Source: an optimization exercise on an open RTL-to-GDS flow (aim: a short achievable clock period and few clock cycles). Production flows keep margins and buffers that such runs may drop.
Where RTL was checked, it was by simulation tests only, not by an equivalence proof against the original.
Not every run is shown, and edits may drop behaviour that the tests do not exercise.
No functional check of the RTL was part of run 2.
Power figures rest on the tool's default switching activity, not on a simulated workload.

===== run.sh =====
#!/bin/bash
# synth_recipe.tcl (not shown) runs the flow's synth.tcl, then flattens the netlist and writes it again
# the make line also repeats each setting of config.mk as NAME=value (left out here)
make -C /OpenROAD-flow-scripts/flow DESIGN_CONFIG=/design/flow/config.mk WORK_HOME=/design/flow/orfs CLKGATE_MAP_FILE= SYNTH_SCRIPT=/design/flow/synth_recipe.tcl finish

===== config.mk =====
export PLATFORM = sky130hd
export DESIGN_NAME = t21_node
export DESIGN_NICKNAME = t21_node
export VERILOG_FILES = /design/flow/design.v
export SDC_FILE = /design/flow/constraint.sdc
export NUM_CORES = 4
export LEC_CHECK = 0
export CAP_MARGIN = 20
export CORE_MARGIN = 2
export CORE_UTILIZATION = 40
export SLEW_MARGIN = 20

===== constraint.sdc =====
create_clock -name core_clock -period 11.0 [get_ports {clk}]
set_input_delay 2.2000 -clock core_clock [delete_from_list [all_inputs] [get_ports {clk}]]
set_output_delay 2.2000 -clock core_clock [all_outputs]
set_load 0.01 [all_outputs]

===== design.v =====
localparam OP_NOP = 4'd0;
localparam OP_MOV = 4'd1;
localparam OP_SWP = 4'd2;
localparam OP_SAV = 4'd3;
localparam OP_ADD = 4'd4;
localparam OP_SUB = 4'd5;
localparam OP_NEG = 4'd6;
localparam OP_JMP = 4'd7;
localparam OP_JEZ = 4'd8;
localparam OP_JNZ = 4'd9;
localparam OP_JGZ = 4'd10;
localparam OP_JLZ = 4'd11;
localparam OP_JRO = 4'd12;
localparam TARGET_NIL = 3'd0;
localparam TARGET_ACC = 3'd1;
localparam TARGET_UP = 3'd2;
localparam TARGET_DOWN = 3'd3;
localparam TARGET_LEFT = 3'd4;
localparam TARGET_RIGHT = 3'd5;
localparam TARGET_ANY = 3'd6;
localparam TARGET_LAST = 3'd7;
localparam IN_MUX_SEL_CONST = 2'd0;
localparam IN_MUX_SEL_ACC = 2'd1;
localparam IN_MUX_SEL_DIR = 2'd2;
localparam OUT_MUX_SEL_IN = 1'd0;
localparam OUT_MUX_SEL_ALU = 1'd1;
localparam INSTR_ALU_ADD = 2'b00;
localparam INSTR_ALU_SUB = 2'b01;
localparam INSTR_ALU_NEG = 2'b10;
localparam INSTR_REG_READ = 2'b00;
localparam INSTR_REG_WRITE = 2'b01;
localparam INSTR_REG_SWP = 2'b10;
localparam INSTR_REG_SAV = 2'b11;
`timescale 1ns / 1ps
module alu(
        input [1:0] instr,
        input signed [10:0] acc,
        input signed [10:0] src,
        output signed [10:0] out
    );
     localparam OP_NOP = 4'd0;
localparam OP_MOV = 4'd1;
localparam OP_SWP = 4'd2;
localparam OP_SAV = 4'd3;
localparam OP_ADD = 4'd4;
localparam OP_SUB = 4'd5;
localparam OP_NEG = 4'd6;
localparam OP_JMP = 4'd7;
localparam OP_JEZ = 4'd8;
localparam OP_JNZ = 4'd9;
localparam OP_JGZ = 4'd10;
localparam OP_JLZ = 4'd11;
localparam OP_JRO = 4'd12;
localparam TARGET_NIL = 3'd0;
localparam TARGET_ACC = 3'd1;
localparam TARGET_UP = 3'd2;
localparam TARGET_DOWN = 3'd3;
localparam TARGET_LEFT = 3'd4;
localparam TARGET_RIGHT = 3'd5;
localparam TARGET_ANY = 3'd6;
localparam TARGET_LAST = 3'd7;
localparam IN_MUX_SEL_CONST = 2'd0;
localparam IN_MUX_SEL_ACC = 2'd1;
localparam IN_MUX_SEL_DIR = 2'd2;
localparam OUT_MUX_SEL_IN = 1'd0;
localparam OUT_MUX_SEL_ALU = 1'd1;
localparam INSTR_ALU_ADD = 2'b00;
localparam INSTR_ALU_SUB = 2'b01;
localparam INSTR_ALU_NEG = 2'b10;
localparam INSTR_REG_READ = 2'b00;
localparam INSTR_REG_WRITE = 2'b01;
localparam INSTR_REG_SWP = 2'b10;
localparam INSTR_REG_SAV = 2'b11;
    function [10:0] saturate;
        input signed [11:0] in;
        localparam MIN_VAL = -11'sd999;
        localparam MAX_VAL = 11'sd999;
        begin
            saturate = (in < MIN_VAL) ? MIN_VAL :
                       (in > MAX_VAL) ? MAX_VAL :
                       in;  
        end
    endfunction
    wire signed [10:0] neg_out;
    wire signed [11:0] add_tmp;
    wire signed [11:0] sub_tmp;
    wire signed [10:0] add_out;
    wire signed [10:0] sub_out;
    assign neg_out = -acc;
    assign add_tmp = acc + src;
    assign sub_tmp =  acc - src;
    assign add_out = saturate(add_tmp);
    assign sub_out = saturate(sub_tmp);
     assign out = (instr == INSTR_ALU_ADD) ? add_out :
          (instr == INSTR_ALU_SUB) ? sub_out :
          neg_out;
endmodule
`timescale 1ns / 1ps
module op_decode(
        input [20:0] op_code,
        output [2:0] src,
        output signed [10:0] const_val,
        output [2:0] dst,
        output [3:0] pc_instr,
        output [1:0] alu_instr,
        output [1:0] registers_instr,
        output [1:0] in_mux_sel,
        output out_mux_sel
    );
     localparam OP_NOP = 4'd0;
localparam OP_MOV = 4'd1;
localparam OP_SWP = 4'd2;
localparam OP_SAV = 4'd3;
localparam OP_ADD = 4'd4;
localparam OP_SUB = 4'd5;
localparam OP_NEG = 4'd6;
localparam OP_JMP = 4'd7;
localparam OP_JEZ = 4'd8;
localparam OP_JNZ = 4'd9;
localparam OP_JGZ = 4'd10;
localparam OP_JLZ = 4'd11;
localparam OP_JRO = 4'd12;
localparam TARGET_NIL = 3'd0;
localparam TARGET_ACC = 3'd1;
localparam TARGET_UP = 3'd2;
localparam TARGET_DOWN = 3'd3;
localparam TARGET_LEFT = 3'd4;
localparam TARGET_RIGHT = 3'd5;
localparam TARGET_ANY = 3'd6;
localparam TARGET_LAST = 3'd7;
localparam IN_MUX_SEL_CONST = 2'd0;
localparam IN_MUX_SEL_ACC = 2'd1;
localparam IN_MUX_SEL_DIR = 2'd2;
localparam OUT_MUX_SEL_IN = 1'd0;
localparam OUT_MUX_SEL_ALU = 1'd1;
localparam INSTR_ALU_ADD = 2'b00;
localparam INSTR_ALU_SUB = 2'b01;
localparam INSTR_ALU_NEG = 2'b10;
localparam INSTR_REG_READ = 2'b00;
localparam INSTR_REG_WRITE = 2'b01;
localparam INSTR_REG_SWP = 2'b10;
localparam INSTR_REG_SAV = 2'b11;
    wire [3:0] op;
    assign op = op_code[20:17];
    assign src = op_code[16:14];
    assign const_val = op_code[13:3];
    assign dst = op_code[2:0];
    assign pc_instr = op;
    assign alu_instr = (op == OP_ADD) ? INSTR_ALU_ADD :
                       (op == OP_SUB) ? INSTR_ALU_SUB :
                       (op == OP_NEG) ? INSTR_ALU_NEG :
                       2'b11;
    assign registers_instr = ((op == OP_MOV && dst == TARGET_ACC)
                              || op == OP_ADD
                              || op == OP_SUB
                              || op == OP_NEG) ? INSTR_REG_WRITE :
                             (op == OP_SWP) ? INSTR_REG_SWP :
                             (op == OP_SAV) ? INSTR_REG_SAV :
                             INSTR_REG_READ;
    assign in_mux_sel = (src == TARGET_NIL) ? IN_MUX_SEL_CONST :
                        (src == TARGET_ACC) ? IN_MUX_SEL_ACC :
                        IN_MUX_SEL_DIR;
    assign out_mux_sel = (op == OP_MOV) ? OUT_MUX_SEL_IN : OUT_MUX_SEL_ALU;
endmodule
`timescale 1ns / 1ps
module registers(
        input clk,
        input clk_en,
        input reset,
        input [1:0] instr,
        input signed [10:0] val_in,
        output reg signed [10:0] acc
    );
     localparam OP_NOP = 4'd0;
localparam OP_MOV = 4'd1;
localparam OP_SWP = 4'd2;
localparam OP_SAV = 4'd3;
localparam OP_ADD = 4'd4;
localparam OP_SUB = 4'd5;
localparam OP_NEG = 4'd6;
localparam OP_JMP = 4'd7;
localparam OP_JEZ = 4'd8;
localparam OP_JNZ = 4'd9;
localparam OP_JGZ = 4'd10;
localparam OP_JLZ = 4'd11;
localparam OP_JRO = 4'd12;
localparam TARGET_NIL = 3'd0;
localparam TARGET_ACC = 3'd1;
localparam TARGET_UP = 3'd2;
localparam TARGET_DOWN = 3'd3;
localparam TARGET_LEFT = 3'd4;
localparam TARGET_RIGHT = 3'd5;
localparam TARGET_ANY = 3'd6;
localparam TARGET_LAST = 3'd7;
localparam IN_MUX_SEL_CONST = 2'd0;
localparam IN_MUX_SEL_ACC = 2'd1;
localparam IN_MUX_SEL_DIR = 2'd2;
localparam OUT_MUX_SEL_IN = 1'd0;
localparam OUT_MUX_SEL_ALU = 1'd1;
localparam INSTR_ALU_ADD = 2'b00;
localparam INSTR_ALU_SUB = 2'b01;
localparam INSTR_ALU_NEG = 2'b10;
localparam INSTR_REG_READ = 2'b00;
localparam INSTR_REG_WRITE = 2'b01;
localparam INSTR_REG_SWP = 2'b10;
localparam INSTR_REG_SAV = 2'b11;
    reg signed [10:0] bak;
    always @ (posedge clk)
    begin
        if (reset)
        begin
            acc <= 0;
            bak <= 0;
        end
        else if(clk_en)
        begin
            if (instr == INSTR_REG_SWP || instr == INSTR_REG_SAV)
            begin
                bak <= acc;
                if (instr == INSTR_REG_SWP)
                begin
                    acc <= bak;
                end
            end
            else if (instr == INSTR_REG_WRITE)
            begin
                acc <= val_in;
            end
        end
    end
endmodule
`timescale 1ns / 1ps
module instr_ram(
        input clk,
        input clk_en,
        input reset,
        input [3:0] instr,
        input signed [10:0] acc,
        input signed [10:0] jmp_off,
        input write_en,
        input [4:0] write_addr,
        input [20:0] write_data,
        output [20:0] opcode
    );
     localparam OP_NOP = 4'd0;
localparam OP_MOV = 4'd1;
localparam OP_SWP = 4'd2;
localparam OP_SAV = 4'd3;
localparam OP_ADD = 4'd4;
localparam OP_SUB = 4'd5;
localparam OP_NEG = 4'd6;
localparam OP_JMP = 4'd7;
localparam OP_JEZ = 4'd8;
localparam OP_JNZ = 4'd9;
localparam OP_JGZ = 4'd10;
localparam OP_JLZ = 4'd11;
localparam OP_JRO = 4'd12;
localparam TARGET_NIL = 3'd0;
localparam TARGET_ACC = 3'd1;
localparam TARGET_UP = 3'd2;
localparam TARGET_DOWN = 3'd3;
localparam TARGET_LEFT = 3'd4;
localparam TARGET_RIGHT = 3'd5;
localparam TARGET_ANY = 3'd6;
localparam TARGET_LAST = 3'd7;
localparam IN_MUX_SEL_CONST = 2'd0;
localparam IN_MUX_SEL_ACC = 2'd1;
localparam IN_MUX_SEL_DIR = 2'd2;
localparam OUT_MUX_SEL_IN = 1'd0;
localparam OUT_MUX_SEL_ALU = 1'd1;
localparam INSTR_ALU_ADD = 2'b00;
localparam INSTR_ALU_SUB = 2'b01;
localparam INSTR_ALU_NEG = 2'b10;
localparam INSTR_REG_READ = 2'b00;
localparam INSTR_REG_WRITE = 2'b01;
localparam INSTR_REG_SWP = 2'b10;
localparam INSTR_REG_SAV = 2'b11;
    reg [20:0] ram[31:0];
    reg [5:0] num_entries;
    reg [4:0] pc;
    wire jmp_en;
    wire signed [11:0] pc_jmp;
    wire signed [5:0] pc_ext;
    assign jmp_en = (instr == OP_JMP) ||
                    (instr == OP_JRO) ||
                    (instr == OP_JEZ && acc == 0) ||
                    (instr == OP_JNZ && acc != 0) ||
                    (instr == OP_JGZ && acc > 0) ||
                    (instr == OP_JLZ && acc < 0);
    assign pc_ext = {1'b0, pc};
    assign pc_jmp = pc_ext + jmp_off;
    assign opcode = ram[pc];
    always @ (posedge clk)
    begin
        if (reset)
        begin
            pc <= 0;
        end
        else if(clk_en)
        begin
            if (jmp_en)
            begin
                if (pc_jmp < 0)
                begin
                    pc <= 0;
                end
                else if (pc_jmp >= num_entries)
                begin
                    pc <= num_entries - 1;
                end
                else
                begin
                    pc <= pc_jmp;
                end
            end
            else
            begin
                if (pc == num_entries - 1)
                begin
                    pc <= 0;
                end
                else
                begin
                    pc <= pc + 1;
                end
            end
        end
        if (write_en)
        begin
            ram[write_addr] <= write_data;
            num_entries <= {1'b0, write_addr} + 6'd1;
        end
    end
endmodule
`timescale 1ns / 1ps
module dir_manager(
        input clk,
        input reset,
        input [2:0] src,
        input [2:0] dst,
        input signed [10:0] left_in_data,
        input left_in_valid,
        output left_in_ready,
        input signed [10:0] right_in_data,
        input right_in_valid,
        output right_in_ready,
        input signed [10:0] up_in_data,
        input up_in_valid,
        output up_in_ready,
        input signed [10:0] down_in_data,
        input down_in_valid,
        output down_in_ready,
        output signed [10:0] left_out_data,
        output left_out_valid,
        input left_out_ready,
        output signed [10:0] right_out_data,
        output right_out_valid,
        input right_out_ready,
        output signed [10:0] up_out_data,
        output up_out_valid,
        input up_out_ready,
        output signed [10:0] down_out_data,
        output down_out_valid,
        input down_out_ready,
        output clk_en,
        output signed [10:0] dir_src_data,
        input signed [10:0] dir_dst_data
    );
     localparam OP_NOP = 4'd0;
localparam OP_MOV = 4'd1;
localparam OP_SWP = 4'd2;
localparam OP_SAV = 4'd3;
localparam OP_ADD = 4'd4;
localparam OP_SUB = 4'd5;
localparam OP_NEG = 4'd6;
localparam OP_JMP = 4'd7;
localparam OP_JEZ = 4'd8;
localparam OP_JNZ = 4'd9;
localparam OP_JGZ = 4'd10;
localparam OP_JLZ = 4'd11;
localparam OP_JRO = 4'd12;
localparam TARGET_NIL = 3'd0;
localparam TARGET_ACC = 3'd1;
localparam TARGET_UP = 3'd2;
localparam TARGET_DOWN = 3'd3;
localparam TARGET_LEFT = 3'd4;
localparam TARGET_RIGHT = 3'd5;
localparam TARGET_ANY = 3'd6;
localparam TARGET_LAST = 3'd7;
localparam IN_MUX_SEL_CONST = 2'd0;
localparam IN_MUX_SEL_ACC = 2'd1;
localparam IN_MUX_SEL_DIR = 2'd2;
localparam OUT_MUX_SEL_IN = 1'd0;
localparam OUT_MUX_SEL_ALU = 1'd1;
localparam INSTR_ALU_ADD = 2'b00;
localparam INSTR_ALU_SUB = 2'b01;
localparam INSTR_ALU_NEG = 2'b10;
localparam INSTR_REG_READ = 2'b00;
localparam INSTR_REG_WRITE = 2'b01;
localparam INSTR_REG_SWP = 2'b10;
localparam INSTR_REG_SAV = 2'b11;
    localparam STATE_SRC = 1'd0;
    localparam STATE_DST = 1'd1;
    function is_dir_target;
    input [2:0] target;
    begin
        is_dir_target = target >= TARGET_UP;
    end
    endfunction
    reg state;
    wire perform_in;
    wire perform_out;
    reg signed [10:0] dir_src_data_reg;
    wire signed [10:0] dir_dst_data_internal;
    wire signed [10:0] dir_src_data_internal;
    wire [2:0] src_sel;
    wire src_waiting;
    wire stall_read;
    wire dst_available;
    assign clk_en = (!stall_read && state == STATE_SRC && !perform_out) || (state == STATE_DST && dst_available);
    assign perform_in = is_dir_target(src);
    assign src_waiting = state == STATE_SRC && perform_in;
    assign left_in_ready = src_waiting && src == TARGET_LEFT;
    assign right_in_ready = src_waiting && src == TARGET_RIGHT;
    assign up_in_ready = src_waiting && src == TARGET_UP;
    assign down_in_ready = src_waiting && src == TARGET_DOWN;
    assign src_sel = (src == TARGET_LEFT && left_in_valid) ? 3'b100 :
                     (src == TARGET_RIGHT && right_in_valid) ? 3'b101 :
                     (src == TARGET_UP && up_in_valid) ? 3'b110 :
                     (src == TARGET_DOWN && down_in_valid) ? 3'b111 :
                     3'b0;
    assign dir_src_data_internal = (src_sel[1:0] == 2'b00) ? left_in_data :
                                   (src_sel[1:0] == 2'b01) ? right_in_data :
                                   (src_sel[1:0] == 2'b10) ? up_in_data :
                                   down_in_data;
    assign stall_read = src_waiting && !src_sel[2];
    assign dir_src_data = (state == STATE_SRC) ? dir_src_data_internal : dir_src_data_reg;
    assign dir_dst_data_internal = (!perform_in) ? dir_dst_data : dir_src_data_reg;
    assign perform_out = is_dir_target(dst);
    assign left_out_data = dir_dst_data_internal;
    assign left_out_valid = state == STATE_DST && dst == TARGET_LEFT;
    assign right_out_data = dir_dst_data_internal;
    assign right_out_valid = state == STATE_DST && dst == TARGET_RIGHT;
    assign up_out_data = dir_dst_data_internal;
    assign up_out_valid = state == STATE_DST && dst == TARGET_UP;
    assign down_out_data = dir_dst_data_internal;
    assign down_out_valid = state == STATE_DST && dst == TARGET_DOWN;
    assign dst_available = (dst == TARGET_LEFT && left_out_ready) ||
                           (dst == TARGET_RIGHT && right_out_ready) ||
                           (dst == TARGET_UP && up_out_ready) ||
                           (dst == TARGET_DOWN && down_out_ready);
    always @ (posedge clk)
    begin
        if (reset)
        begin
            state <= STATE_SRC;
            dir_src_data_reg <= 'd0;
        end
        else
        begin
            if (state == STATE_SRC && perform_out && !stall_read)
            begin
                state <= STATE_DST;
                dir_src_data_reg <= dir_src_data_internal;
            end
            else if (state == STATE_DST && dst_available)
            begin
                state <= STATE_SRC;
            end
        end
    end
endmodule
`timescale 1ns / 1ps
module t21_node(
        input clk,
        input reset,
        input signed [10:0] left_in_data,
        input left_in_valid,
        output signed left_in_ready,
        input signed [10:0] right_in_data,
        input right_in_valid,
        output signed right_in_ready,
        input signed [10:0] up_in_data,
        input up_in_valid,
        output signed up_in_ready,
        input signed [10:0] down_in_data,
        input down_in_valid,
        output signed down_in_ready,
        output signed [10:0] left_out_data,
        output left_out_valid,
        input signed left_out_ready,
        output signed [10:0] right_out_data,
        output right_out_valid,
        input signed right_out_ready,
        output signed [10:0] up_out_data,
        output up_out_valid,
        input signed up_out_ready,
        output signed [10:0] down_out_data,
        output down_out_valid,
        input signed down_out_ready,
        input write_en,
        input [4:0] write_addr,
        input [20:0] write_data
    );
     localparam OP_NOP = 4'd0;
localparam OP_MOV = 4'd1;
localparam OP_SWP = 4'd2;
localparam OP_SAV = 4'd3;
localparam OP_ADD = 4'd4;
localparam OP_SUB = 4'd5;
localparam OP_NEG = 4'd6;
localparam OP_JMP = 4'd7;
localparam OP_JEZ = 4'd8;
localparam OP_JNZ = 4'd9;
localparam OP_JGZ = 4'd10;
localparam OP_JLZ = 4'd11;
localparam OP_JRO = 4'd12;
localparam TARGET_NIL = 3'd0;
localparam TARGET_ACC = 3'd1;
localparam TARGET_UP = 3'd2;
localparam TARGET_DOWN = 3'd3;
localparam TARGET_LEFT = 3'd4;
localparam TARGET_RIGHT = 3'd5;
localparam TARGET_ANY = 3'd6;
localparam TARGET_LAST = 3'd7;
localparam IN_MUX_SEL_CONST = 2'd0;
localparam IN_MUX_SEL_ACC = 2'd1;
localparam IN_MUX_SEL_DIR = 2'd2;
localparam OUT_MUX_SEL_IN = 1'd0;
localparam OUT_MUX_SEL_ALU = 1'd1;
localparam INSTR_ALU_ADD = 2'b00;
localparam INSTR_ALU_SUB = 2'b01;
localparam INSTR_ALU_NEG = 2'b10;
localparam INSTR_REG_READ = 2'b00;
localparam INSTR_REG_WRITE = 2'b01;
localparam INSTR_REG_SWP = 2'b10;
localparam INSTR_REG_SAV = 2'b11;
    wire clk_en;
    wire [20:0] op_code;
    wire [3:0] pc_instr;
    wire [2:0] src, dst;
    wire [1:0] alu_instr;
    wire [1:0] registers_instr;
    wire [1:0] in_mux_sel;
    wire out_mux_sel;
    wire signed [10:0] const_val;
    wire signed [10:0] acc_reg, alu_output;
    wire signed [10:0] src_input;
    wire signed [10:0] dst_output;
    wire signed [10:0] dir_output;
    dir_manager dir_manager_0(
        clk, reset,
        src, dst,
        left_in_data, left_in_valid, left_in_ready,
        right_in_data, right_in_valid, right_in_ready,
        up_in_data, up_in_valid, up_in_ready,
        down_in_data, down_in_valid, down_in_ready,
        left_out_data, left_out_valid, left_out_ready,
        right_out_data, right_out_valid, right_out_ready,
        up_out_data, up_out_valid, up_out_ready,
        down_out_data, down_out_valid, down_out_ready,
        clk_en,
        dir_output, dst_output
    );
    op_decode op_decode_0(op_code, src, const_val, dst, pc_instr, alu_instr, registers_instr, in_mux_sel, out_mux_sel);
    alu alu_0(alu_instr, acc_reg, src_input, alu_output);
    instr_ram instr_ram_0(clk, clk_en, reset, pc_instr, acc_reg, src_input, write_en, write_addr, write_data, op_code);
    registers registers_0(clk, clk_en, reset, registers_instr, dst_output, acc_reg);
    assign src_input = (in_mux_sel == IN_MUX_SEL_CONST) ? const_val :
                        (in_mux_sel == IN_MUX_SEL_ACC) ? acc_reg :
                        dir_output;
    assign dst_output = (out_mux_sel == OUT_MUX_SEL_IN) ? src_input :
                        alu_output;
endmodule

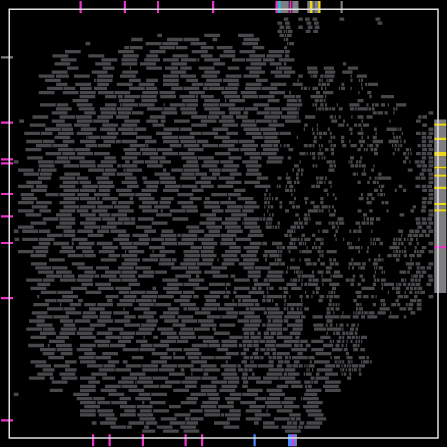
Run 1: pin map
(1.5 px per um) Pins as bars across the die edge, other pins in grey.
[cyan] right_out_ready | pins: 1 | direction: input | edge: top
[yellow] left_out_data | pins: 11 | direction: output | edge: 9 right, 2 top
[magenta] write_data | pins: 21 | direction: input | edge: 8 left, 6 top, 6 bottom, 1 right
[blue] write_addr | pins: 5 | direction: input | edge: bottom
Die Width: 285 um
height of the die: 285 um
PortBufs: 132

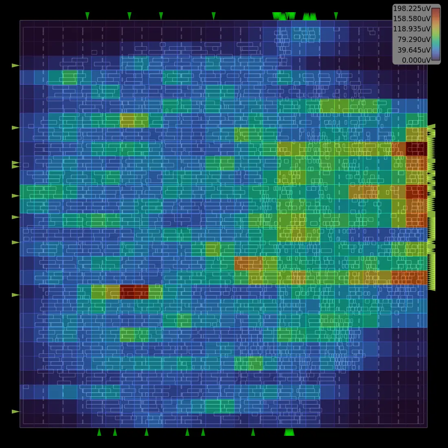
Run 1: supply voltage drop heat map
Internal Power: 6.86 mW
Net Switching: 4.12 mW
total chip power: 11.0 mW
Pwr Density: 296 nW/um^2

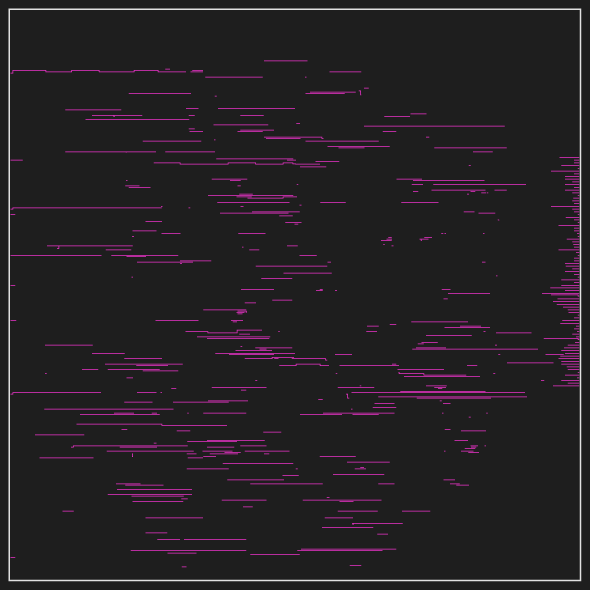
Run 1: met3 routing
(2 px per um)
main direction: horizontal
share of all routed wire: 6.0%
vias: 17800
Post-Route WL: 87700 um
met3 Use GR: 3.21%

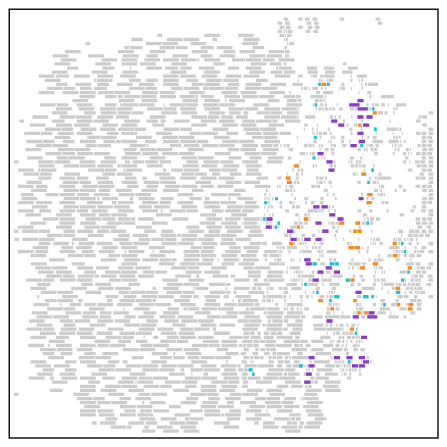
Run 1: selected gate families
(1.5 px per um)
[purple] fa/ha/maj cells | cells: 49
[cyan] and/or cells | cells: 37
[orange] non-inverting ao/oa cells | cells: 34 | where: middle right

==> results.cfg, run 1 <==
[finish]
syn2layout_area_growth_pct = 17.6
final_common_cell = edfxtp_1
layout-drive-gt1-share_pct = 22.7
final_nets = 2116
final_core_util_pct = 47.7

[clocking]
numCtsBuffers = 75
cts_tree = done
clk_transition_reported_paths_ns = 0.06
postCtsHoldBufs = 0
cts_root_buf = clkbuf_16
cts.sink_count = 722
clk_path_buf_depth = 3

[timing]
skew_ns = 0.0260
max_freq_ghz = 0.0952
hold_ws_ns = 0.486
worst_slack_ns = 0.498
tns_ns = 0
setup_viol = 0
timing.final.hold_violations = 0
min_period_ns = 10.50
slew_viol_final = 0

[logic_synthesis]
synthCells = 1823
synthesis.area_um2 = 31600
synth.distinct_cells = 84
yosysSeqAreaShare_pct = 67.3
yosys_warnings = 4
avgSynthCellArea_um2 = 17.3
synth-edff-count = 678
syn-num-nets = 1952

[worst_setup_path]
path_class = in2out
cpMostUsedCell = a21oi_1
worst_path_largest_cell_delay_ns = 0.53
cp-end-kind = output port
cp_data_arrival_time_ns = 8.30

[routing]
drc = 0
dr.pass1.iters = 5
post_drt_wl_per_cell_um = 28.4
drt_iter0_drc = 1694
routed_via_density = 5.77

[global_route]
grt_pass1_wl_um = 127000
gr-total-overflow = 0
grt_pass1_vias = 18100

[die]
row_count = 102
core_area_um2 = 77700
die-area_um2 = 81100

[place]
routabilityCongestion = 0.877
place_area_um2 = 34500
placedCellCount = 2942
dp_slack_ns = 0.159

[job]
max_cap_violations = 0

[status]
status = no timing/DRC/antenna violations

[pwr]
p_leak_nw = 12.0
Testbench counts for the RTL of run 1, summed over its fixed seeds: cycles 46,013.
==> run 1: how the worst max path moves through the flow <==
| stage | to | cells after the start | from |
|---|---|---|---|
| 6_report | up_out_data[1] | 28 | right_in_valid |
| 5_1_grt | down_out_data[3] | 26 | flop |
| 4_1_cts | up_out_data[1] | 28 | flop |
| 3_5_place_dp | up_out_data[1] | 25 | up_in_valid |
| 3_3_place_gp | down_out_data[4] | 24 | right_in_valid |
| 2_1_floorplan | left_out_data[3] | 29 | flop |
==> run 1: repair_timing <==
item / 4_1_cts / 5_1_grt
endpoints found under the setup margin: 4 / 40
buffers inserted: 0 / 7
cloned: 0 / 0
pin swaps: 0 / 1
gates resized for setup: 1 / 7
==> run 1: kinds of logic after synthesis <==
group	Yosys count	synth area share (%)
fa+ha+maj	49	2.01
buf+inv	166	2.60
flops	722	67.3
simple gates	323	4.89
mux	268	16.5
compound gates	257	5.58
xor+xnor	38	1.05
==> run 1: report_power, final <==
part	leakage, nW	internal [mW]	switching, mW
clock	1.24	1.55	1.05
sequential	6.47	3.09	0.163
combinational	4.28	2.23	2.91
total	12.0	6.86	4.12
==> run 1: cell type report <==
type | instances | area, um^2
repair buffers | 210 | 2110
fillers | 6492 | 40600
clock buffers | 91 | 2030
multi-input cells | 935 | 9770
flip-flops and latches | 722 | 21300
clock inverters | 41 | 474
diodes | 1 | 2.50
inverters | 43 | 163
well taps | 1040 | 1300
==> run 1: synthesized netlist by cell type, types with 27 or more instances <==
cell type | number | area share, %
nand2_1 | 58 | 0.69
nor2_1 | 137 | 1.6
dfxtp_1 | 44 | 2.8
clkbuf_1 | 48 | 0.57
buf_4 | 37 | 0.88
mux2i_1 | 57 | 1.8
ha_1 | 45 | 1.8
a21oi_1 | 63 | 1.0
inv_1 | 42 | 0.50
edfxtp_1 | 678 | 65
xnor2_1 | 27 | 0.75
mux4_2 | 196 | 14
o21ai_0 | 48 | 0.76
==> run 1: critical path: cells and delay by family <==
kind                     cells  cell delay, ns
AND/OR/NAND/NOR              5            0.81
XOR/XNOR                     1            0.34
AO/OA/AOI/OAI               15            2.80
buffers and inverters        5            1.42
adder cells (fa/ha/maj)      2            0.69
==> run 1: per-layer routing <==
metal  GRT usage (%)  up-vias  routed length, um
met5               0        -                 12
met1            28.6     9347              36300
met4            7.22        2               2600
met2            36.4      659              43500
li1                -     7651                  -
met3            3.21      118               5260
==> run 2: a larger rewrite; changed files in full <==
removed: run.sh
==> design.v <==
localparam OP_NOP = 4'd0;
localparam OP_MOV = 4'd1;
localparam OP_SWP = 4'd2;
localparam OP_SAV = 4'd3;
localparam OP_ADD = 4'd4;
localparam OP_SUB = 4'd5;
localparam OP_NEG = 4'd6;
localparam OP_JMP = 4'd7;
localparam OP_JEZ = 4'd8;
localparam OP_JNZ = 4'd9;
localparam OP_JGZ = 4'd10;
localparam OP_JLZ = 4'd11;
localparam OP_JRO = 4'd12;
localparam TARGET_NIL = 3'd0;
localparam TARGET_ACC = 3'd1;
localparam TARGET_UP = 3'd2;
localparam TARGET_DOWN = 3'd3;
localparam TARGET_LEFT = 3'd4;
localparam TARGET_RIGHT = 3'd5;
localparam TARGET_ANY = 3'd6;
localparam TARGET_LAST = 3'd7;
localparam IN_MUX_SEL_CONST = 2'd0;
localparam IN_MUX_SEL_ACC = 2'd1;
localparam IN_MUX_SEL_DIR = 2'd2;
localparam OUT_MUX_SEL_IN = 1'd0;
localparam OUT_MUX_SEL_ALU = 1'd1;
localparam INSTR_ALU_ADD = 2'b00;
localparam INSTR_ALU_SUB = 2'b01;
localparam INSTR_ALU_NEG = 2'b10;
localparam INSTR_REG_READ = 2'b00;
localparam INSTR_REG_WRITE = 2'b01;
localparam INSTR_REG_SWP = 2'b10;
localparam INSTR_REG_SAV = 2'b11;
`timescale 1ns / 1ps
module t21_node(
        input clk,
        input reset,
        input signed [10:0] left_in_data,
        input left_in_valid,
        output signed left_in_ready,
        input signed [10:0] right_in_data,
        input right_in_valid,
        output signed right_in_ready,
        input signed [10:0] up_in_data,
        input up_in_valid,
        output signed up_in_ready,
        input signed [10:0] down_in_data,
        input down_in_valid,
        output signed down_in_ready,
        output signed [10:0] left_out_data,
        output left_out_valid,
        input signed left_out_ready,
        output signed [10:0] right_out_data,
        output right_out_valid,
        input signed right_out_ready,
        output signed [10:0] up_out_data,
        output up_out_valid,
        input signed up_out_ready,
        output signed [10:0] down_out_data,
        output down_out_valid,
        input signed down_out_ready,
        input write_en,
        input [4:0] write_addr,
        input [20:0] write_data
    );
     localparam OP_NOP = 4'd0;
localparam OP_MOV = 4'd1;
localparam OP_SWP = 4'd2;
localparam OP_SAV = 4'd3;
localparam OP_ADD = 4'd4;
localparam OP_SUB = 4'd5;
localparam OP_NEG = 4'd6;
localparam OP_JMP = 4'd7;
localparam OP_JEZ = 4'd8;
localparam OP_JNZ = 4'd9;
localparam OP_JGZ = 4'd10;
localparam OP_JLZ = 4'd11;
localparam OP_JRO = 4'd12;
localparam TARGET_NIL = 3'd0;
localparam TARGET_ACC = 3'd1;
localparam TARGET_UP = 3'd2;
localparam TARGET_DOWN = 3'd3;
localparam TARGET_LEFT = 3'd4;
localparam TARGET_RIGHT = 3'd5;
localparam TARGET_ANY = 3'd6;
localparam TARGET_LAST = 3'd7;
localparam IN_MUX_SEL_CONST = 2'd0;
localparam IN_MUX_SEL_ACC = 2'd1;
localparam IN_MUX_SEL_DIR = 2'd2;
localparam OUT_MUX_SEL_IN = 1'd0;
localparam OUT_MUX_SEL_ALU = 1'd1;
localparam INSTR_ALU_ADD = 2'b00;
localparam INSTR_ALU_SUB = 2'b01;
localparam INSTR_ALU_NEG = 2'b10;
localparam INSTR_REG_READ = 2'b00;
localparam INSTR_REG_WRITE = 2'b01;
localparam INSTR_REG_SWP = 2'b10;
localparam INSTR_REG_SAV = 2'b11;
    function is_port;
        input [2:0] t;
        is_port = (t[2:1] == 2'b01) || (t[2:1] == 2'b10);
    endfunction
    function is_hang;
        input [2:0] t;
        is_hang = (t[2:1] == 2'b11);
    endfunction
    function [3:0] port_oh;
        input [2:0] t;
        port_oh = {t == TARGET_RIGHT, t == TARGET_LEFT, t == TARGET_DOWN, t == TARGET_UP};
    endfunction
    function is_jmp;
        input [3:0] o;
        is_jmp = (o >= OP_JMP) && (o <= OP_JRO);
    endfunction
    function [10:0] sat;
        input signed [11:0] x;
        sat = (x > 12'sd999) ? 11'sd999 : (x < -12'sd999) ? -11'sd999 : x[10:0];
    endfunction
    function cond;
        input [3:0] o;
        input zf;
        input nf;
        cond = (o == OP_JMP) || (o == OP_JRO) ||
               (o == OP_JEZ && zf) || (o == OP_JNZ && !zf) ||
               (o == OP_JGZ && !zf && !nf) || (o == OP_JLZ && nf);
    endfunction
    reg [20:0] ram_i [0:31];
    reg [2:0]  ram_n [0:31];
    reg [4:0]  ram_t [0:31];
    reg [4:0]  nm1;             
    wire signed [11:0] wsum = $signed({7'd0, write_addr}) + $signed({write_data[13], write_data[13:3]});
    wire [4:0] wtraw = wsum[11] ? 5'd0 : (|wsum[10:5]) ? 5'd31 : wsum[4:0];
    always @(posedge clk) begin
        if (write_en) begin
            ram_i[write_addr] <= write_data;
            ram_t[write_addr] <= wtraw;
            nm1 <= write_addr;
        end
    end
    integer k;
    always @(posedge clk) begin
        for (k = 0; k < 32; k = k + 1) begin
            if (write_en && write_addr == k)
                ram_n[k] <= (write_addr == 5'd0) ? write_data[16:14] : ram_i[0][16:14];
            else if (write_en && write_addr == k + 1)
                ram_n[k] <= write_data[16:14];
        end
    end
    function [4:0] seqa;
        input [4:0] a;
        input [4:0] last;
        seqa = (a == last) ? 5'd0 : a + 5'd1;
    endfunction
    function [4:0] clampt;
        input [4:0] t;
        input [4:0] last;
        clampt = (t > last) ? last : t;
    endfunction
    reg [4:0]  pc;
    reg [20:0] cur;
    reg [2:0]  cur_n;
    reg [4:0]  cur_c;
    reg [20:0] ns, nt;
    reg [2:0]  ns_n, nt_n;
    reg [4:0]  ns_c, nt_c;      
    reg [4:0]  ns_pc, nt_pc;
    reg [4:0]  ns_sq, nt_sq;    
    reg        nt_v;
    reg        rf;
    reg signed [10:0] acc, bak;
    reg [10:0] sv;
    reg [4:0]  jt, jt_sq;       
    reg        opr;
    reg        pre;
    reg [3:0]  rdy;
    reg [3:0]  ov;
    reg [10:0] od;
    reg        wd;
    assign up_in_ready = rdy[0];
    assign down_in_ready = rdy[1];
    assign left_in_ready = rdy[2];
    assign right_in_ready = rdy[3];
    assign up_out_valid = ov[0];
    assign down_out_valid = ov[1];
    assign left_out_valid = ov[2];
    assign right_out_valid = ov[3];
    assign up_out_data = od;
    assign down_out_data = od;
    assign left_out_data = od;
    assign right_out_data = od;
    wire [3:0] in_v = {right_in_valid, left_in_valid, down_in_valid, up_in_valid};
    wire [3:0] out_r = {right_out_ready, left_out_ready, down_out_ready, up_out_ready};
    wire rd_fire = |(rdy & in_v);
    wire [10:0] rd_data = ({11{rdy[0]}} & up_in_data) | ({11{rdy[1]}} & down_in_data) |
                          ({11{rdy[2]}} & left_in_data) | ({11{rdy[3]}} & right_in_data);
    wire wr_fire = |(ov & out_r);
    wire [3:0]  op  = cur[20:17];
    wire [2:0]  src = cur[16:14];
    wire [10:0] cc  = cur[13:3];
    wire [2:0]  dst = cur[2:0];
    wire src_p = is_port(src);
    wire src_h = is_hang(src);
    wire dst_p = is_port(dst);
    wire dst_h = is_hang(dst);
    wire signed [10:0] S = (src == TARGET_NIL) ? cc : (src == TARGET_ACC) ? acc : sv;
    wire z = (acc == 11'd0);
    wire ng = acc[10];
    wire taken = cond(op, z, ng);
    wire jmp = is_jmp(op);
    wire cjump = jmp && taken && (src == TARGET_NIL);
    wire djump = jmp && taken && (src != TARGET_NIL);
    wire signed [11:0] asum = acc + S;
    wire signed [11:0] adif = acc - S;
    wire [10:0] add_s = sat(asum);
    wire [10:0] sub_s = sat(adif);
    wire [10:0] neg_a = -acc;
    wire [10:0] wval = src_p ? sv :
                       (op == OP_MOV) ? S :
                       (op == OP_ADD) ? add_s :
                       (op == OP_SUB) ? sub_s : neg_a;
    reg signed [10:0] acc_x, bak_x;
    always @* begin
        acc_x = acc;
        bak_x = bak;
        case (op)
            OP_MOV: if (dst == TARGET_ACC) acc_x = S;
            OP_SWP: begin acc_x = bak; bak_x = acc; end
            OP_SAV: bak_x = acc;
            OP_ADD: acc_x = add_s;
            OP_SUB: acc_x = sub_s;
            OP_NEG: acc_x = neg_a;
            default: ;
        endcase
    end
    reg zx, nx_;
    always @* begin
        zx = z;
        nx_ = ng;
        case (op)
            OP_MOV: if (dst == TARGET_ACC) begin zx = (S == 11'd0); nx_ = S[10]; end
            OP_SWP: begin zx = (bak == 11'd0); nx_ = bak[10]; end
            OP_ADD: begin zx = (asum == 12'd0); nx_ = asum[11]; end
            OP_SUB: begin zx = (adif == 12'd0); nx_ = adif[11]; end
            OP_NEG: begin zx = z; nx_ = neg_a[10]; end
            default: ;
        endcase
    end
    wire signed [11:0] jsum = $signed({7'd0, pc}) + $signed({S[10], S});
    wire jlo = jsum[11];
    wire jhi = (|jsum[10:5]) || (jsum[4:0] >= nm1);
    wire [4:0] jtgt = jlo ? 5'd0 : jhi ? nm1 : jsum[4:0];
    wire [4:0] jtgt_sq = jlo ? ((nm1 == 5'd0) ? 5'd0 : 5'd1) : jhi ? 5'd0 : jsum[4:0] + 5'd1;
    wire hang = src_h || (opr && dst_h);
    wire base_ok = !rf && opr && !hang;
    wire need_w = base_ok && dst_p && !(|ov) && !wd;
    wire fill = base_ok && cjump && !nt_v;
    wire exec = base_ok && !(cjump && !nt_v) && (!dst_p || wd || ((|ov) && wr_fire));
    wire pre_ok_cur = !jmp && !dst_p && !dst_h && is_port(cur_n);
    wire tk = cjump;
    wire [20:0] nx    = tk ? nt : ns;
    wire [4:0]  nx_pc = tk ? nt_pc : ns_pc;
    wire [2:0]  nx_n  = tk ? nt_n : ns_n;
    wire [4:0]  nx_c  = tk ? nt_c : ns_c;
    wire [4:0]  nx_sq = tk ? nt_sq : ns_sq;
    wire [20:0] f_ss_i = ram_i[ns_sq];
    wire [2:0]  f_ss_n = ram_n[ns_sq];
    wire [4:0]  f_ss_c = clampt(ram_t[ns_sq], nm1);
    wire [20:0] f_ts_i = ram_i[nt_sq];
    wire [2:0]  f_ts_n = ram_n[nt_sq];
    wire [4:0]  f_ts_c = clampt(ram_t[nt_sq], nm1);
    wire [20:0] f_sc_i = ram_i[ns_c];
    wire [2:0]  f_sc_n = ram_n[ns_c];
    wire [4:0]  f_sc_c = clampt(ram_t[ns_c], nm1);
    wire [20:0] f_tc_i = ram_i[nt_c];
    wire [2:0]  f_tc_n = ram_n[nt_c];
    wire [4:0]  f_tc_c = clampt(ram_t[nt_c], nm1);
    wire [20:0] f_j_i  = ram_i[jt];
    wire [2:0]  f_j_n  = ram_n[jt];
    wire [4:0]  f_j_c  = clampt(ram_t[jt], nm1);
    wire [20:0] f_jq_i = ram_i[jt_sq];
    wire [2:0]  f_jq_n = ram_n[jt_sq];
    wire [4:0]  f_jq_c = clampt(ram_t[jt_sq], nm1);
    wire fdj = exec && djump && src_p;
    wire rl = rf || fdj;
    wire [20:0] ld    = rl ? f_j_i : nx;
    wire [4:0]  ld_pc = rl ? jt : nx_pc;
    wire [2:0]  ld_n  = rl ? f_j_n : nx_n;
    wire [2:0]  ld_s  = tk ? f_tc_i[16:14] : f_sc_i[16:14];
    wire [4:0]  ld_c  = rl ? f_j_c : nx_c;
    wire [3:0]  ld_op = ld[20:17];
    wire [2:0]  ld_src = ld[16:14];
    wire [2:0]  ld_dst = ld[2:0];
    wire pre_hit = pre && rd_fire;
    wire ld_opr = !is_port(ld_src) || pre_hit;
    wire ld_tk = cond(ld_op, zx, nx_);
    wire ld_cj = is_jmp(ld_op) && ld_src == TARGET_NIL && !rl;
    wire [2:0] ld_pn = (ld_cj && ld_tk) ? ld_s : ld_n;
    wire ld_pre_ok = ld_opr && !is_hang(ld_src) && (!is_jmp(ld_op) || ld_cj) && !is_port(ld_dst) &&
                     !is_hang(ld_dst) && is_port(ld_pn);
    wire ld_wfast = ld_opr && is_port(ld_dst) && !is_hang(ld_src) &&
                    (is_port(ld_src) || ld_op == OP_MOV);
    wire [10:0] ld_w = is_port(ld_src) ? rd_data :
                       (ld_src == TARGET_NIL) ? ld[13:3] : (rf ? acc : acc_x);
    wire [4:0] jpc = pre ? nx_pc : pc;
    wire signed [11:0] rsum = $signed({7'd0, jpc}) + $signed({rd_data[10], rd_data});
    wire rlo = rsum[11];
    wire rhi = (|rsum[10:5]) || (rsum[4:0] >= nm1);
    wire [4:0] jt_rd = rlo ? 5'd0 : rhi ? nm1 : rsum[4:0];
    wire [4:0] jt_rd_sq = rlo ? ((nm1 == 5'd0) ? 5'd0 : 5'd1) : rhi ? 5'd0 : rsum[4:0] + 5'd1;
    wire [4:0] wlast = write_en ? write_addr : nm1;
    always @(posedge clk) begin
        if (reset) begin
            jt <= 5'd0;
            jt_sq <= (wlast == 5'd0) ? 5'd0 : 5'd1;
            rf <= 1'b1;
            nt_v <= 1'b0;
            acc <= 11'd0;
            bak <= 11'd0;
            opr <= 1'b0;
            pre <= 1'b0;
            rdy <= 4'd0;
            ov <= 4'd0;
            wd <= 1'b0;
        end else if (rf || exec) begin
            wd <= 1'b0;
            if (exec) begin
                acc <= acc_x;
                bak <= bak_x;
            end
            if (exec && djump && !src_p) begin
                jt <= jtgt;
                jt_sq <= jtgt_sq;
                rf <= 1'b1;
                rdy <= 4'd0;
                ov <= 4'd0;
                pre <= 1'b0;
            end else begin
                rf <= 1'b0;
                pc <= ld_pc;
                cur <= ld;
                cur_n <= ld_n;
                cur_c <= ld_c;
                if (rl) begin
                    ns <= f_jq_i;
                    ns_n <= f_jq_n;
                    ns_c <= f_jq_c;
                    ns_pc <= jt_sq;
                    ns_sq <= seqa(jt_sq, nm1);
                end else if (tk) begin
                    ns <= f_ts_i;
                    ns_n <= f_ts_n;
                    ns_c <= f_ts_c;
                    ns_pc <= nt_sq;
                    ns_sq <= seqa(nt_sq, nm1);
                    nt <= f_tc_i;
                    nt_n <= f_tc_n;
                    nt_c <= f_tc_c;
                    nt_pc <= nt_c;
                    nt_sq <= seqa(nt_c, nm1);
                end else begin
                    ns <= f_ss_i;
                    ns_n <= f_ss_n;
                    ns_c <= f_ss_c;
                    ns_pc <= ns_sq;
                    ns_sq <= seqa(ns_sq, nm1);
                    nt <= f_sc_i;
                    nt_n <= f_sc_n;
                    nt_c <= f_sc_c;
                    nt_pc <= ns_c;
                    nt_sq <= seqa(ns_c, nm1);
                end
                nt_v <= !rl;
                if (rl) jt <= f_j_c;
                opr <= ld_opr;
                if (pre_hit) begin
                    sv <= rd_data;
                    jt <= jt_rd;
                    jt_sq <= jt_rd_sq;
                end
                pre <= ld_pre_ok;
                rdy <= (!ld_opr) ? port_oh(ld_src) : ld_pre_ok ? port_oh(ld_pn) : 4'd0;
                ov <= ld_wfast ? port_oh(ld_dst) : 4'd0;
                if (ld_wfast) od <= ld_w;
            end
        end else begin
            if (fill) begin
                nt <= f_j_i;
                nt_n <= f_j_n;
                nt_c <= f_j_c;
                nt_pc <= jt;
                nt_sq <= seqa(jt, nm1);
                nt_v <= 1'b1;
                if ((|ov) && wr_fire) begin
                    ov <= 4'd0;
                    wd <= 1'b1;
                end
            end
            if (!opr && rd_fire) begin
                opr <= 1'b1;
                sv <= rd_data;
                jt <= jt_rd;
                jt_sq <= jt_rd_sq;
                pre <= pre_ok_cur;
                rdy <= pre_ok_cur ? port_oh(cur_n) : 4'd0;
                if (dst_p) begin
                    ov <= port_oh(dst);
                    od <= rd_data;
                end
            end
            if (need_w) begin
                ov <= port_oh(dst);
                od <= wval;
            end
        end
    end
endmodule
==> flow/run.sh <==
#!/bin/bash
set -uo pipefail
bash standard.sh SETUP_SLACK_MARGIN=7.5 finish > layout.log 2>&1
==> standard.sh <==
#!/bin/bash
# synth_recipe.tcl (not shown) runs the flow's synth.tcl, then flattens the netlist and writes it again
# the make line also repeats each setting of config.mk as NAME=value (left out here)
make -C /OpenROAD-flow-scripts/flow DESIGN_CONFIG=/design/flow/config.mk WORK_HOME=/design/flow/orfs CLKGATE_MAP_FILE= SYNTH_SCRIPT=/design/flow/synth_recipe.tcl "${@:-finish}"
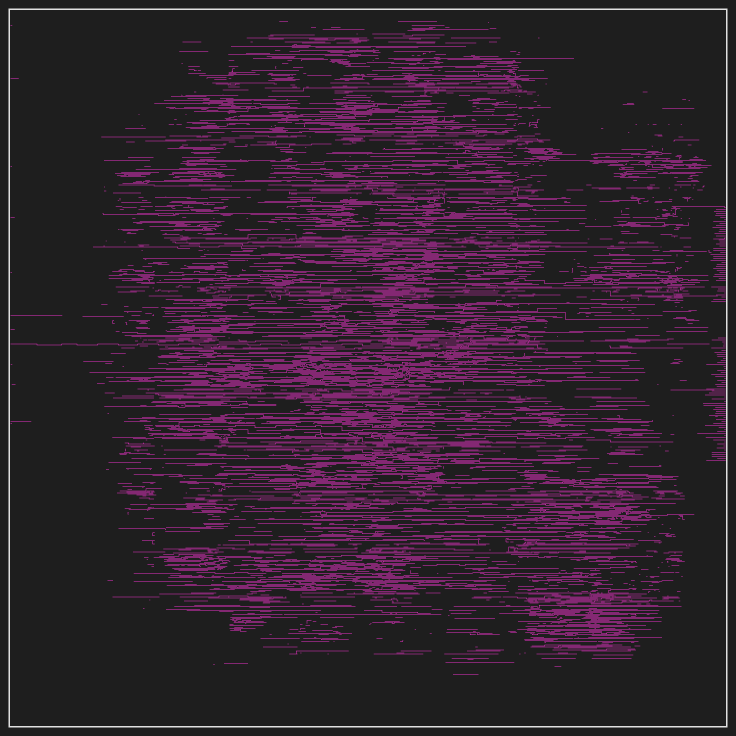
Run 2: met3 routing
(1.5 px per um)
nets with wire on the layer: 1642
longest straight run: 241 um
met3 Use GR: 14.6%
vias: 73800
Post-Route WL: 404000 um

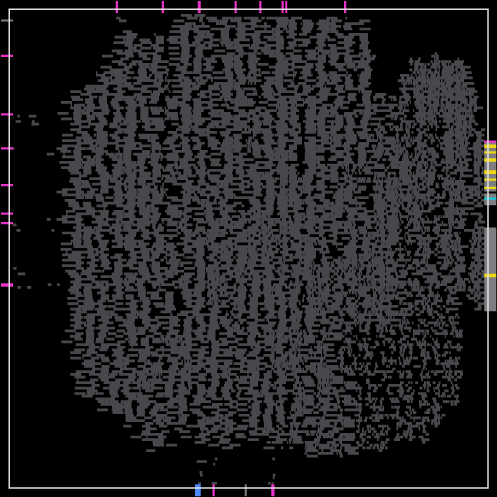
Run 2: pin map
(1 px per um) Pins as bars across the die edge, other pins in grey.
[cyan] right_out_ready | pins: 1 | direction: input | edge: right
[magenta] write_data | pins: 21 | direction: input | edge: 9 top, 8 left, 3 bottom, 1 right
[yellow] left_out_data | pins: 11 | direction: output | edge: right
[blue] write_addr | pins: 5 | direction: input | edge: bottom
all pins by edge: 106 right, 9 left, 9 bottom, 9 top
Die Width: 477 um
height of the die: 477 um

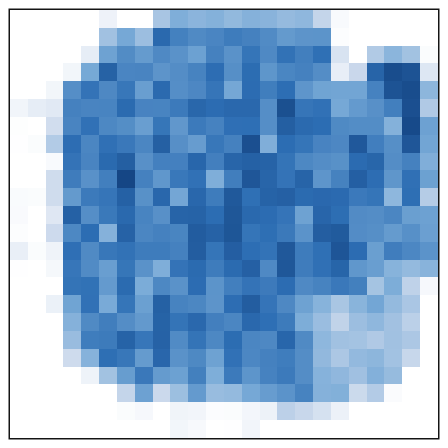
Run 2: local utilization
24 x 24 tiles, from white (low) to dark blue (high), 0 to 100% covered.
tiles over 75% full: 16%
emptiest ninth of the die: lower left
densest ninth of the die: centre
mean over tiles: 47%
nearly empty tiles: 19%

==> run 2 against run 1 <==
- cell area grew to 3.0 times the previous value
- cell count grew to 3.1 times the previous value
- global-route usage grew 13 points
- first-iteration DRC count grew to 7.9 times the previous value
- clock power grew about 80%
- clock-buffer cell count grew 67
- clock skew grew 0.0088 ns
- sequential share of layout area shrank 27 points
- sequential cell count grew 410
- critical endpoint is now od[6]$_DFFE_PP_
- largest cell class is now multi-input combinational cells
==> results.cfg, run 2 <==
[clocking]
numCtsBuffers = 135
clk_path_buf_depth = 3
cts_tree = done
clk_transition_reported_paths_ns = 0.06
cts_root_buf = clkbuf_16

[worst_setup_path]
cp_data_arrival_time_ns = 5.30
path_class = reg2reg
cp-end-kind = flop
crit_family = simple AND/OR/NAND/NOR gates
cpMostUsedCell = buf_6
worst_path_largest_cell_delay_ns = 0.53

[logic_synthesis]
synthCells = 6212
synth.distinct_cells = 86
yosys-top-cells-area = mux4_2 (39%), edfxtp_1 (36%), mux2i_1 (2.8%), clkbuf_1 (1.8%), nand2_1 (1.7%)
avgSynthCellArea_um2 = 14.4
syn-num-nets = 6419
synth_top_area_cell = mux4_2
synth-edff-count = 1062
synth_top_area_share_pct = 39.3

[pwr]
comb_cell_power_mw = 10.2
seq-power_mw = 5.25
seqPwrFrac_pct = 26.0
p_leak_nw = 36.5
p_switching_mw = 7.64
switching_share_pct = 37.9
internal_power_mw = 12.5
top_power_group = combinational cells
power_density_nw_per_um2 = 182

[status]
status = no timing/DRC/antenna violations

[die]
row_count = 173
core_area_um2 = 223000
die-area_um2 = 228000

[routing]
dr.pass1.iters = 13
post_drt_wl_per_cell_um = 41.9
routed_via_density = 7.65
drt_iter0_drc = 13400

[finish]
seq_area_um2 = 33400
final_common_cell = mux4_2
final_nets = 6761

[global_route]
grt_pass1_vias = 70000

[timing]
skew_ns = 0.0348
slew_viol_final = 0
max_freq_ghz = 0.211
timing.final.hold_violations = 0
setup_viol = 0

[place]
routabilityCongestion = 0.995
place_area_um2 = 95000
portBuffers = 132
-- run 2: tightest hold or removal path, stage by stage (launching register included) --
cell and delay, ns:
dfxtp_1 0.31, nor2_1 0.09, nor3_1 0.05
-- run 2: final timing paths --
kind / slack, ns / cells past startpoint / to / start
max: 6.26 / 22 / od[6]$_DFFE_PP_ / cur[15]$_DFFE_PP_
min: 0.49 / 2 / wd$_SDFFE_PP0P_ / wd$_SDFFE_PP0P_
max reg2reg: 6.26 / 22 / od[6]$_DFFE_PP_ / cur[15]$_DFFE_PP_
min reg2reg: 0.49 / 2 / wd$_SDFFE_PP0P_ / wd$_SDFFE_PP0P_
-- run 2: final cells by class --
| class | count | area share (%) |
|---|---|---|
| multi-input cells | 4330 | 51.8 |
| flip-flops and latches | 1132 | 30.2 |
| repair buffers | 841 | 9.99 |
| well taps | 2975 | 3.37 |
| clock buffers | 158 | 3.20 |
| clock inverters | 81 | 0.853 |
| inverters | 112 | 0.498 |
| diodes | 11 | 0.0249 |
| repair inverters | 2 | 0.0158 |
-- run 2: repair_timing --
action                                   CTS  global route
hold buffers                               0             0
endpoints found under the setup margin  1528           624
gates cloned                              94            11
buffers inserted                         322           124
gates resized for setup                  974           289
pin swaps                                137           124
-- run 2: metal layers --
layer	global-route usage (%)	up-vias	routed length, um
li1	-	27300	-
met4	23.4	24	34600
met5	0	-	267
met1	41.7	37200	131000
met3	14.6	1923	65500
met2	49.9	7338	174000
-- run 2: stage by stage --
stage / setup slack [ns] / hold slack [ns] / util, % / cells
after floorplan: 5.95 / 0.469 / - / 6212
after CTS: 6.43 / 0.495 / 48.5 / 9495
after detailed placement: 4.65 / 0.483 / 42.7 / 8840
final: 6.26 / 0.491 / 49.7 / 9642
after global placement: 4.67 / 0.483 / 42.7 / 8840
after global routing: 6.17 / 0.524 / 49.7 / 9634
-- run 2: kinds of logic (layout without fill, tap and decap cells) --
kind of cell / after synthesis / after routing / synth area share, %
muxes: 1892 / 1892 / 43.1
AOI/OAI and AO/OA: 1036 / 1053 / 7.58
and+or+nand+nor: 1170 / 1176 / 6.06
adders and majority gates: 127 / 127 / 1.81
other: 0 / 11 / 0
buffers and inverters: 773 / 1194 / 3.50
xor gates and xnor gates: 82 / 82 / 0.801
DFF: 1132 / 1132 / 37.1
==> run 3, diff against run 2 <==
--- a/design.v
+++ b/design.v
@@ -129,5 +129,5 @@
     reg [4:0]  ram_t [0:31];
     reg [4:0]  nm1;             
-    wire signed [11:0] wsum = $signed({7'd0, write_addr}) + $signed({write_data[13], write_data[13:3]});
+    wire signed [11:0] wsum = {7'd0, write_addr} + {write_data[13], write_data[13:3]};
     wire [4:0] wtraw = wsum[11] ? 5'd0 : (|wsum[10:5]) ? 5'd31 : wsum[4:0];
     always @(posedge clk) begin
@@ -160,5 +160,4 @@
     reg [20:0] cur;
     reg [2:0]  cur_n;
-    reg [4:0]  cur_c;
     reg [20:0] ns, nt;
     reg [2:0]  ns_n, nt_n;
@@ -169,11 +168,12 @@
     reg        rf;
     reg signed [10:0] acc, bak;
-    reg [10:0] sv;
+    reg [10:0] sv;              
     reg [4:0]  jt, jt_sq;       
     reg        opr;
     reg        pre;
+    reg [4:0]  prp;             
     reg [3:0]  rdy;
     reg [3:0]  ov;
-    reg [10:0] od;
+    reg [10:0] od_u, od_d, od_l, od_r;    
     reg        wd;
     assign up_in_ready = rdy[0];
@@ -185,8 +185,8 @@
     assign left_out_valid = ov[2];
     assign right_out_valid = ov[3];
-    assign up_out_data = od;
-    assign down_out_data = od;
-    assign left_out_data = od;
-    assign right_out_data = od;
+    assign up_out_data = od_u;
+    assign down_out_data = od_d;
+    assign left_out_data = od_l;
+    assign right_out_data = od_r;
     wire [3:0] in_v = {right_in_valid, left_in_valid, down_in_valid, up_in_valid};
     wire [3:0] out_r = {right_out_ready, left_out_ready, down_out_ready, up_out_ready};
@@ -203,7 +203,6 @@
     wire dst_p = is_port(dst);
     wire dst_h = is_hang(dst);
-    wire signed [10:0] S = (src == TARGET_NIL) ? cc : (src == TARGET_ACC) ? acc : sv;
-    wire z = (acc == 11'd0);
-    wire ng = acc[10];
+    wire signed [10:0] S = sv;
+    reg z, ng;    
     wire taken = cond(op, z, ng);
     wire jmp = is_jmp(op);
@@ -246,5 +245,5 @@
         endcase
     end
-    wire signed [11:0] jsum = $signed({7'd0, pc}) + $signed({S[10], S});
+    wire signed [11:0] jsum = {7'd0, pc} + {S[10], S};
     wire jlo = jsum[11];
     wire jhi = (|jsum[10:5]) || (jsum[4:0] >= nm1);
@@ -281,5 +280,5 @@
     wire [2:0]  f_jq_n = ram_n[jt_sq];
     wire [4:0]  f_jq_c = clampt(ram_t[jt_sq], nm1);
-    wire fdj = exec && djump && src_p;
+    wire fdj = base_ok && djump && src_p && !dst_p;
     wire rl = rf || fdj;
     wire [20:0] ld    = rl ? f_j_i : nx;
@@ -302,10 +301,20 @@
     wire [10:0] ld_w = is_port(ld_src) ? rd_data :
                        (ld_src == TARGET_NIL) ? ld[13:3] : (rf ? acc : acc_x);
-    wire [4:0] jpc = pre ? nx_pc : pc;
-    wire signed [11:0] rsum = $signed({7'd0, jpc}) + $signed({rd_data[10], rd_data});
-    wire rlo = rsum[11];
-    wire rhi = (|rsum[10:5]) || (rsum[4:0] >= nm1);
-    wire [4:0] jt_rd = rlo ? 5'd0 : rhi ? nm1 : rsum[4:0];
-    wire [4:0] jt_rd_sq = rlo ? ((nm1 == 5'd0) ? 5'd0 : 5'd1) : rhi ? 5'd0 : rsum[4:0] + 5'd1;
+    wire [10:0] ld_sv = (ld_src == TARGET_NIL) ? ld[13:3] :
+                        (ld_src == TARGET_ACC) ? (rf ? acc : acc_x) : rd_data;
+    wire [4:0] jpc = pre ? prp : pc;
+    wire [6:0] jpc0 = {2'b00, jpc};
+    wire [6:0] jpc1 = {2'b00, jpc} + 7'd1;
+    wire [6:0] jpcm = {2'b00, jpc} - {2'b00, nm1};
+    wire [6:0] rd7 = {rd_data[5], rd_data[5:0]};
+    wire big_pos = !rd_data[10] && (|rd_data[9:5]);
+    wire big_neg = rd_data[10] && !(&rd_data[9:5]);
+    wire [6:0] rs0 = jpc0 + rd7;
+    wire [6:0] rs1 = jpc1 + rd7;
+    wire [6:0] rsm = jpcm + rd7;
+    wire rlo = big_neg || (!big_pos && rs0[6]);
+    wire rhi = !rlo && (big_pos || !rsm[6]);
+    wire [4:0] jt_rd = rlo ? 5'd0 : rhi ? nm1 : rs0[4:0];
+    wire [4:0] jt_rd_sq = rlo ? ((nm1 == 5'd0) ? 5'd0 : 5'd1) : rhi ? 5'd0 : rs1[4:0];
     wire [4:0] wlast = write_en ? write_addr : nm1;
     always @(posedge clk) begin
@@ -317,4 +326,6 @@
             acc <= 11'd0;
             bak <= 11'd0;
+            z <= 1'b1;
+            ng <= 1'b0;
             opr <= 1'b0;
             pre <= 1'b0;
@@ -327,6 +338,8 @@
                 acc <= acc_x;
                 bak <= bak_x;
+                z <= zx;
+                ng <= nx_;
             end
-            if (exec && djump && !src_p) begin
+            if (exec && djump && !fdj) begin
                 jt <= jtgt;
                 jt_sq <= jtgt_sq;
@@ -340,5 +353,4 @@
                 cur <= ld;
                 cur_n <= ld_n;
-                cur_c <= ld_c;
                 if (rl) begin
                     ns <= f_jq_i;
@@ -373,13 +385,17 @@
                 if (rl) jt <= f_j_c;
                 opr <= ld_opr;
+                sv <= ld_sv;
                 if (pre_hit) begin
-                    sv <= rd_data;
                     jt <= jt_rd;
                     jt_sq <= jt_rd_sq;
                 end
                 pre <= ld_pre_ok;
+                prp <= (ld_cj && ld_tk) ? (tk ? nt_c : ns_c) : (rl ? jt_sq : (tk ? nt_sq : ns_sq));
                 rdy <= (!ld_opr) ? port_oh(ld_src) : ld_pre_ok ? port_oh(ld_pn) : 4'd0;
                 ov <= ld_wfast ? port_oh(ld_dst) : 4'd0;
-                if (ld_wfast) od <= ld_w;
+                if (ld_wfast && ld_dst == TARGET_UP) od_u <= ld_w;
+                if (ld_wfast && ld_dst == TARGET_DOWN) od_d <= ld_w;
+                if (ld_wfast && ld_dst == TARGET_LEFT) od_l <= ld_w;
+                if (ld_wfast && ld_dst == TARGET_RIGHT) od_r <= ld_w;
             end
         end else begin
@@ -402,13 +418,20 @@
                 jt_sq <= jt_rd_sq;
                 pre <= pre_ok_cur;
+                prp <= ns_pc;
                 rdy <= pre_ok_cur ? port_oh(cur_n) : 4'd0;
                 if (dst_p) begin
                     ov <= port_oh(dst);
-                    od <= rd_data;
+                    if (dst == TARGET_UP) od_u <= rd_data;
+                    if (dst == TARGET_DOWN) od_d <= rd_data;
+                    if (dst == TARGET_LEFT) od_l <= rd_data;
+                    if (dst == TARGET_RIGHT) od_r <= rd_data;
                 end
             end
             if (need_w) begin
                 ov <= port_oh(dst);
-                od <= wval;
+                if (dst == TARGET_UP) od_u <= wval;
+                if (dst == TARGET_DOWN) od_d <= wval;
+                if (dst == TARGET_LEFT) od_l <= wval;
+                if (dst == TARGET_RIGHT) od_r <= wval;
             end
         end
--- a/config.mk
+++ b/config.mk
@@ -8,4 +8,5 @@
 export CAP_MARGIN = 20
 export CORE_MARGIN = 2
-export CORE_UTILIZATION = 40
+export CORE_UTILIZATION = 30
+export PLACE_DENSITY = 0.45
 export SLEW_MARGIN = 20
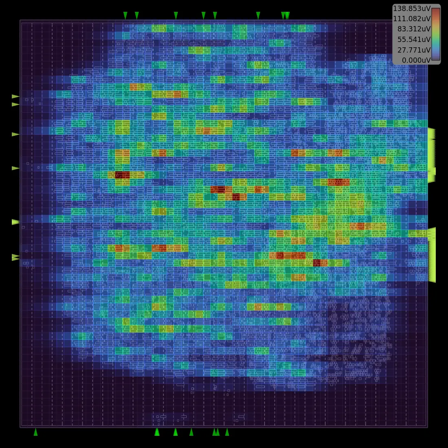
Run 3: supply voltage drop heat map
Net Switching: 9.46 mW
Internal Power: 14.2 mW
total chip power: 23.6 mW

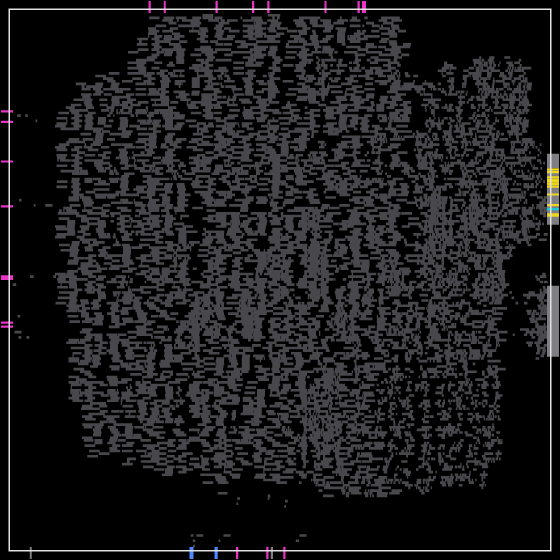
Run 3: pin map
Pins as bars across the die edge, other pins in grey.
[cyan] right_out_ready | pins: 1 | direction: input | edge: right
[magenta] write_data | pins: 21 | direction: input | edge: 9 left, 9 top, 3 bottom
[blue] write_addr | pins: 5 | direction: input | edge: bottom
[yellow] left_out_data | pins: 11 | direction: output | edge: right
all pins by edge: 105 right, 10 bottom, 9 left, 9 top

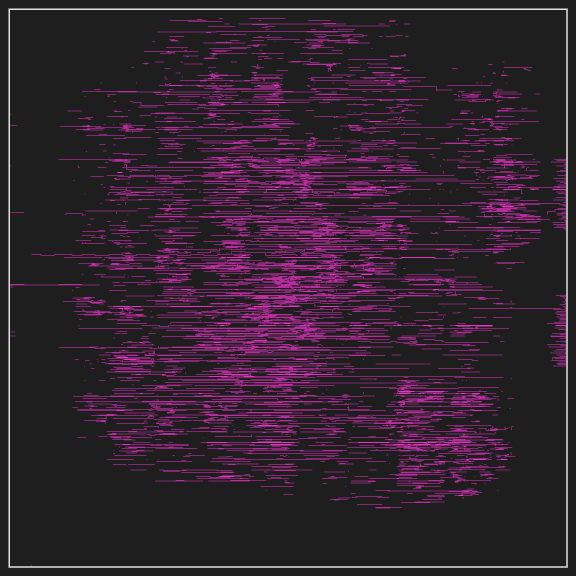
Run 3: met3 routing
(1 px per um)
main direction: horizontal
nets with wire on the layer: 1539
wire length on this layer: 59.0 mm
share of all routed wire: 13%
longest straight run: 292 um

==> run 3 against run 2 <==
- still clean
- first-iteration DRC count decreased by 8.6%
- sequential cell count increased by 29
- clock skew increased by 0.0049 ns
- non-clock buffer count increased by 172
- die area increased by 36%
- synthesized cell count increased by 4.9%
- worst hold slack got worse by 0.0072 ns
- clock-buffer cell count increased by 27
- via count increased by 3.8%
- clock power increased by 9.6%
- sequential share of layout area decreased by 0.93 points
- largest cell class unchanged
==> results.cfg, run 3 <==
[pwr]
top_power_group = combinational cells
seqPwrFrac_pct = 23.5
p_leak_nw = 38.6
switching_share_pct = 40.0

[clocking]
clk_transition_reported_paths_ns = 0.06
cts_resized = 1060
cts_tree = done
numCtsBuffers = 151
cts_root_buf = clkbuf_16
postCtsHoldBufs = 0
post_cts_buffers = 444

[timing]
slew_viol_final = 0
max_freq_ghz = 0.227
timing.final.hold_violations = 0
setup_viol = 0

[routing]
post_drt_wl_per_cell_um = 42.1
wl_um = 471000
dr.pass1.iters = 7
route.vias.total = 76600
drt_iter0_drc = 12300
routed_via_density = 6.85

[place]
routabilityCongestion = 0.912
portBuffers = 132

[logic_synthesis]
syn-num-nets = 6729
yosys-top-cells-area = mux4_2 (38%), edfxtp_1 (36%), mux2i_1 (2.7%), nand2_1 (1.8%), clkbuf_1 (1.8%)
synthCells = 6516
synth_top_area_cell = mux4_2
synth_top_area_share_pct = 37.8

[die]
row_count = 202
die-area_um2 = 309000
core_area_um2 = 303000
die_w_um = 556

[finish]
seq_area_um2 = 34300
final_nets = 7285
final_common_cell = mux4_2
final_core_util_pct = 38.6

[worst_setup_path]
cp_data_arrival_time_ns = 5.17
cp-end-kind = flop
path_class = reg2reg

[status]
status = no timing/DRC/antenna violations
Testbench counts for the RTL of run 3, summed over its fixed seeds: cycles 42,633.
## run 3: cell types whose count changed in the layout (fill, tap and decap cells not counted), sizes merged, moves of 14 or more
cell	previous run	this run
a222oi	24	43
clkbuf	173	191
buf	716	892
clkinv	52	77
mux4	1565	1535
nor2	272	346
a221oi	45	60
edfxtp	1062	1089
o21ai	267	296
nor2b	42	59
nand2	407	452
a21oi	231	271
o211ai	24	41
clkdlybuf4s50	54	40
## run 3: kinds of logic (layout without fill, tap and decap cells)
family / after synthesis / after routing / share of synthesized area, %
mux: 1852 / 1852 / 41.4
other cells: 0 / 7 / 0
simple gates: 1332 / 1339 / 6.75
flops: 1161 / 1161 / 37.3
fa+ha+maj: 133 / 133 / 1.87
xor+xnor: 82 / 82 / 0.785
buf+inv: 759 / 1422 / 3.18
compound gates: 1197 / 1212 / 8.73
## run 3: worst max-delay path, delay by kind of cell (launching register included)
kind,cells,cell delay [ns]
AND/OR/NAND/NOR,4,1.65
adder cells (fa/ha/maj),1,0.35
AO/OA/AOI/OAI,6,1.37
flip-flops,1,0.53
buffers and inverters,4,0.40
## run 3: metal layers
metal	vias up	share of wire, %	GRT usage [%]
li1	29000	-	-
met1	39800	36	38.0
met2	6376	44	44.3
met3	1403	13	8.52
met4	12	7.2	17.9
met5	-	0.017	0.0469
## run 3: path summary, 6_finish.rpt
check	start	to	slack, ns	cells after the start
worst min register to register	wd$_SDFFE_PP0P_	wd$_SDFFE_PP0P_	0.48	1
worst max register to register	sv[4]$_DFFE_PP_	rdy[2]$_SDFFE_PP0N_	6.59	15
worst min-delay path	wd$_SDFFE_PP0P_	wd$_SDFFE_PP0P_	0.48	1
worst max-delay path	sv[4]$_DFFE_PP_	rdy[2]$_SDFFE_PP0N_	6.59	15
## run 3: metrics by stage
step                hold WS (ns)  power (mW)  cells  worst slack (ns)
finish                     0.484        23.6  11200              6.59
global route               0.519        24.2  11200              6.53
CTS                        0.477        22.9  11000              6.64
detailed placement         0.463        15.6  10200              4.73
global placement           0.452        15.5  10200              3.05
floorplan                  0.441        12.3   6516              6.38
## run 3: area by class of cell
type	count	area share, %
multi-input combinational	4618	49.9
inverter	121	0.505
timing repair inverter	6	0.134
clock inverter	97	0.849
tap	3978	4.25
antenna	7	0.0150
sequential	1161	29.3
clock buffer	185	3.45
timing repair buffer	1013	11.5
==> run 4, diff against run 3 <==
--- a/design.v
+++ b/design.v
@@ -174,4 +174,5 @@
     reg [4:0]  prp;             
     reg [3:0]  rdy;
+    reg [3:0]  rsel;            
     reg [3:0]  ov;
     reg [10:0] od_u, od_d, od_l, od_r;    
@@ -192,6 +193,6 @@
     wire [3:0] out_r = {right_out_ready, left_out_ready, down_out_ready, up_out_ready};
     wire rd_fire = |(rdy & in_v);
-    wire [10:0] rd_data = ({11{rdy[0]}} & up_in_data) | ({11{rdy[1]}} & down_in_data) |
-                          ({11{rdy[2]}} & left_in_data) | ({11{rdy[3]}} & right_in_data);
+    wire [10:0] rd_data = ({11{rsel[0]}} & up_in_data) | ({11{rsel[1]}} & down_in_data) |
+                          ({11{rsel[2]}} & left_in_data) | ({11{rsel[3]}} & right_in_data);
     wire wr_fire = |(ov & out_r);
     wire [3:0]  op  = cur[20:17];
@@ -232,4 +233,7 @@
         endcase
     end
+    wire [11:0] za = {acc[10], acc};
+    wire [11:0] zb = {S[10], S};
+    wire add_z = ((za ^ zb) == {za[10:0] | zb[10:0], 1'b0});
     reg zx, nx_;
     always @* begin
@@ -239,6 +243,6 @@
             OP_MOV: if (dst == TARGET_ACC) begin zx = (S == 11'd0); nx_ = S[10]; end
             OP_SWP: begin zx = (bak == 11'd0); nx_ = bak[10]; end
-            OP_ADD: begin zx = (asum == 12'd0); nx_ = asum[11]; end
-            OP_SUB: begin zx = (adif == 12'd0); nx_ = adif[11]; end
+            OP_ADD: begin zx = add_z; nx_ = asum[11]; end
+            OP_SUB: begin zx = (acc == S); nx_ = adif[11]; end
             OP_NEG: begin zx = z; nx_ = neg_a[10]; end
             default: ;
@@ -299,4 +303,5 @@
     wire ld_wfast = ld_opr && is_port(ld_dst) && !is_hang(ld_src) &&
                     (is_port(ld_src) || ld_op == OP_MOV);
+    wire [3:0] rdy_ld = (!ld_opr) ? port_oh(ld_src) : ld_pre_ok ? port_oh(ld_pn) : 4'd0;
     wire [10:0] ld_w = is_port(ld_src) ? rd_data :
                        (ld_src == TARGET_NIL) ? ld[13:3] : (rf ? acc : acc_x);
@@ -392,10 +397,11 @@
                 pre <= ld_pre_ok;
                 prp <= (ld_cj && ld_tk) ? (tk ? nt_c : ns_c) : (rl ? jt_sq : (tk ? nt_sq : ns_sq));
-                rdy <= (!ld_opr) ? port_oh(ld_src) : ld_pre_ok ? port_oh(ld_pn) : 4'd0;
+                rdy <= rdy_ld;
+                if (|rdy_ld) rsel <= rdy_ld;
                 ov <= ld_wfast ? port_oh(ld_dst) : 4'd0;
-                if (ld_wfast && ld_dst == TARGET_UP) od_u <= ld_w;
-                if (ld_wfast && ld_dst == TARGET_DOWN) od_d <= ld_w;
-                if (ld_wfast && ld_dst == TARGET_LEFT) od_l <= ld_w;
-                if (ld_wfast && ld_dst == TARGET_RIGHT) od_r <= ld_w;
+                if (ld_dst == TARGET_UP) od_u <= ld_w;
+                if (ld_dst == TARGET_DOWN) od_d <= ld_w;
+                if (ld_dst == TARGET_LEFT) od_l <= ld_w;
+                if (ld_dst == TARGET_RIGHT) od_r <= ld_w;
             end
         end else begin
@@ -420,4 +426,5 @@
                 prp <= ns_pc;
                 rdy <= pre_ok_cur ? port_oh(cur_n) : 4'd0;
+                if (pre_ok_cur) rsel <= port_oh(cur_n);
                 if (dst_p) begin
                     ov <= port_oh(dst);
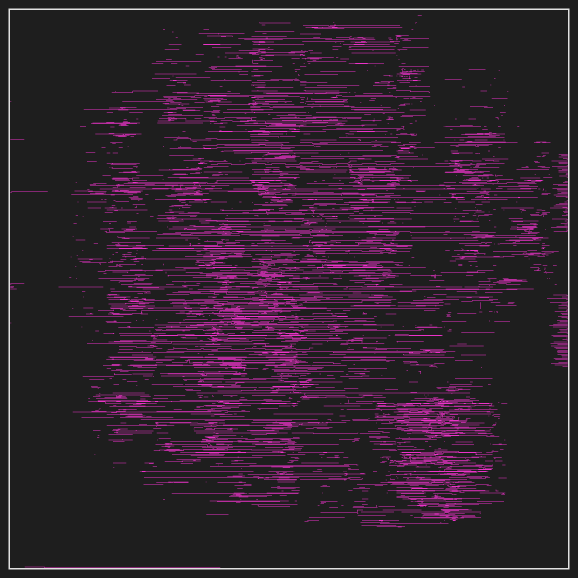
Run 4: met3 routing
(1 px per um)
longest straight run: 274 um
main direction: horizontal
share of all routed wire: 12%
Post-Route WL: 467000 um
met3 Use GR: 8.44%
vias: 76400

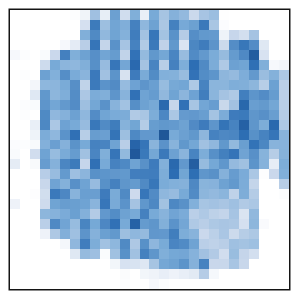
Run 4: local utilization
(0.5 px per um) 28 x 28 tiles, from white (low) to dark blue (high), 0 to 100% covered.
mean over tiles: 36%
fullest tile: 85%
densest ninth of the die: centre
tiles over 75% full: 1.8%
nearly empty tiles: 24%

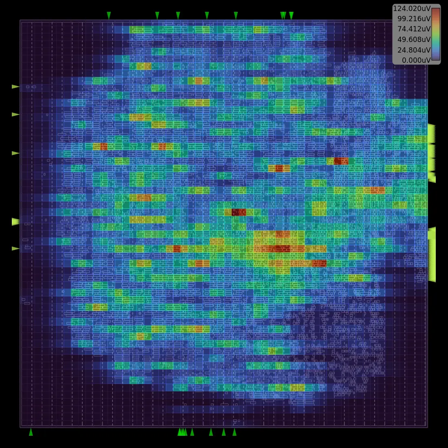
Run 4: supply voltage drop heat map
Internal Power: 12.9 mW
Net Switching: 7.79 mW
Pwr Density: 175 nW/um^2
total chip power: 20.6 mW

==> run 4 against run 3 <==
- largest cell class unchanged
- die area is 0.67% higher
- global-route usage shrank 0.36 points
- clock power decreased by 1%
- routed wire length shrank 0.73%
- still clean on timing, DRC and antenna
- clock skew up 0.048 ns
- cell area up 0.67%
- synthesized area up 0.67%
- non-clock buffer count increased by 38
- fmax is 0.59% higher
- synthesized cell count up 1.1%
==> results.cfg, run 4 <==
[timing]
slew_viol_final = 0
setup_viol = 0
max_freq_ghz = 0.228
slew_headroom_pct = 17.8
timing.final.hold_violations = 0

[pwr]
combPwrFrac_pct = 49.1
switching_share_pct = 37.7
p_leak_nw = 38.7

[routing]
wl_met2_um = 208000
met3_length_um = 56400
dr.pass1.iters = 9
maxUsedRoutingLayer = met5
post_drt_wl_per_cell_um = 41.0
drt_iter0_drc = 12000
drt-met1-wl_um = 170000

[clocking]
clk_transition_reported_paths_ns = 0.06
clk_path_buf_depth = 4
cts_root_buf = clkbuf_16
postCtsHoldBufs = 0

[die]
die-area_um2 = 311000
die_w_um = 558
row_count = 203
core_area_um2 = 306000

[finish]
regMostFlops = ram_i
final_core_util_pct = 38.5
final_common_cell = mux4_2
final_nets = 7403

[global_route]
grt_pass1_vias = 73600
busiest_layer = met2
met2_usage_pct = 44.6
gr-usage-met1_pct = 37.3

[place]
portBuffers = 132
routabilityCongestion = 0.933
dp_slack_ns = 4.85

[worst_setup_path]
path_class = reg2reg
worst-r2r-setup-slack_ns = 6.61
cp-end-kind = flop
cp_max_fo = 5
crit_family = multiplexers
critical_path_buf_inv_count = 3

[logic_synthesis]
syn-num-nets = 6812
synth_top_area_cell = mux4_2
synth_top_area_share_pct = 37.3
yosys-top-cells-area = mux4_2 (37%), edfxtp_1 (36%), mux2i_1 (2.5%), ha_1 (1.8%), clkbuf_1 (1.7%)
synthCells = 6588

[status]
status = no timing/DRC/antenna violations
Testbench counts for the RTL of run 4, summed over its fixed seeds: cycles 42,633.
## run 4: timing repair
action / in CTS / in global routing
setup endpoints to repair: 1585 / 651
gates cloned: 109 / 9
resized for setup: 1167 / 244
setup buffers: 458 / 156
pin swaps: 182 / 155
## run 4: logic make-up after synthesis
kind of cell / share of synthesized area [%]
AOI/OAI and AO/OA: 9.22
xor gates and xnor gates: 0.941
adders and majority gates: 2.01
buffers and inverters: 3.38
DFF: 37.2
muxes: 40.9
and+or+nand+nor: 6.37
## run 4: worst paths after layout
path	from	to	cells past startpoint
worst max register to register	flop	flop	17
worst min register to register	wd$_SDFFE_PP0P_	wd$_SDFFE_PP0P_	2
worst min-delay path	wd$_SDFFE_PP0P_	wd$_SDFFE_PP0P_	2
worst max-delay path	flop	flop	17
## run 4: worst register-to-register path: stages (launching register included)
cell and delay, ns:
dfxtp_4 0.39, buf_12 0.15, buf_12 0.14, buf_16 0.11, mux4_2 0.52, mux4_2 0.53, mux2i_4 0.29, ha_2 0.24
nor2b_1 0.05, o21a_1 0.18, o21ai_1 0.15, nand2b_1 0.09, a21oi_2 0.14, a31oi_2 0.06, mux2_4 0.31, a222oi_1 0.51
a21oi_2 0.12, mux2_2 0.29
## run 4: cell type report
class	instances	area [um^2]	area share, %
clock inverter	76	667	0.566
timing repair inverter	1	11.3	0.00956
inverter	133	642	0.545
tap	4100	5130	4.36
clock buffer	199	4200	3.56
antenna	9	22.5	0.0191
multi-input combinational	4670	59400	50.5
timing repair buffer	1051	13300	11.3
sequential	1165	34400	29.2
## run 4: stage by stage
step	cell area [um^2]	cells	total power, mW	hold slack, ns
floorplan	94300	6588	10.8	0.431
global placement	99100	10400	13.2	0.447
detailed placement	99200	10400	13.2	0.467
CTS	115000	11200	20.0	0.482
global route	118000	11400	21.2	0.510
finish	118000	11400	20.6	0.476
## run 4: power groups by stage
stage / registers [mW] / clock network, mW / logic [mW]
CTS: 5.41 / 5.13 / 9.50
floorplan: 5.30 / 0 / 5.47
detailed placement: 5.76 / 0 / 7.48
global route: 5.43 / 5.30 / 10.5
finish: 5.43 / 5.08 / 10.1
global placement: 5.75 / 0 / 7.47
--- run 5 (changed files replaced; the others as in run 4) ---
==> design.v <==
localparam OP_NOP = 4'd0;
localparam OP_MOV = 4'd1;
localparam OP_SWP = 4'd2;
localparam OP_SAV = 4'd3;
localparam OP_ADD = 4'd4;
localparam OP_SUB = 4'd5;
localparam OP_NEG = 4'd6;
localparam OP_JMP = 4'd7;
localparam OP_JEZ = 4'd8;
localparam OP_JNZ = 4'd9;
localparam OP_JGZ = 4'd10;
localparam OP_JLZ = 4'd11;
localparam OP_JRO = 4'd12;
localparam TARGET_NIL = 3'd0;
localparam TARGET_ACC = 3'd1;
localparam TARGET_UP = 3'd2;
localparam TARGET_DOWN = 3'd3;
localparam TARGET_LEFT = 3'd4;
localparam TARGET_RIGHT = 3'd5;
localparam TARGET_ANY = 3'd6;
localparam TARGET_LAST = 3'd7;
localparam IN_MUX_SEL_CONST = 2'd0;
localparam IN_MUX_SEL_ACC = 2'd1;
localparam IN_MUX_SEL_DIR = 2'd2;
localparam OUT_MUX_SEL_IN = 1'd0;
localparam OUT_MUX_SEL_ALU = 1'd1;
localparam INSTR_ALU_ADD = 2'b00;
localparam INSTR_ALU_SUB = 2'b01;
localparam INSTR_ALU_NEG = 2'b10;
localparam INSTR_REG_READ = 2'b00;
localparam INSTR_REG_WRITE = 2'b01;
localparam INSTR_REG_SWP = 2'b10;
localparam INSTR_REG_SAV = 2'b11;
`timescale 1ns / 1ps
module t21_node(
        input clk,
        input reset,
        input signed [10:0] left_in_data,
        input left_in_valid,
        output signed left_in_ready,
        input signed [10:0] right_in_data,
        input right_in_valid,
        output signed right_in_ready,
        input signed [10:0] up_in_data,
        input up_in_valid,
        output signed up_in_ready,
        input signed [10:0] down_in_data,
        input down_in_valid,
        output signed down_in_ready,
        output signed [10:0] left_out_data,
        output left_out_valid,
        input signed left_out_ready,
        output signed [10:0] right_out_data,
        output right_out_valid,
        input signed right_out_ready,
        output signed [10:0] up_out_data,
        output up_out_valid,
        input signed up_out_ready,
        output signed [10:0] down_out_data,
        output down_out_valid,
        input signed down_out_ready,
        input write_en,
        input [4:0] write_addr,
        input [20:0] write_data
    );
     localparam OP_NOP = 4'd0;
localparam OP_MOV = 4'd1;
localparam OP_SWP = 4'd2;
localparam OP_SAV = 4'd3;
localparam OP_ADD = 4'd4;
localparam OP_SUB = 4'd5;
localparam OP_NEG = 4'd6;
localparam OP_JMP = 4'd7;
localparam OP_JEZ = 4'd8;
localparam OP_JNZ = 4'd9;
localparam OP_JGZ = 4'd10;
localparam OP_JLZ = 4'd11;
localparam OP_JRO = 4'd12;
localparam TARGET_NIL = 3'd0;
localparam TARGET_ACC = 3'd1;
localparam TARGET_UP = 3'd2;
localparam TARGET_DOWN = 3'd3;
localparam TARGET_LEFT = 3'd4;
localparam TARGET_RIGHT = 3'd5;
localparam TARGET_ANY = 3'd6;
localparam TARGET_LAST = 3'd7;
localparam IN_MUX_SEL_CONST = 2'd0;
localparam IN_MUX_SEL_ACC = 2'd1;
localparam IN_MUX_SEL_DIR = 2'd2;
localparam OUT_MUX_SEL_IN = 1'd0;
localparam OUT_MUX_SEL_ALU = 1'd1;
localparam INSTR_ALU_ADD = 2'b00;
localparam INSTR_ALU_SUB = 2'b01;
localparam INSTR_ALU_NEG = 2'b10;
localparam INSTR_REG_READ = 2'b00;
localparam INSTR_REG_WRITE = 2'b01;
localparam INSTR_REG_SWP = 2'b10;
localparam INSTR_REG_SAV = 2'b11;
    function is_port;
        input [2:0] t;
        is_port = (t[2:1] == 2'b01) || (t[2:1] == 2'b10);
    endfunction
    function is_hang;
        input [2:0] t;
        is_hang = (t[2:1] == 2'b11);
    endfunction
    function [3:0] port_oh;
        input [2:0] t;
        port_oh = {t == TARGET_RIGHT, t == TARGET_LEFT, t == TARGET_DOWN, t == TARGET_UP};
    endfunction
    function is_jmp;
        input [3:0] o;
        is_jmp = (!o[3] && o[2] && o[1] && o[0]) || (o[3] && !o[2]) ||
                 (o[3] && o[2] && !o[1] && !o[0]);
    endfunction
    function [10:0] sat;
        input signed [11:0] x;
        sat = (x > 12'sd999) ? 11'sd999 : (x < -12'sd999) ? -11'sd999 : x[10:0];
    endfunction
    function cond;
        input [3:0] o;
        input zf;
        input nf;
        cond = (o == OP_JMP) || (o == OP_JRO) ||
               (o == OP_JEZ && zf) || (o == OP_JNZ && !zf) ||
               (o == OP_JGZ && !zf && !nf) || (o == OP_JLZ && nf);
    endfunction
    reg [20:0] ram_i [0:31];
    reg [2:0]  ram_n [0:31];
    reg [4:0]  ram_t [0:31];
    reg [4:0]  nm1;             
    wire [10:0] wc = write_data[13:3];
    wire wbig_pos = !wc[10] && (|wc[9:5]);
    wire wbig_neg = wc[10] && !(&wc[9:5]);
    wire [6:0] wsum7 = {2'b00, write_addr} + {wc[5], wc[5:0]};
    wire [4:0] wtraw = wbig_neg ? 5'd0 : wbig_pos ? 5'd31 :
                       wsum7[6] ? 5'd0 : wsum7[5] ? 5'd31 : wsum7[4:0];
    always @(posedge clk) begin
        if (write_en) begin
            ram_i[write_addr] <= write_data;
            ram_t[write_addr] <= wtraw;
            nm1 <= write_addr;
        end
    end
    integer k;
    always @(posedge clk) begin
        for (k = 0; k < 32; k = k + 1) begin
            if (write_en && write_addr == k)
                ram_n[k] <= (write_addr == 5'd0) ? write_data[16:14] : ram_i[0][16:14];
            else if (write_en && write_addr == k + 1)
                ram_n[k] <= write_data[16:14];
        end
    end
    reg [4:0]  tcl  [0:31];
    reg        skp  [0:31];
    reg [31:0] lastr;
    wire [4:0] wtcl = !wc[10] ? write_addr : (wbig_neg || wsum7[6]) ? 5'd0 : wsum7[4:0];
    wire wskp = (write_data[20:17] == OP_JMP || write_data[20:17] == OP_JRO) &&
                write_data[16:14] == TARGET_NIL && !is_port(write_data[2:0]) && !is_hang(write_data[2:0]);
    always @(posedge clk) begin
        if (write_en) begin
            lastr <= 32'd1 << write_addr;
            for (k = 0; k < 32; k = k + 1) begin
                if (write_addr == k) begin
                    tcl[k] <= wtcl;
                    skp[k] <= wskp;
                end else begin
                    tcl[k] <= (ram_t[k] > write_addr) ? write_addr : ram_t[k];
                end
            end
        end
    end
    genvar g;
    wire [3:0] e0o = ram_i[0][20:17];
    wire [2:0] e0s = ram_i[0][16:14];
    wire [2:0] e0d = ram_i[0][2:0];
    wire e0pre = !is_port(e0s) && !is_hang(e0s) && !is_jmp(e0o) && !is_port(e0d) &&
                 !is_hang(e0d) && is_port(ram_n[0]);
    wire [3:0] e0rdy = is_port(e0s) ? port_oh(e0s) : e0pre ? port_oh(ram_n[0]) : 4'd0;
    wire [3:0] e0sel = is_port(e0s) ? port_oh(e0s) : port_oh(ram_n[0]);
    wire [3:0] e0ov = (!is_port(e0s) && !is_hang(e0s) && e0o == OP_MOV) ? port_oh(e0d) : 4'd0;
    wire [4:0] eseq [0:31];
    wire [2:0] en [0:31];
    generate
        for (g = 0; g < 32; g = g + 1) begin : g_skip
            if (g == 31) begin : g_last
                assign eseq[g] = skp[0] ? tcl[0] : 5'd0;
                assign en[g] = skp[0] ? TARGET_NIL : ram_n[g];
            end else begin : g_mid
                wire sk = lastr[g] ? skp[0] : skp[g + 1];
                assign eseq[g] = lastr[g] ? (skp[0] ? tcl[0] : 5'd0) : (skp[g + 1] ? tcl[g + 1] : g + 1);
                assign en[g] = sk ? TARGET_NIL : ram_n[g];
            end
        end
    endgenerate
    function [13:0] decf;
        input [20:0] w;
        begin
            decf[0] = is_port(w[16:14]);
            decf[1] = is_hang(w[16:14]);
            decf[2] = is_port(w[2:0]);
            decf[3] = is_hang(w[2:0]);
            decf[4] = is_jmp(w[20:17]);
            decf[5] = w[16:14] == TARGET_NIL;
            decf[6] = w[20:17] == OP_JMP || w[20:17] == OP_JRO;
            decf[7] = w[20:17] == OP_JEZ;
            decf[8] = w[20:17] == OP_JNZ;
            decf[9] = w[20:17] == OP_JGZ;
            decf[10] = w[20:17] == OP_JLZ;
            decf[11] = w[20:17] == OP_MOV;
            decf[12] = w[20:17] == OP_JRO;
            decf[13] = w[2:0] == TARGET_ACC;
        end
    endfunction
    function [4:0] seqa;
        input [4:0] a;
        input [4:0] last;
        seqa = (a == last) ? 5'd0 : a + 5'd1;
    endfunction
    function [4:0] clampt;
        input [4:0] t;
        input [4:0] last;
        clampt = (t > last) ? last : t;
    endfunction
    reg [4:0]  pc;
    reg [20:0] cur;
    reg [2:0]  cur_n;
    reg [20:0] ns, nt;
    reg [2:0]  ns_n, nt_n;
    reg [4:0]  ns_c, nt_c;      
    reg [4:0]  ns_pc, nt_pc;
    reg [4:0]  ns_sq, nt_sq;    
    reg        nt_v;
    reg        rf;
    reg signed [10:0] acc, bak;
    reg [10:0] sv;              
    reg [4:0]  jt, jt_sq;       
    reg        opr;
    reg        pre_r;           
    reg [3:0]  rdyx;            
    reg [4:0]  prpx;            
    wire       pre = pre_r || (|rdyx);
    reg [4:0]  prp;             
    reg [3:0]  rdy;
    reg [3:0]  rsel;            
    reg [3:0]  ov;
    reg [10:0] od_u, od_d, od_l, od_r;    
    reg        wd;
    assign up_in_ready = rdy[0] | rdyx[0];
    assign down_in_ready = rdy[1] | rdyx[1];
    assign left_in_ready = rdy[2] | rdyx[2];
    assign right_in_ready = rdy[3] | rdyx[3];
    assign up_out_valid = ov[0];
    assign down_out_valid = ov[1];
    assign left_out_valid = ov[2];
    assign right_out_valid = ov[3];
    assign up_out_data = od_u;
    assign down_out_data = od_d;
    assign left_out_data = od_l;
    assign right_out_data = od_r;
    wire [3:0] in_v = {right_in_valid, left_in_valid, down_in_valid, up_in_valid};
    wire [3:0] out_r = {right_out_ready, left_out_ready, down_out_ready, up_out_ready};
    wire [3:0] rda = rdy | rdyx;
    wire [3:0] rds = rsel | rdyx;
    wire rd_fire = |(rda & in_v);
    wire [10:0] rd_data = ({11{rds[0]}} & up_in_data) | ({11{rds[1]}} & down_in_data) |
                          ({11{rds[2]}} & left_in_data) | ({11{rds[3]}} & right_in_data);
    wire wr_fire = |(ov & out_r);
    wire [3:0]  op  = cur[20:17];
    wire [2:0]  src = cur[16:14];
    wire [10:0] cc  = cur[13:3];
    wire [2:0]  dst = cur[2:0];
    reg [13:0] cf;
    wire src_p = cf[0];
    wire src_h = cf[1];
    wire dst_p = cf[2];
    wire dst_h = cf[3];
    wire signed [10:0] S = sv;
    reg z, ng;    
    wire taken = cf[6] || (cf[7] && z) || (cf[8] && !z) || (cf[9] && !z && !ng) || (cf[10] && ng);
    wire jmp = cf[4];
    wire cjump = jmp && taken && cf[5];
    wire djump = jmp && taken && !cf[5];
    wire signed [11:0] asum = acc + S;
    wire signed [11:0] adif = acc - S;
    wire [10:0] add_s = sat(asum);
    wire [10:0] sub_s = sat(adif);
    wire [10:0] neg_a = -acc;
    wire [10:0] wval = src_p ? sv :
                       (op == OP_MOV) ? S :
                       (op == OP_ADD) ? add_s :
                       (op == OP_SUB) ? sub_s : neg_a;
    reg signed [10:0] acc_x, bak_x;
    always @* begin
        acc_x = acc;
        bak_x = bak;
        case (op)
            OP_MOV: if (dst == TARGET_ACC) acc_x = S;
            OP_SWP: begin acc_x = bak; bak_x = acc; end
            OP_SAV: bak_x = acc;
            OP_ADD: acc_x = add_s;
            OP_SUB: acc_x = sub_s;
            OP_NEG: acc_x = neg_a;
            default: ;
        endcase
    end
    wire [11:0] za = {acc[10], acc};
    wire [11:0] zb = {S[10], S};
    wire add_z = ((za ^ zb) == {za[10:0] | zb[10:0], 1'b0});
    reg zx, nx_;
    always @* begin
        zx = z;
        nx_ = ng;
        case (op)
            OP_MOV: if (dst == TARGET_ACC) begin zx = (S == 11'd0); nx_ = S[10]; end
            OP_SWP: begin zx = (bak == 11'd0); nx_ = bak[10]; end
            OP_ADD: begin zx = add_z; nx_ = asum[11]; end
            OP_SUB: begin zx = (acc == S); nx_ = adif[11]; end
            OP_NEG: begin zx = z; nx_ = neg_a[10]; end
            default: ;
        endcase
    end
    wire signed [11:0] jsum = {7'd0, pc} + {S[10], S};
    wire jlo = jsum[11];
    wire jhi = (|jsum[10:5]) || (jsum[4:0] >= nm1);
    wire [4:0] jtgt = jlo ? 5'd0 : jhi ? nm1 : jsum[4:0];
    wire [4:0] jtgt_sq = jlo ? ((nm1 == 5'd0) ? 5'd0 : 5'd1) : jhi ? 5'd0 : jsum[4:0] + 5'd1;
    wire hang = src_h || (opr && dst_h);
    wire base_ok = !rf && opr && !hang;
    wire need_w = base_ok && dst_p && !(|ov) && !wd;
    wire fill = base_ok && cjump && !nt_v;
    wire exec = base_ok && !(cjump && !nt_v) && (!dst_p || wd || ((|ov) && wr_fire));
    wire rx_ok = !rf && !opr && src_p && cf[11] && !dst_p && !dst_h;
    wire rexec = rx_ok && rd_fire;
    wire [10:0] acc_f = rexec ? ((dst == TARGET_ACC) ? rd_data : acc) : acc_x;
    wire zf = rexec ? ((dst == TARGET_ACC) ? (rd_data == 11'd0) : z) : zx;
    wire nf = rexec ? ((dst == TARGET_ACC) ? rd_data[10] : ng) : nx_;
    wire pre_ok_cur = !jmp && !dst_p && !dst_h && is_port(cur_n);
    wire tk = cjump;
    wire [20:0] nx    = tk ? nt : ns;
    wire [4:0]  nx_pc = tk ? nt_pc : ns_pc;
    wire [2:0]  nx_n  = tk ? nt_n : ns_n;
    wire [4:0]  nx_c  = tk ? nt_c : ns_c;
    wire [4:0]  nx_sq = tk ? nt_sq : ns_sq;
    wire [20:0] f_ss_i = ram_i[ns_sq];
    wire [2:0]  f_ss_n = en[ns_sq];
    wire [4:0]  f_ss_c = tcl[ns_sq];
    wire [20:0] f_ts_i = ram_i[nt_sq];
    wire [2:0]  f_ts_n = en[nt_sq];
    wire [4:0]  f_ts_c = tcl[nt_sq];
    wire [20:0] f_sc_i = ram_i[ns_c];
    wire [2:0]  f_sc_n = en[ns_c];
    wire [4:0]  f_sc_c = tcl[ns_c];
    wire [20:0] f_tc_i = ram_i[nt_c];
    wire [2:0]  f_tc_n = en[nt_c];
    wire [4:0]  f_tc_c = tcl[nt_c];
    wire [20:0] f_j_i  = ram_i[jt];
    wire [2:0]  f_j_n  = ram_n[jt];
    wire [4:0]  f_j_c  = tcl[jt];
    wire [20:0] f_jq_i = ram_i[jt_sq];
    wire [2:0]  f_jq_n = en[jt_sq];
    wire [2:0]  f_j_en = en[jt];
    wire [4:0]  f_jq_c = tcl[jt_sq];
    wire fdj = base_ok && djump && src_p && !dst_p;
    wire rl = rf || fdj;
    wire [20:0] ld    = rl ? f_j_i : nx;
    wire [4:0]  ld_pc = rl ? jt : nx_pc;
    wire [2:0]  ld_n  = rl ? f_j_n : nx_n;
    wire [2:0]  ld_s  = tk ? f_tc_i[16:14] : f_sc_i[16:14];
    wire [4:0]  ld_c  = rl ? f_j_c : nx_c;
    wire [3:0]  ld_op = ld[20:17];
    wire [2:0]  ld_src = ld[16:14];
    wire [2:0]  ld_dst = ld[2:0];
    wire pre_hit = pre && rd_fire;
    wire ld_opr = !is_port(ld_src) || pre_hit;
    wire ld_tk = cond(ld_op, zx, nx_);
    wire ld_ccj = ld_op == OP_JEZ || ld_op == OP_JNZ || ld_op == OP_JGZ || ld_op == OP_JLZ;
    wire ld_cj = is_jmp(ld_op) && ld_src == TARGET_NIL && !rl;
    wire [2:0] ld_pn = (ld_cj && ld_tk) ? ld_s : ld_n;
    wire ld_pre_ok = ld_opr && !is_hang(ld_src) && (!is_jmp(ld_op) || (ld_cj && !(rexec && dst == TARGET_ACC && ld_ccj))) && !is_port(ld_dst) &&
                     !is_hang(ld_dst) && is_port(ld_pn);
    wire ld_wfast = ld_opr && is_port(ld_dst) && !is_hang(ld_src) &&
                    (is_port(ld_src) || ld_op == OP_MOV);
    wire [3:0] rdy_ld =
                        (!ld_opr) ? port_oh(ld_src) : ld_pre_ok ? port_oh(ld_pn) : 4'd0;
    wire [10:0] ld_w = is_port(ld_src) ? rd_data :
                       (ld_src == TARGET_NIL) ? ld[13:3] : (rf ? acc : acc_f);
    wire [10:0] ld_sv = (ld_src == TARGET_NIL) ? ld[13:3] :
                        (ld_src == TARGET_ACC) ? (rf ? acc : acc_f) : rd_data;
    wire [4:0] jpc = (|rdyx) ? prpx : pre_r ? prp : pc;
    wire [6:0] jpc0 = {2'b00, jpc};
    wire [6:0] jpc1 = {2'b00, jpc} + 7'd1;
    wire [6:0] jpcm = {2'b00, jpc} - {2'b00, nm1};
    wire [6:0] rd7 = {rd_data[5], rd_data[5:0]};
    wire big_pos = !rd_data[10] && (|rd_data[9:5]);
    wire big_neg = rd_data[10] && !(&rd_data[9:5]);
    wire [6:0] rs0 = jpc0 + rd7;
    wire [6:0] rs1 = jpc1 + rd7;
    wire [6:0] rsm = jpcm + rd7;
    wire rlo = big_neg || (!big_pos && rs0[6]);
    wire rhi = !rlo && (big_pos || !rsm[6]);
    wire [4:0] jt_rd = rlo ? 5'd0 : rhi ? nm1 : rs0[4:0];
    wire [4:0] jt_rd_sq = rlo ? ((nm1 == 5'd0) ? 5'd0 : 5'd1) : rhi ? 5'd0 : rs1[4:0];
    wire [3:0] xrd0 = port_oh(ram_i[0][16:14]);
    wire [3:0] xrdl = port_oh(ram_i[nm1][16:14]);
    wire [3:0] xr = rlo ? xrd0 : rhi ? xrdl : 4'd0;
    wire [4:0] xpc = rlo ? 5'd0 : nm1;
    wire ld_jro = ld_op == OP_JRO && is_port(ld_src) && !is_port(ld_dst) && !is_hang(ld_dst);
    wire cur_jro = cf[12] && src_p && !dst_p && !dst_h;
    wire [4:0] wlast = write_en ? write_addr : nm1;
    wire rs_direct = wlast >= 5'd2 && !(is_jmp(ram_i[0][20:17]) && ram_i[0][16:14] == TARGET_NIL);
    wire [2:0] e0_src = ram_i[0][16:14];
    wire [10:0] e0_w = (e0_src == TARGET_NIL) ? ram_i[0][13:3] : 11'd0;
    always @(posedge clk) begin
        rdyx <= 4'd0;
        if (reset) begin
            nt_v <= 1'b0;
            acc <= 11'd0;
            bak <= 11'd0;
            z <= 1'b1;
            ng <= 1'b0;
            wd <= 1'b0;
            if (rs_direct) begin
                rf <= 1'b0;
                pc <= 5'd0;
                cur <= ram_i[0];
                cf <= decf(ram_i[0]);
                cur_n <= ram_n[0];
                ns <= ram_i[1];
                ns_n <= (write_en && write_addr == 5'd2) ? write_data[16:14] : ram_n[1];
                ns_c <= (ram_t[1] > wlast) ? wlast : ram_t[1];
                ns_pc <= 5'd1;
                ns_sq <= 5'd2;
                opr <= !is_port(e0_src);
                sv <= (e0_src == TARGET_NIL) ? ram_i[0][13:3] : 11'd0;
                pre_r <= e0pre;
                prp <= 5'd1;
                rdy <= e0rdy;
                rsel <= e0sel;
                ov <= e0ov;
                if (ram_i[0][2:0] == TARGET_UP) od_u <= e0_w;
                if (ram_i[0][2:0] == TARGET_DOWN) od_d <= e0_w;
                if (ram_i[0][2:0] == TARGET_LEFT) od_l <= e0_w;
                if (ram_i[0][2:0] == TARGET_RIGHT) od_r <= e0_w;
            end else begin
                jt <= 5'd0;
                jt_sq <= (wlast == 5'd0) ? 5'd0 : 5'd1;
                rf <= 1'b1;
                opr <= 1'b0;
                pre_r <= 1'b0;
                rdy <= 4'd0;
                ov <= 4'd0;
            end
        end else if (rf || exec || rexec) begin
            wd <= 1'b0;
            if (exec || rexec) begin
                acc <= acc_f;
                bak <= bak_x;
                z <= zf;
                ng <= nf;
            end
            if (exec && djump && !fdj) begin
                jt <= jtgt;
                jt_sq <= jtgt_sq;
                rf <= 1'b1;
                rdy <= 4'd0;
                ov <= 4'd0;
                pre_r <= 1'b0;
            end else begin
                rf <= 1'b0;
                pc <= ld_pc;
                cur <= ld;
                cf <= decf(ld);
                cur_n <= ld_n;
                if (rl) begin
                    ns <= f_jq_i;
                    ns_n <= f_jq_n;
                    ns_c <= f_jq_c;
                    ns_pc <= jt_sq;
                    ns_sq <= eseq[jt_sq];
                end else if (tk) begin
                    ns <= f_ts_i;
                    ns_n <= f_ts_n;
                    ns_c <= f_ts_c;
                    ns_pc <= nt_sq;
                    ns_sq <= eseq[nt_sq];
                    nt <= f_tc_i;
                    nt_n <= f_tc_n;
                    nt_c <= f_tc_c;
                    nt_pc <= nt_c;
                    nt_sq <= eseq[nt_c];
                end else begin
                    ns <= f_ss_i;
                    ns_n <= f_ss_n;
                    ns_c <= f_ss_c;
                    ns_pc <= ns_sq;
                    ns_sq <= eseq[ns_sq];
                    nt <= f_sc_i;
                    nt_n <= f_sc_n;
                    nt_c <= f_sc_c;
                    nt_pc <= ns_c;
                    nt_sq <= eseq[ns_c];
                end
                nt_v <= !rl;
                if (rl) jt <= f_j_c;
                opr <= ld_opr;
                sv <= ld_sv;
                if (pre_hit) begin
                    jt <= jt_rd;
                    jt_sq <= jt_rd_sq;
                end
                if (pre_hit && ld_jro) begin
                    pre_r <= 1'b0;
                    rdy <= 4'd0;
                    rsel <= 4'd0;
                    rdyx <= xr;
                    prpx <= xpc;
                end else begin
                    pre_r <= ld_pre_ok;
                    prp <= (ld_cj && ld_tk) ? (tk ? nt_c : ns_c) : (rl ? jt_sq : (tk ? nt_sq : ns_sq));
                    rdy <= rdy_ld;
                    rsel <= ld_opr ? port_oh(ld_pn) : port_oh(ld_src);
                end
                ov <= ld_wfast ? port_oh(ld_dst) : 4'd0;
                if (ld_dst == TARGET_UP) od_u <= ld_w;
                if (ld_dst == TARGET_DOWN) od_d <= ld_w;
                if (ld_dst == TARGET_LEFT) od_l <= ld_w;
                if (ld_dst == TARGET_RIGHT) od_r <= ld_w;
            end
        end else begin
            if (fill) begin
                nt <= f_j_i;
                nt_n <= f_j_en;
                nt_c <= f_j_c;
                nt_pc <= jt;
                nt_sq <= eseq[jt];
                nt_v <= 1'b1;
                if ((|ov) && wr_fire) begin
                    ov <= 4'd0;
                    wd <= 1'b1;
                end
            end
            if (!opr && rd_fire) begin
                opr <= 1'b1;
                sv <= rd_data;
                jt <= jt_rd;
                jt_sq <= jt_rd_sq;
                if (cur_jro) begin
                    pre_r <= 1'b0;
                    rdy <= 4'd0;
                    rsel <= 4'd0;
                    rdyx <= xr;
                    prpx <= xpc;
                end else begin
                    pre_r <= pre_ok_cur;
                    prp <= ns_pc;
                    rdy <= pre_ok_cur ? port_oh(cur_n) : 4'd0;
                    rsel <= port_oh(cur_n);
                end
                if (dst_p) begin
                    ov <= port_oh(dst);
                    if (dst == TARGET_UP) od_u <= rd_data;
                    if (dst == TARGET_DOWN) od_d <= rd_data;
                    if (dst == TARGET_LEFT) od_l <= rd_data;
                    if (dst == TARGET_RIGHT) od_r <= rd_data;
                end
            end
            if (need_w) begin
                ov <= port_oh(dst);
                if (dst == TARGET_UP) od_u <= wval;
                if (dst == TARGET_DOWN) od_d <= wval;
                if (dst == TARGET_LEFT) od_l <= wval;
                if (dst == TARGET_RIGHT) od_r <= wval;
            end
        end
    end
endmodule
==> config.mk <==
export PLATFORM = sky130hd
export DESIGN_NAME = t21_node
export DESIGN_NICKNAME = t21_node
export VERILOG_FILES = /design/flow/design.v
export SDC_FILE = /design/flow/constraint.sdc
export NUM_CORES = 4
export LEC_CHECK = 0
export CAP_MARGIN = 20
export CORE_MARGIN = 2
export CORE_UTILIZATION = 25
export PLACE_DENSITY = 0.4
export SLEW_MARGIN = 20
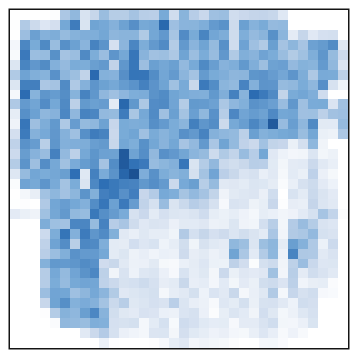
Run 5: local utilization
(0.5 px per um) 34 x 34 tiles, from white (low) to dark blue (high), 0 to 100% covered.
tiles over 75% full: 0.90%
nearly empty tiles: 11%
fullest tile: 86%
mean over tiles: 32%

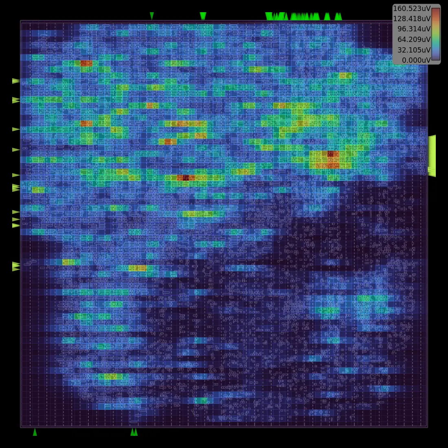
Run 5: supply voltage drop heat map
Pwr Density: 197 nW/um^2
total chip power: 30.1 mW
Net Switching: 13.5 mW
Internal Power: 16.6 mW

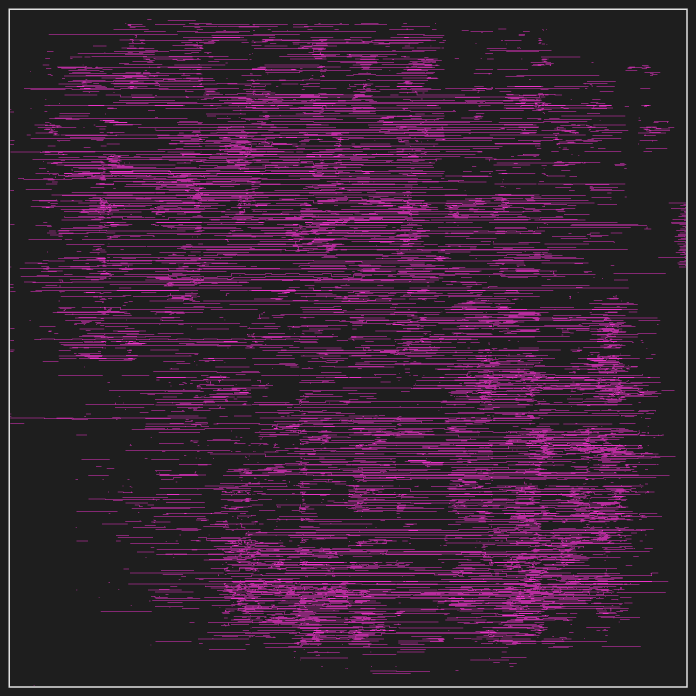
Run 5: met3 routing
(1 px per um)
longest straight run: 403 um
nets with wire on the layer: 2414
share of all routed wire: 13%

==> run 5 against run 4 <==
- non-clock buffer count rose by 711
- still clean on timing, DRC and antenna
- routed wire length rose by 100%
- cell area rose by 30%
- synthesized area rose by 23%
- critical path depth fell by 4
- largest power group unchanged
==> results.cfg, run 5 <==
[timing]
tightest_slew_ns = 1.27
slew_headroom_pct = 15.7
setup_viol = 0
max_freq_ghz = 0.234
slew_viol_final = 0
hold_ws_ns = 0.498

[place]
dp_slack_ns = 4.17
placedCellCount = 15600
portBuffers = 132
routabilityCongestion = 1.08
place_area_um2 = 127000

[routing]
drt_iter0_drc = 21300
dr.pass1.iters = 9
wl_um = 949000
post_drt_wl_per_cell_um = 56.0
route.vias.total = 118000

[clocking]
clk_transition_reported_paths_ns = 0.06
clk_path_buf_depth = 4
cts_root_buf = clkbuf_16
postCtsHoldBufs = 0

[logic_synthesis]
yosys-top-cells-area = edfxtp_1 (36%), mux4_2 (25%), a221oi_1 (3.6%), mux2i_1 (3.3%), a22o_1 (2.9%)
syn-num-nets = 9982
synth_top_area_cell = edfxtp_1
yosys.area_share.simple_pct = 10.1

[finish]
final_cells = 16900
final_cell_area_um2 = 153000
final_nets = 11000
seq_area_um2 = 41800
final_common_cell = edfxtp_1
layout-drive-gt1-share_pct = 43.8
final_core_util_pct = 34.0
regMostFlops = ram_i

[global_route]
busiest_layer = met2
met2_usage_pct = 55.0
gr-usage-met1_pct = 50.3
use_met3_pct = 16.6
grt_pass1_vias = 108000

[pwr]
p_leak_nw = 52.8
combPwrFrac_pct = 55.9
switching_share_pct = 44.7

[status]
status = no timing/DRC/antenna violations

[worst_setup_path]
path_class = reg2reg
crit_start = sv[0]$_DFFE_PP_
r2r-start = sv[0]$_DFFE_PP_
cp_max_fo = 4
cp-end-kind = flop

[min_path]
min-delay-start = wd$_SDFFE_PP0P_

[die]
row_count = 246
die_w_um = 676
Testbench counts for the RTL of run 5, summed over its fixed seeds: cycles 39,493.
## run 5: cell count changes in the layout (fill, tap and decap cells not counted), sizes merged, moves of 136 or more
cell | previous run | this run
mux4 | 1525 | 1250
edfxtp | 1093 | 1340
nand4 | 27 | 163
nand2 | 409 | 781
buf | 927 | 1650
a21oi | 302 | 447
a22o | 37 | 378
o21ai | 341 | 547
a22oi | 106 | 356
mux2i | 234 | 373
nor2 | 366 | 624
a221oi | 56 | 460
## run 5: critical path, stage by stage (launching register included)
cell and delay (ns):
edfxtp_1 0.54, ha_4 0.24, fa_2 0.38, a211oi_4 0.26, o21bai_1 0.13, a2111o_1 0.38, o211ai_1 0.32, or3_4 0.23
a211oi_4 0.07, o21bai_4 0.23, or2_4 0.28, or4_4 0.53, a31o_4 0.27, a21o_1 0.16
## run 5: cell families (layout without fill, tap and decap cells)
kind of cell,Yosys count,in the layout
AOI/OAI and AO/OA,2784,2785
xor gates and xnor gates,48,48
adders and majority gates,246,246
buffers and inverters,1098,2301
DFF,1412,1412
muxes,1670,1670
other,0,122
and+or+nand+nor,2399,2405
## run 5: path summary, 6_finish.rpt
kind,endpoint,slack [ns],cells after the start
max reg2reg,od_l[6]$_DFFE_PP_,6.72,13
min reg2reg,wd$_SDFFE_PP0P_,0.50,2
min,wd$_SDFFE_PP0P_,0.50,2
max,od_l[6]$_DFFE_PP_,6.72,13
## run 5: layout make-up
| class | instances | share of cell area [%] |
|---|---|---|
| multi-input combinational | 7154 | 49.8 |
| sequential | 1412 | 27.4 |
| timing repair buffer | 1762 | 13.1 |
| tap | 5952 | 4.87 |
| clock buffer | 230 | 3.24 |
| inverter | 194 | 0.669 |
| clock inverter | 104 | 0.652 |
| antenna | 122 | 0.200 |
| timing repair inverter | 11 | 0.120 |
## run 5: metal layers
layer	share of wire (%)	up-vias	wire, um
li1	-	42500	-
met1	39	62000	368000
met2	40	10700	382000
met3	13	2883	123000
met4	7.9	36	74700
met5	0.061	-	574
## run 5: repair_timing
action,CTS,global route
endpoints found under the setup margin,1941,1241
pin swaps,313,228
buffers inserted,549,226
gates cloned,84,35
gates resized for setup,1967,619
## run 5: power groups by stage
stage                     registers [mW]  clock network, mW  logic (mW)
final                               7.06               6.20        16.8
after global routing                7.06               6.44        17.0
after CTS                           7.03               6.29        15.6
after detailed placement            7.39                  0        12.8
after global placement              7.43                  0        12.8
after floorplan                     6.64                  0        7.83

## what the ideal ports hide
The results above use ideal ports. As a check the final layouts listed here were re-extracted and re-timed, cells and wires unchanged.
Step 1: set_driving_cell puts a clkbuf_16 on clk and a buf_2 on each other input, an assumption about the parent block.
Step 2 also shifts input and output timing later by t, the mid clock arrival at the registers, as if the neighbouring blocks saw the same clock.
Three values: ideal ports, drivers, drivers and shift; two values: the first two.
run | t, ns | setup WS [ns] | hold WS [ns] | worst setup path at the end | cell pins on the clock port's net
run 1 | 0.671 | 0.498 / 0.473 / 0.473 | 0.486 / 0.486 / 0.486 | input to output | 1
run 2 | 0.909 | 6.263 / 6.263 / 5.557 | 0.491 / 0.491 / 0.491 | input to register | 1
run 3 | 0.952 | 6.588 / 6.588 / 5.840 | 0.484 / 0.484 / 0.484 | input to register | 1
run 4 | 0.959 | 6.614 / 6.614 / 5.927 | 0.476 / 0.476 / 0.476 | input to register | 1
run 5 | 1.028 | 6.723 / 6.723 / 5.884 | 0.498 / 0.498 / 0.498 | input to register | 1
After both steps setup and hold are still met in every run listed. For run 5, which loses most, drivers alone change the setup slack by 0.000 ns; drivers and shift together by -0.839 ns.
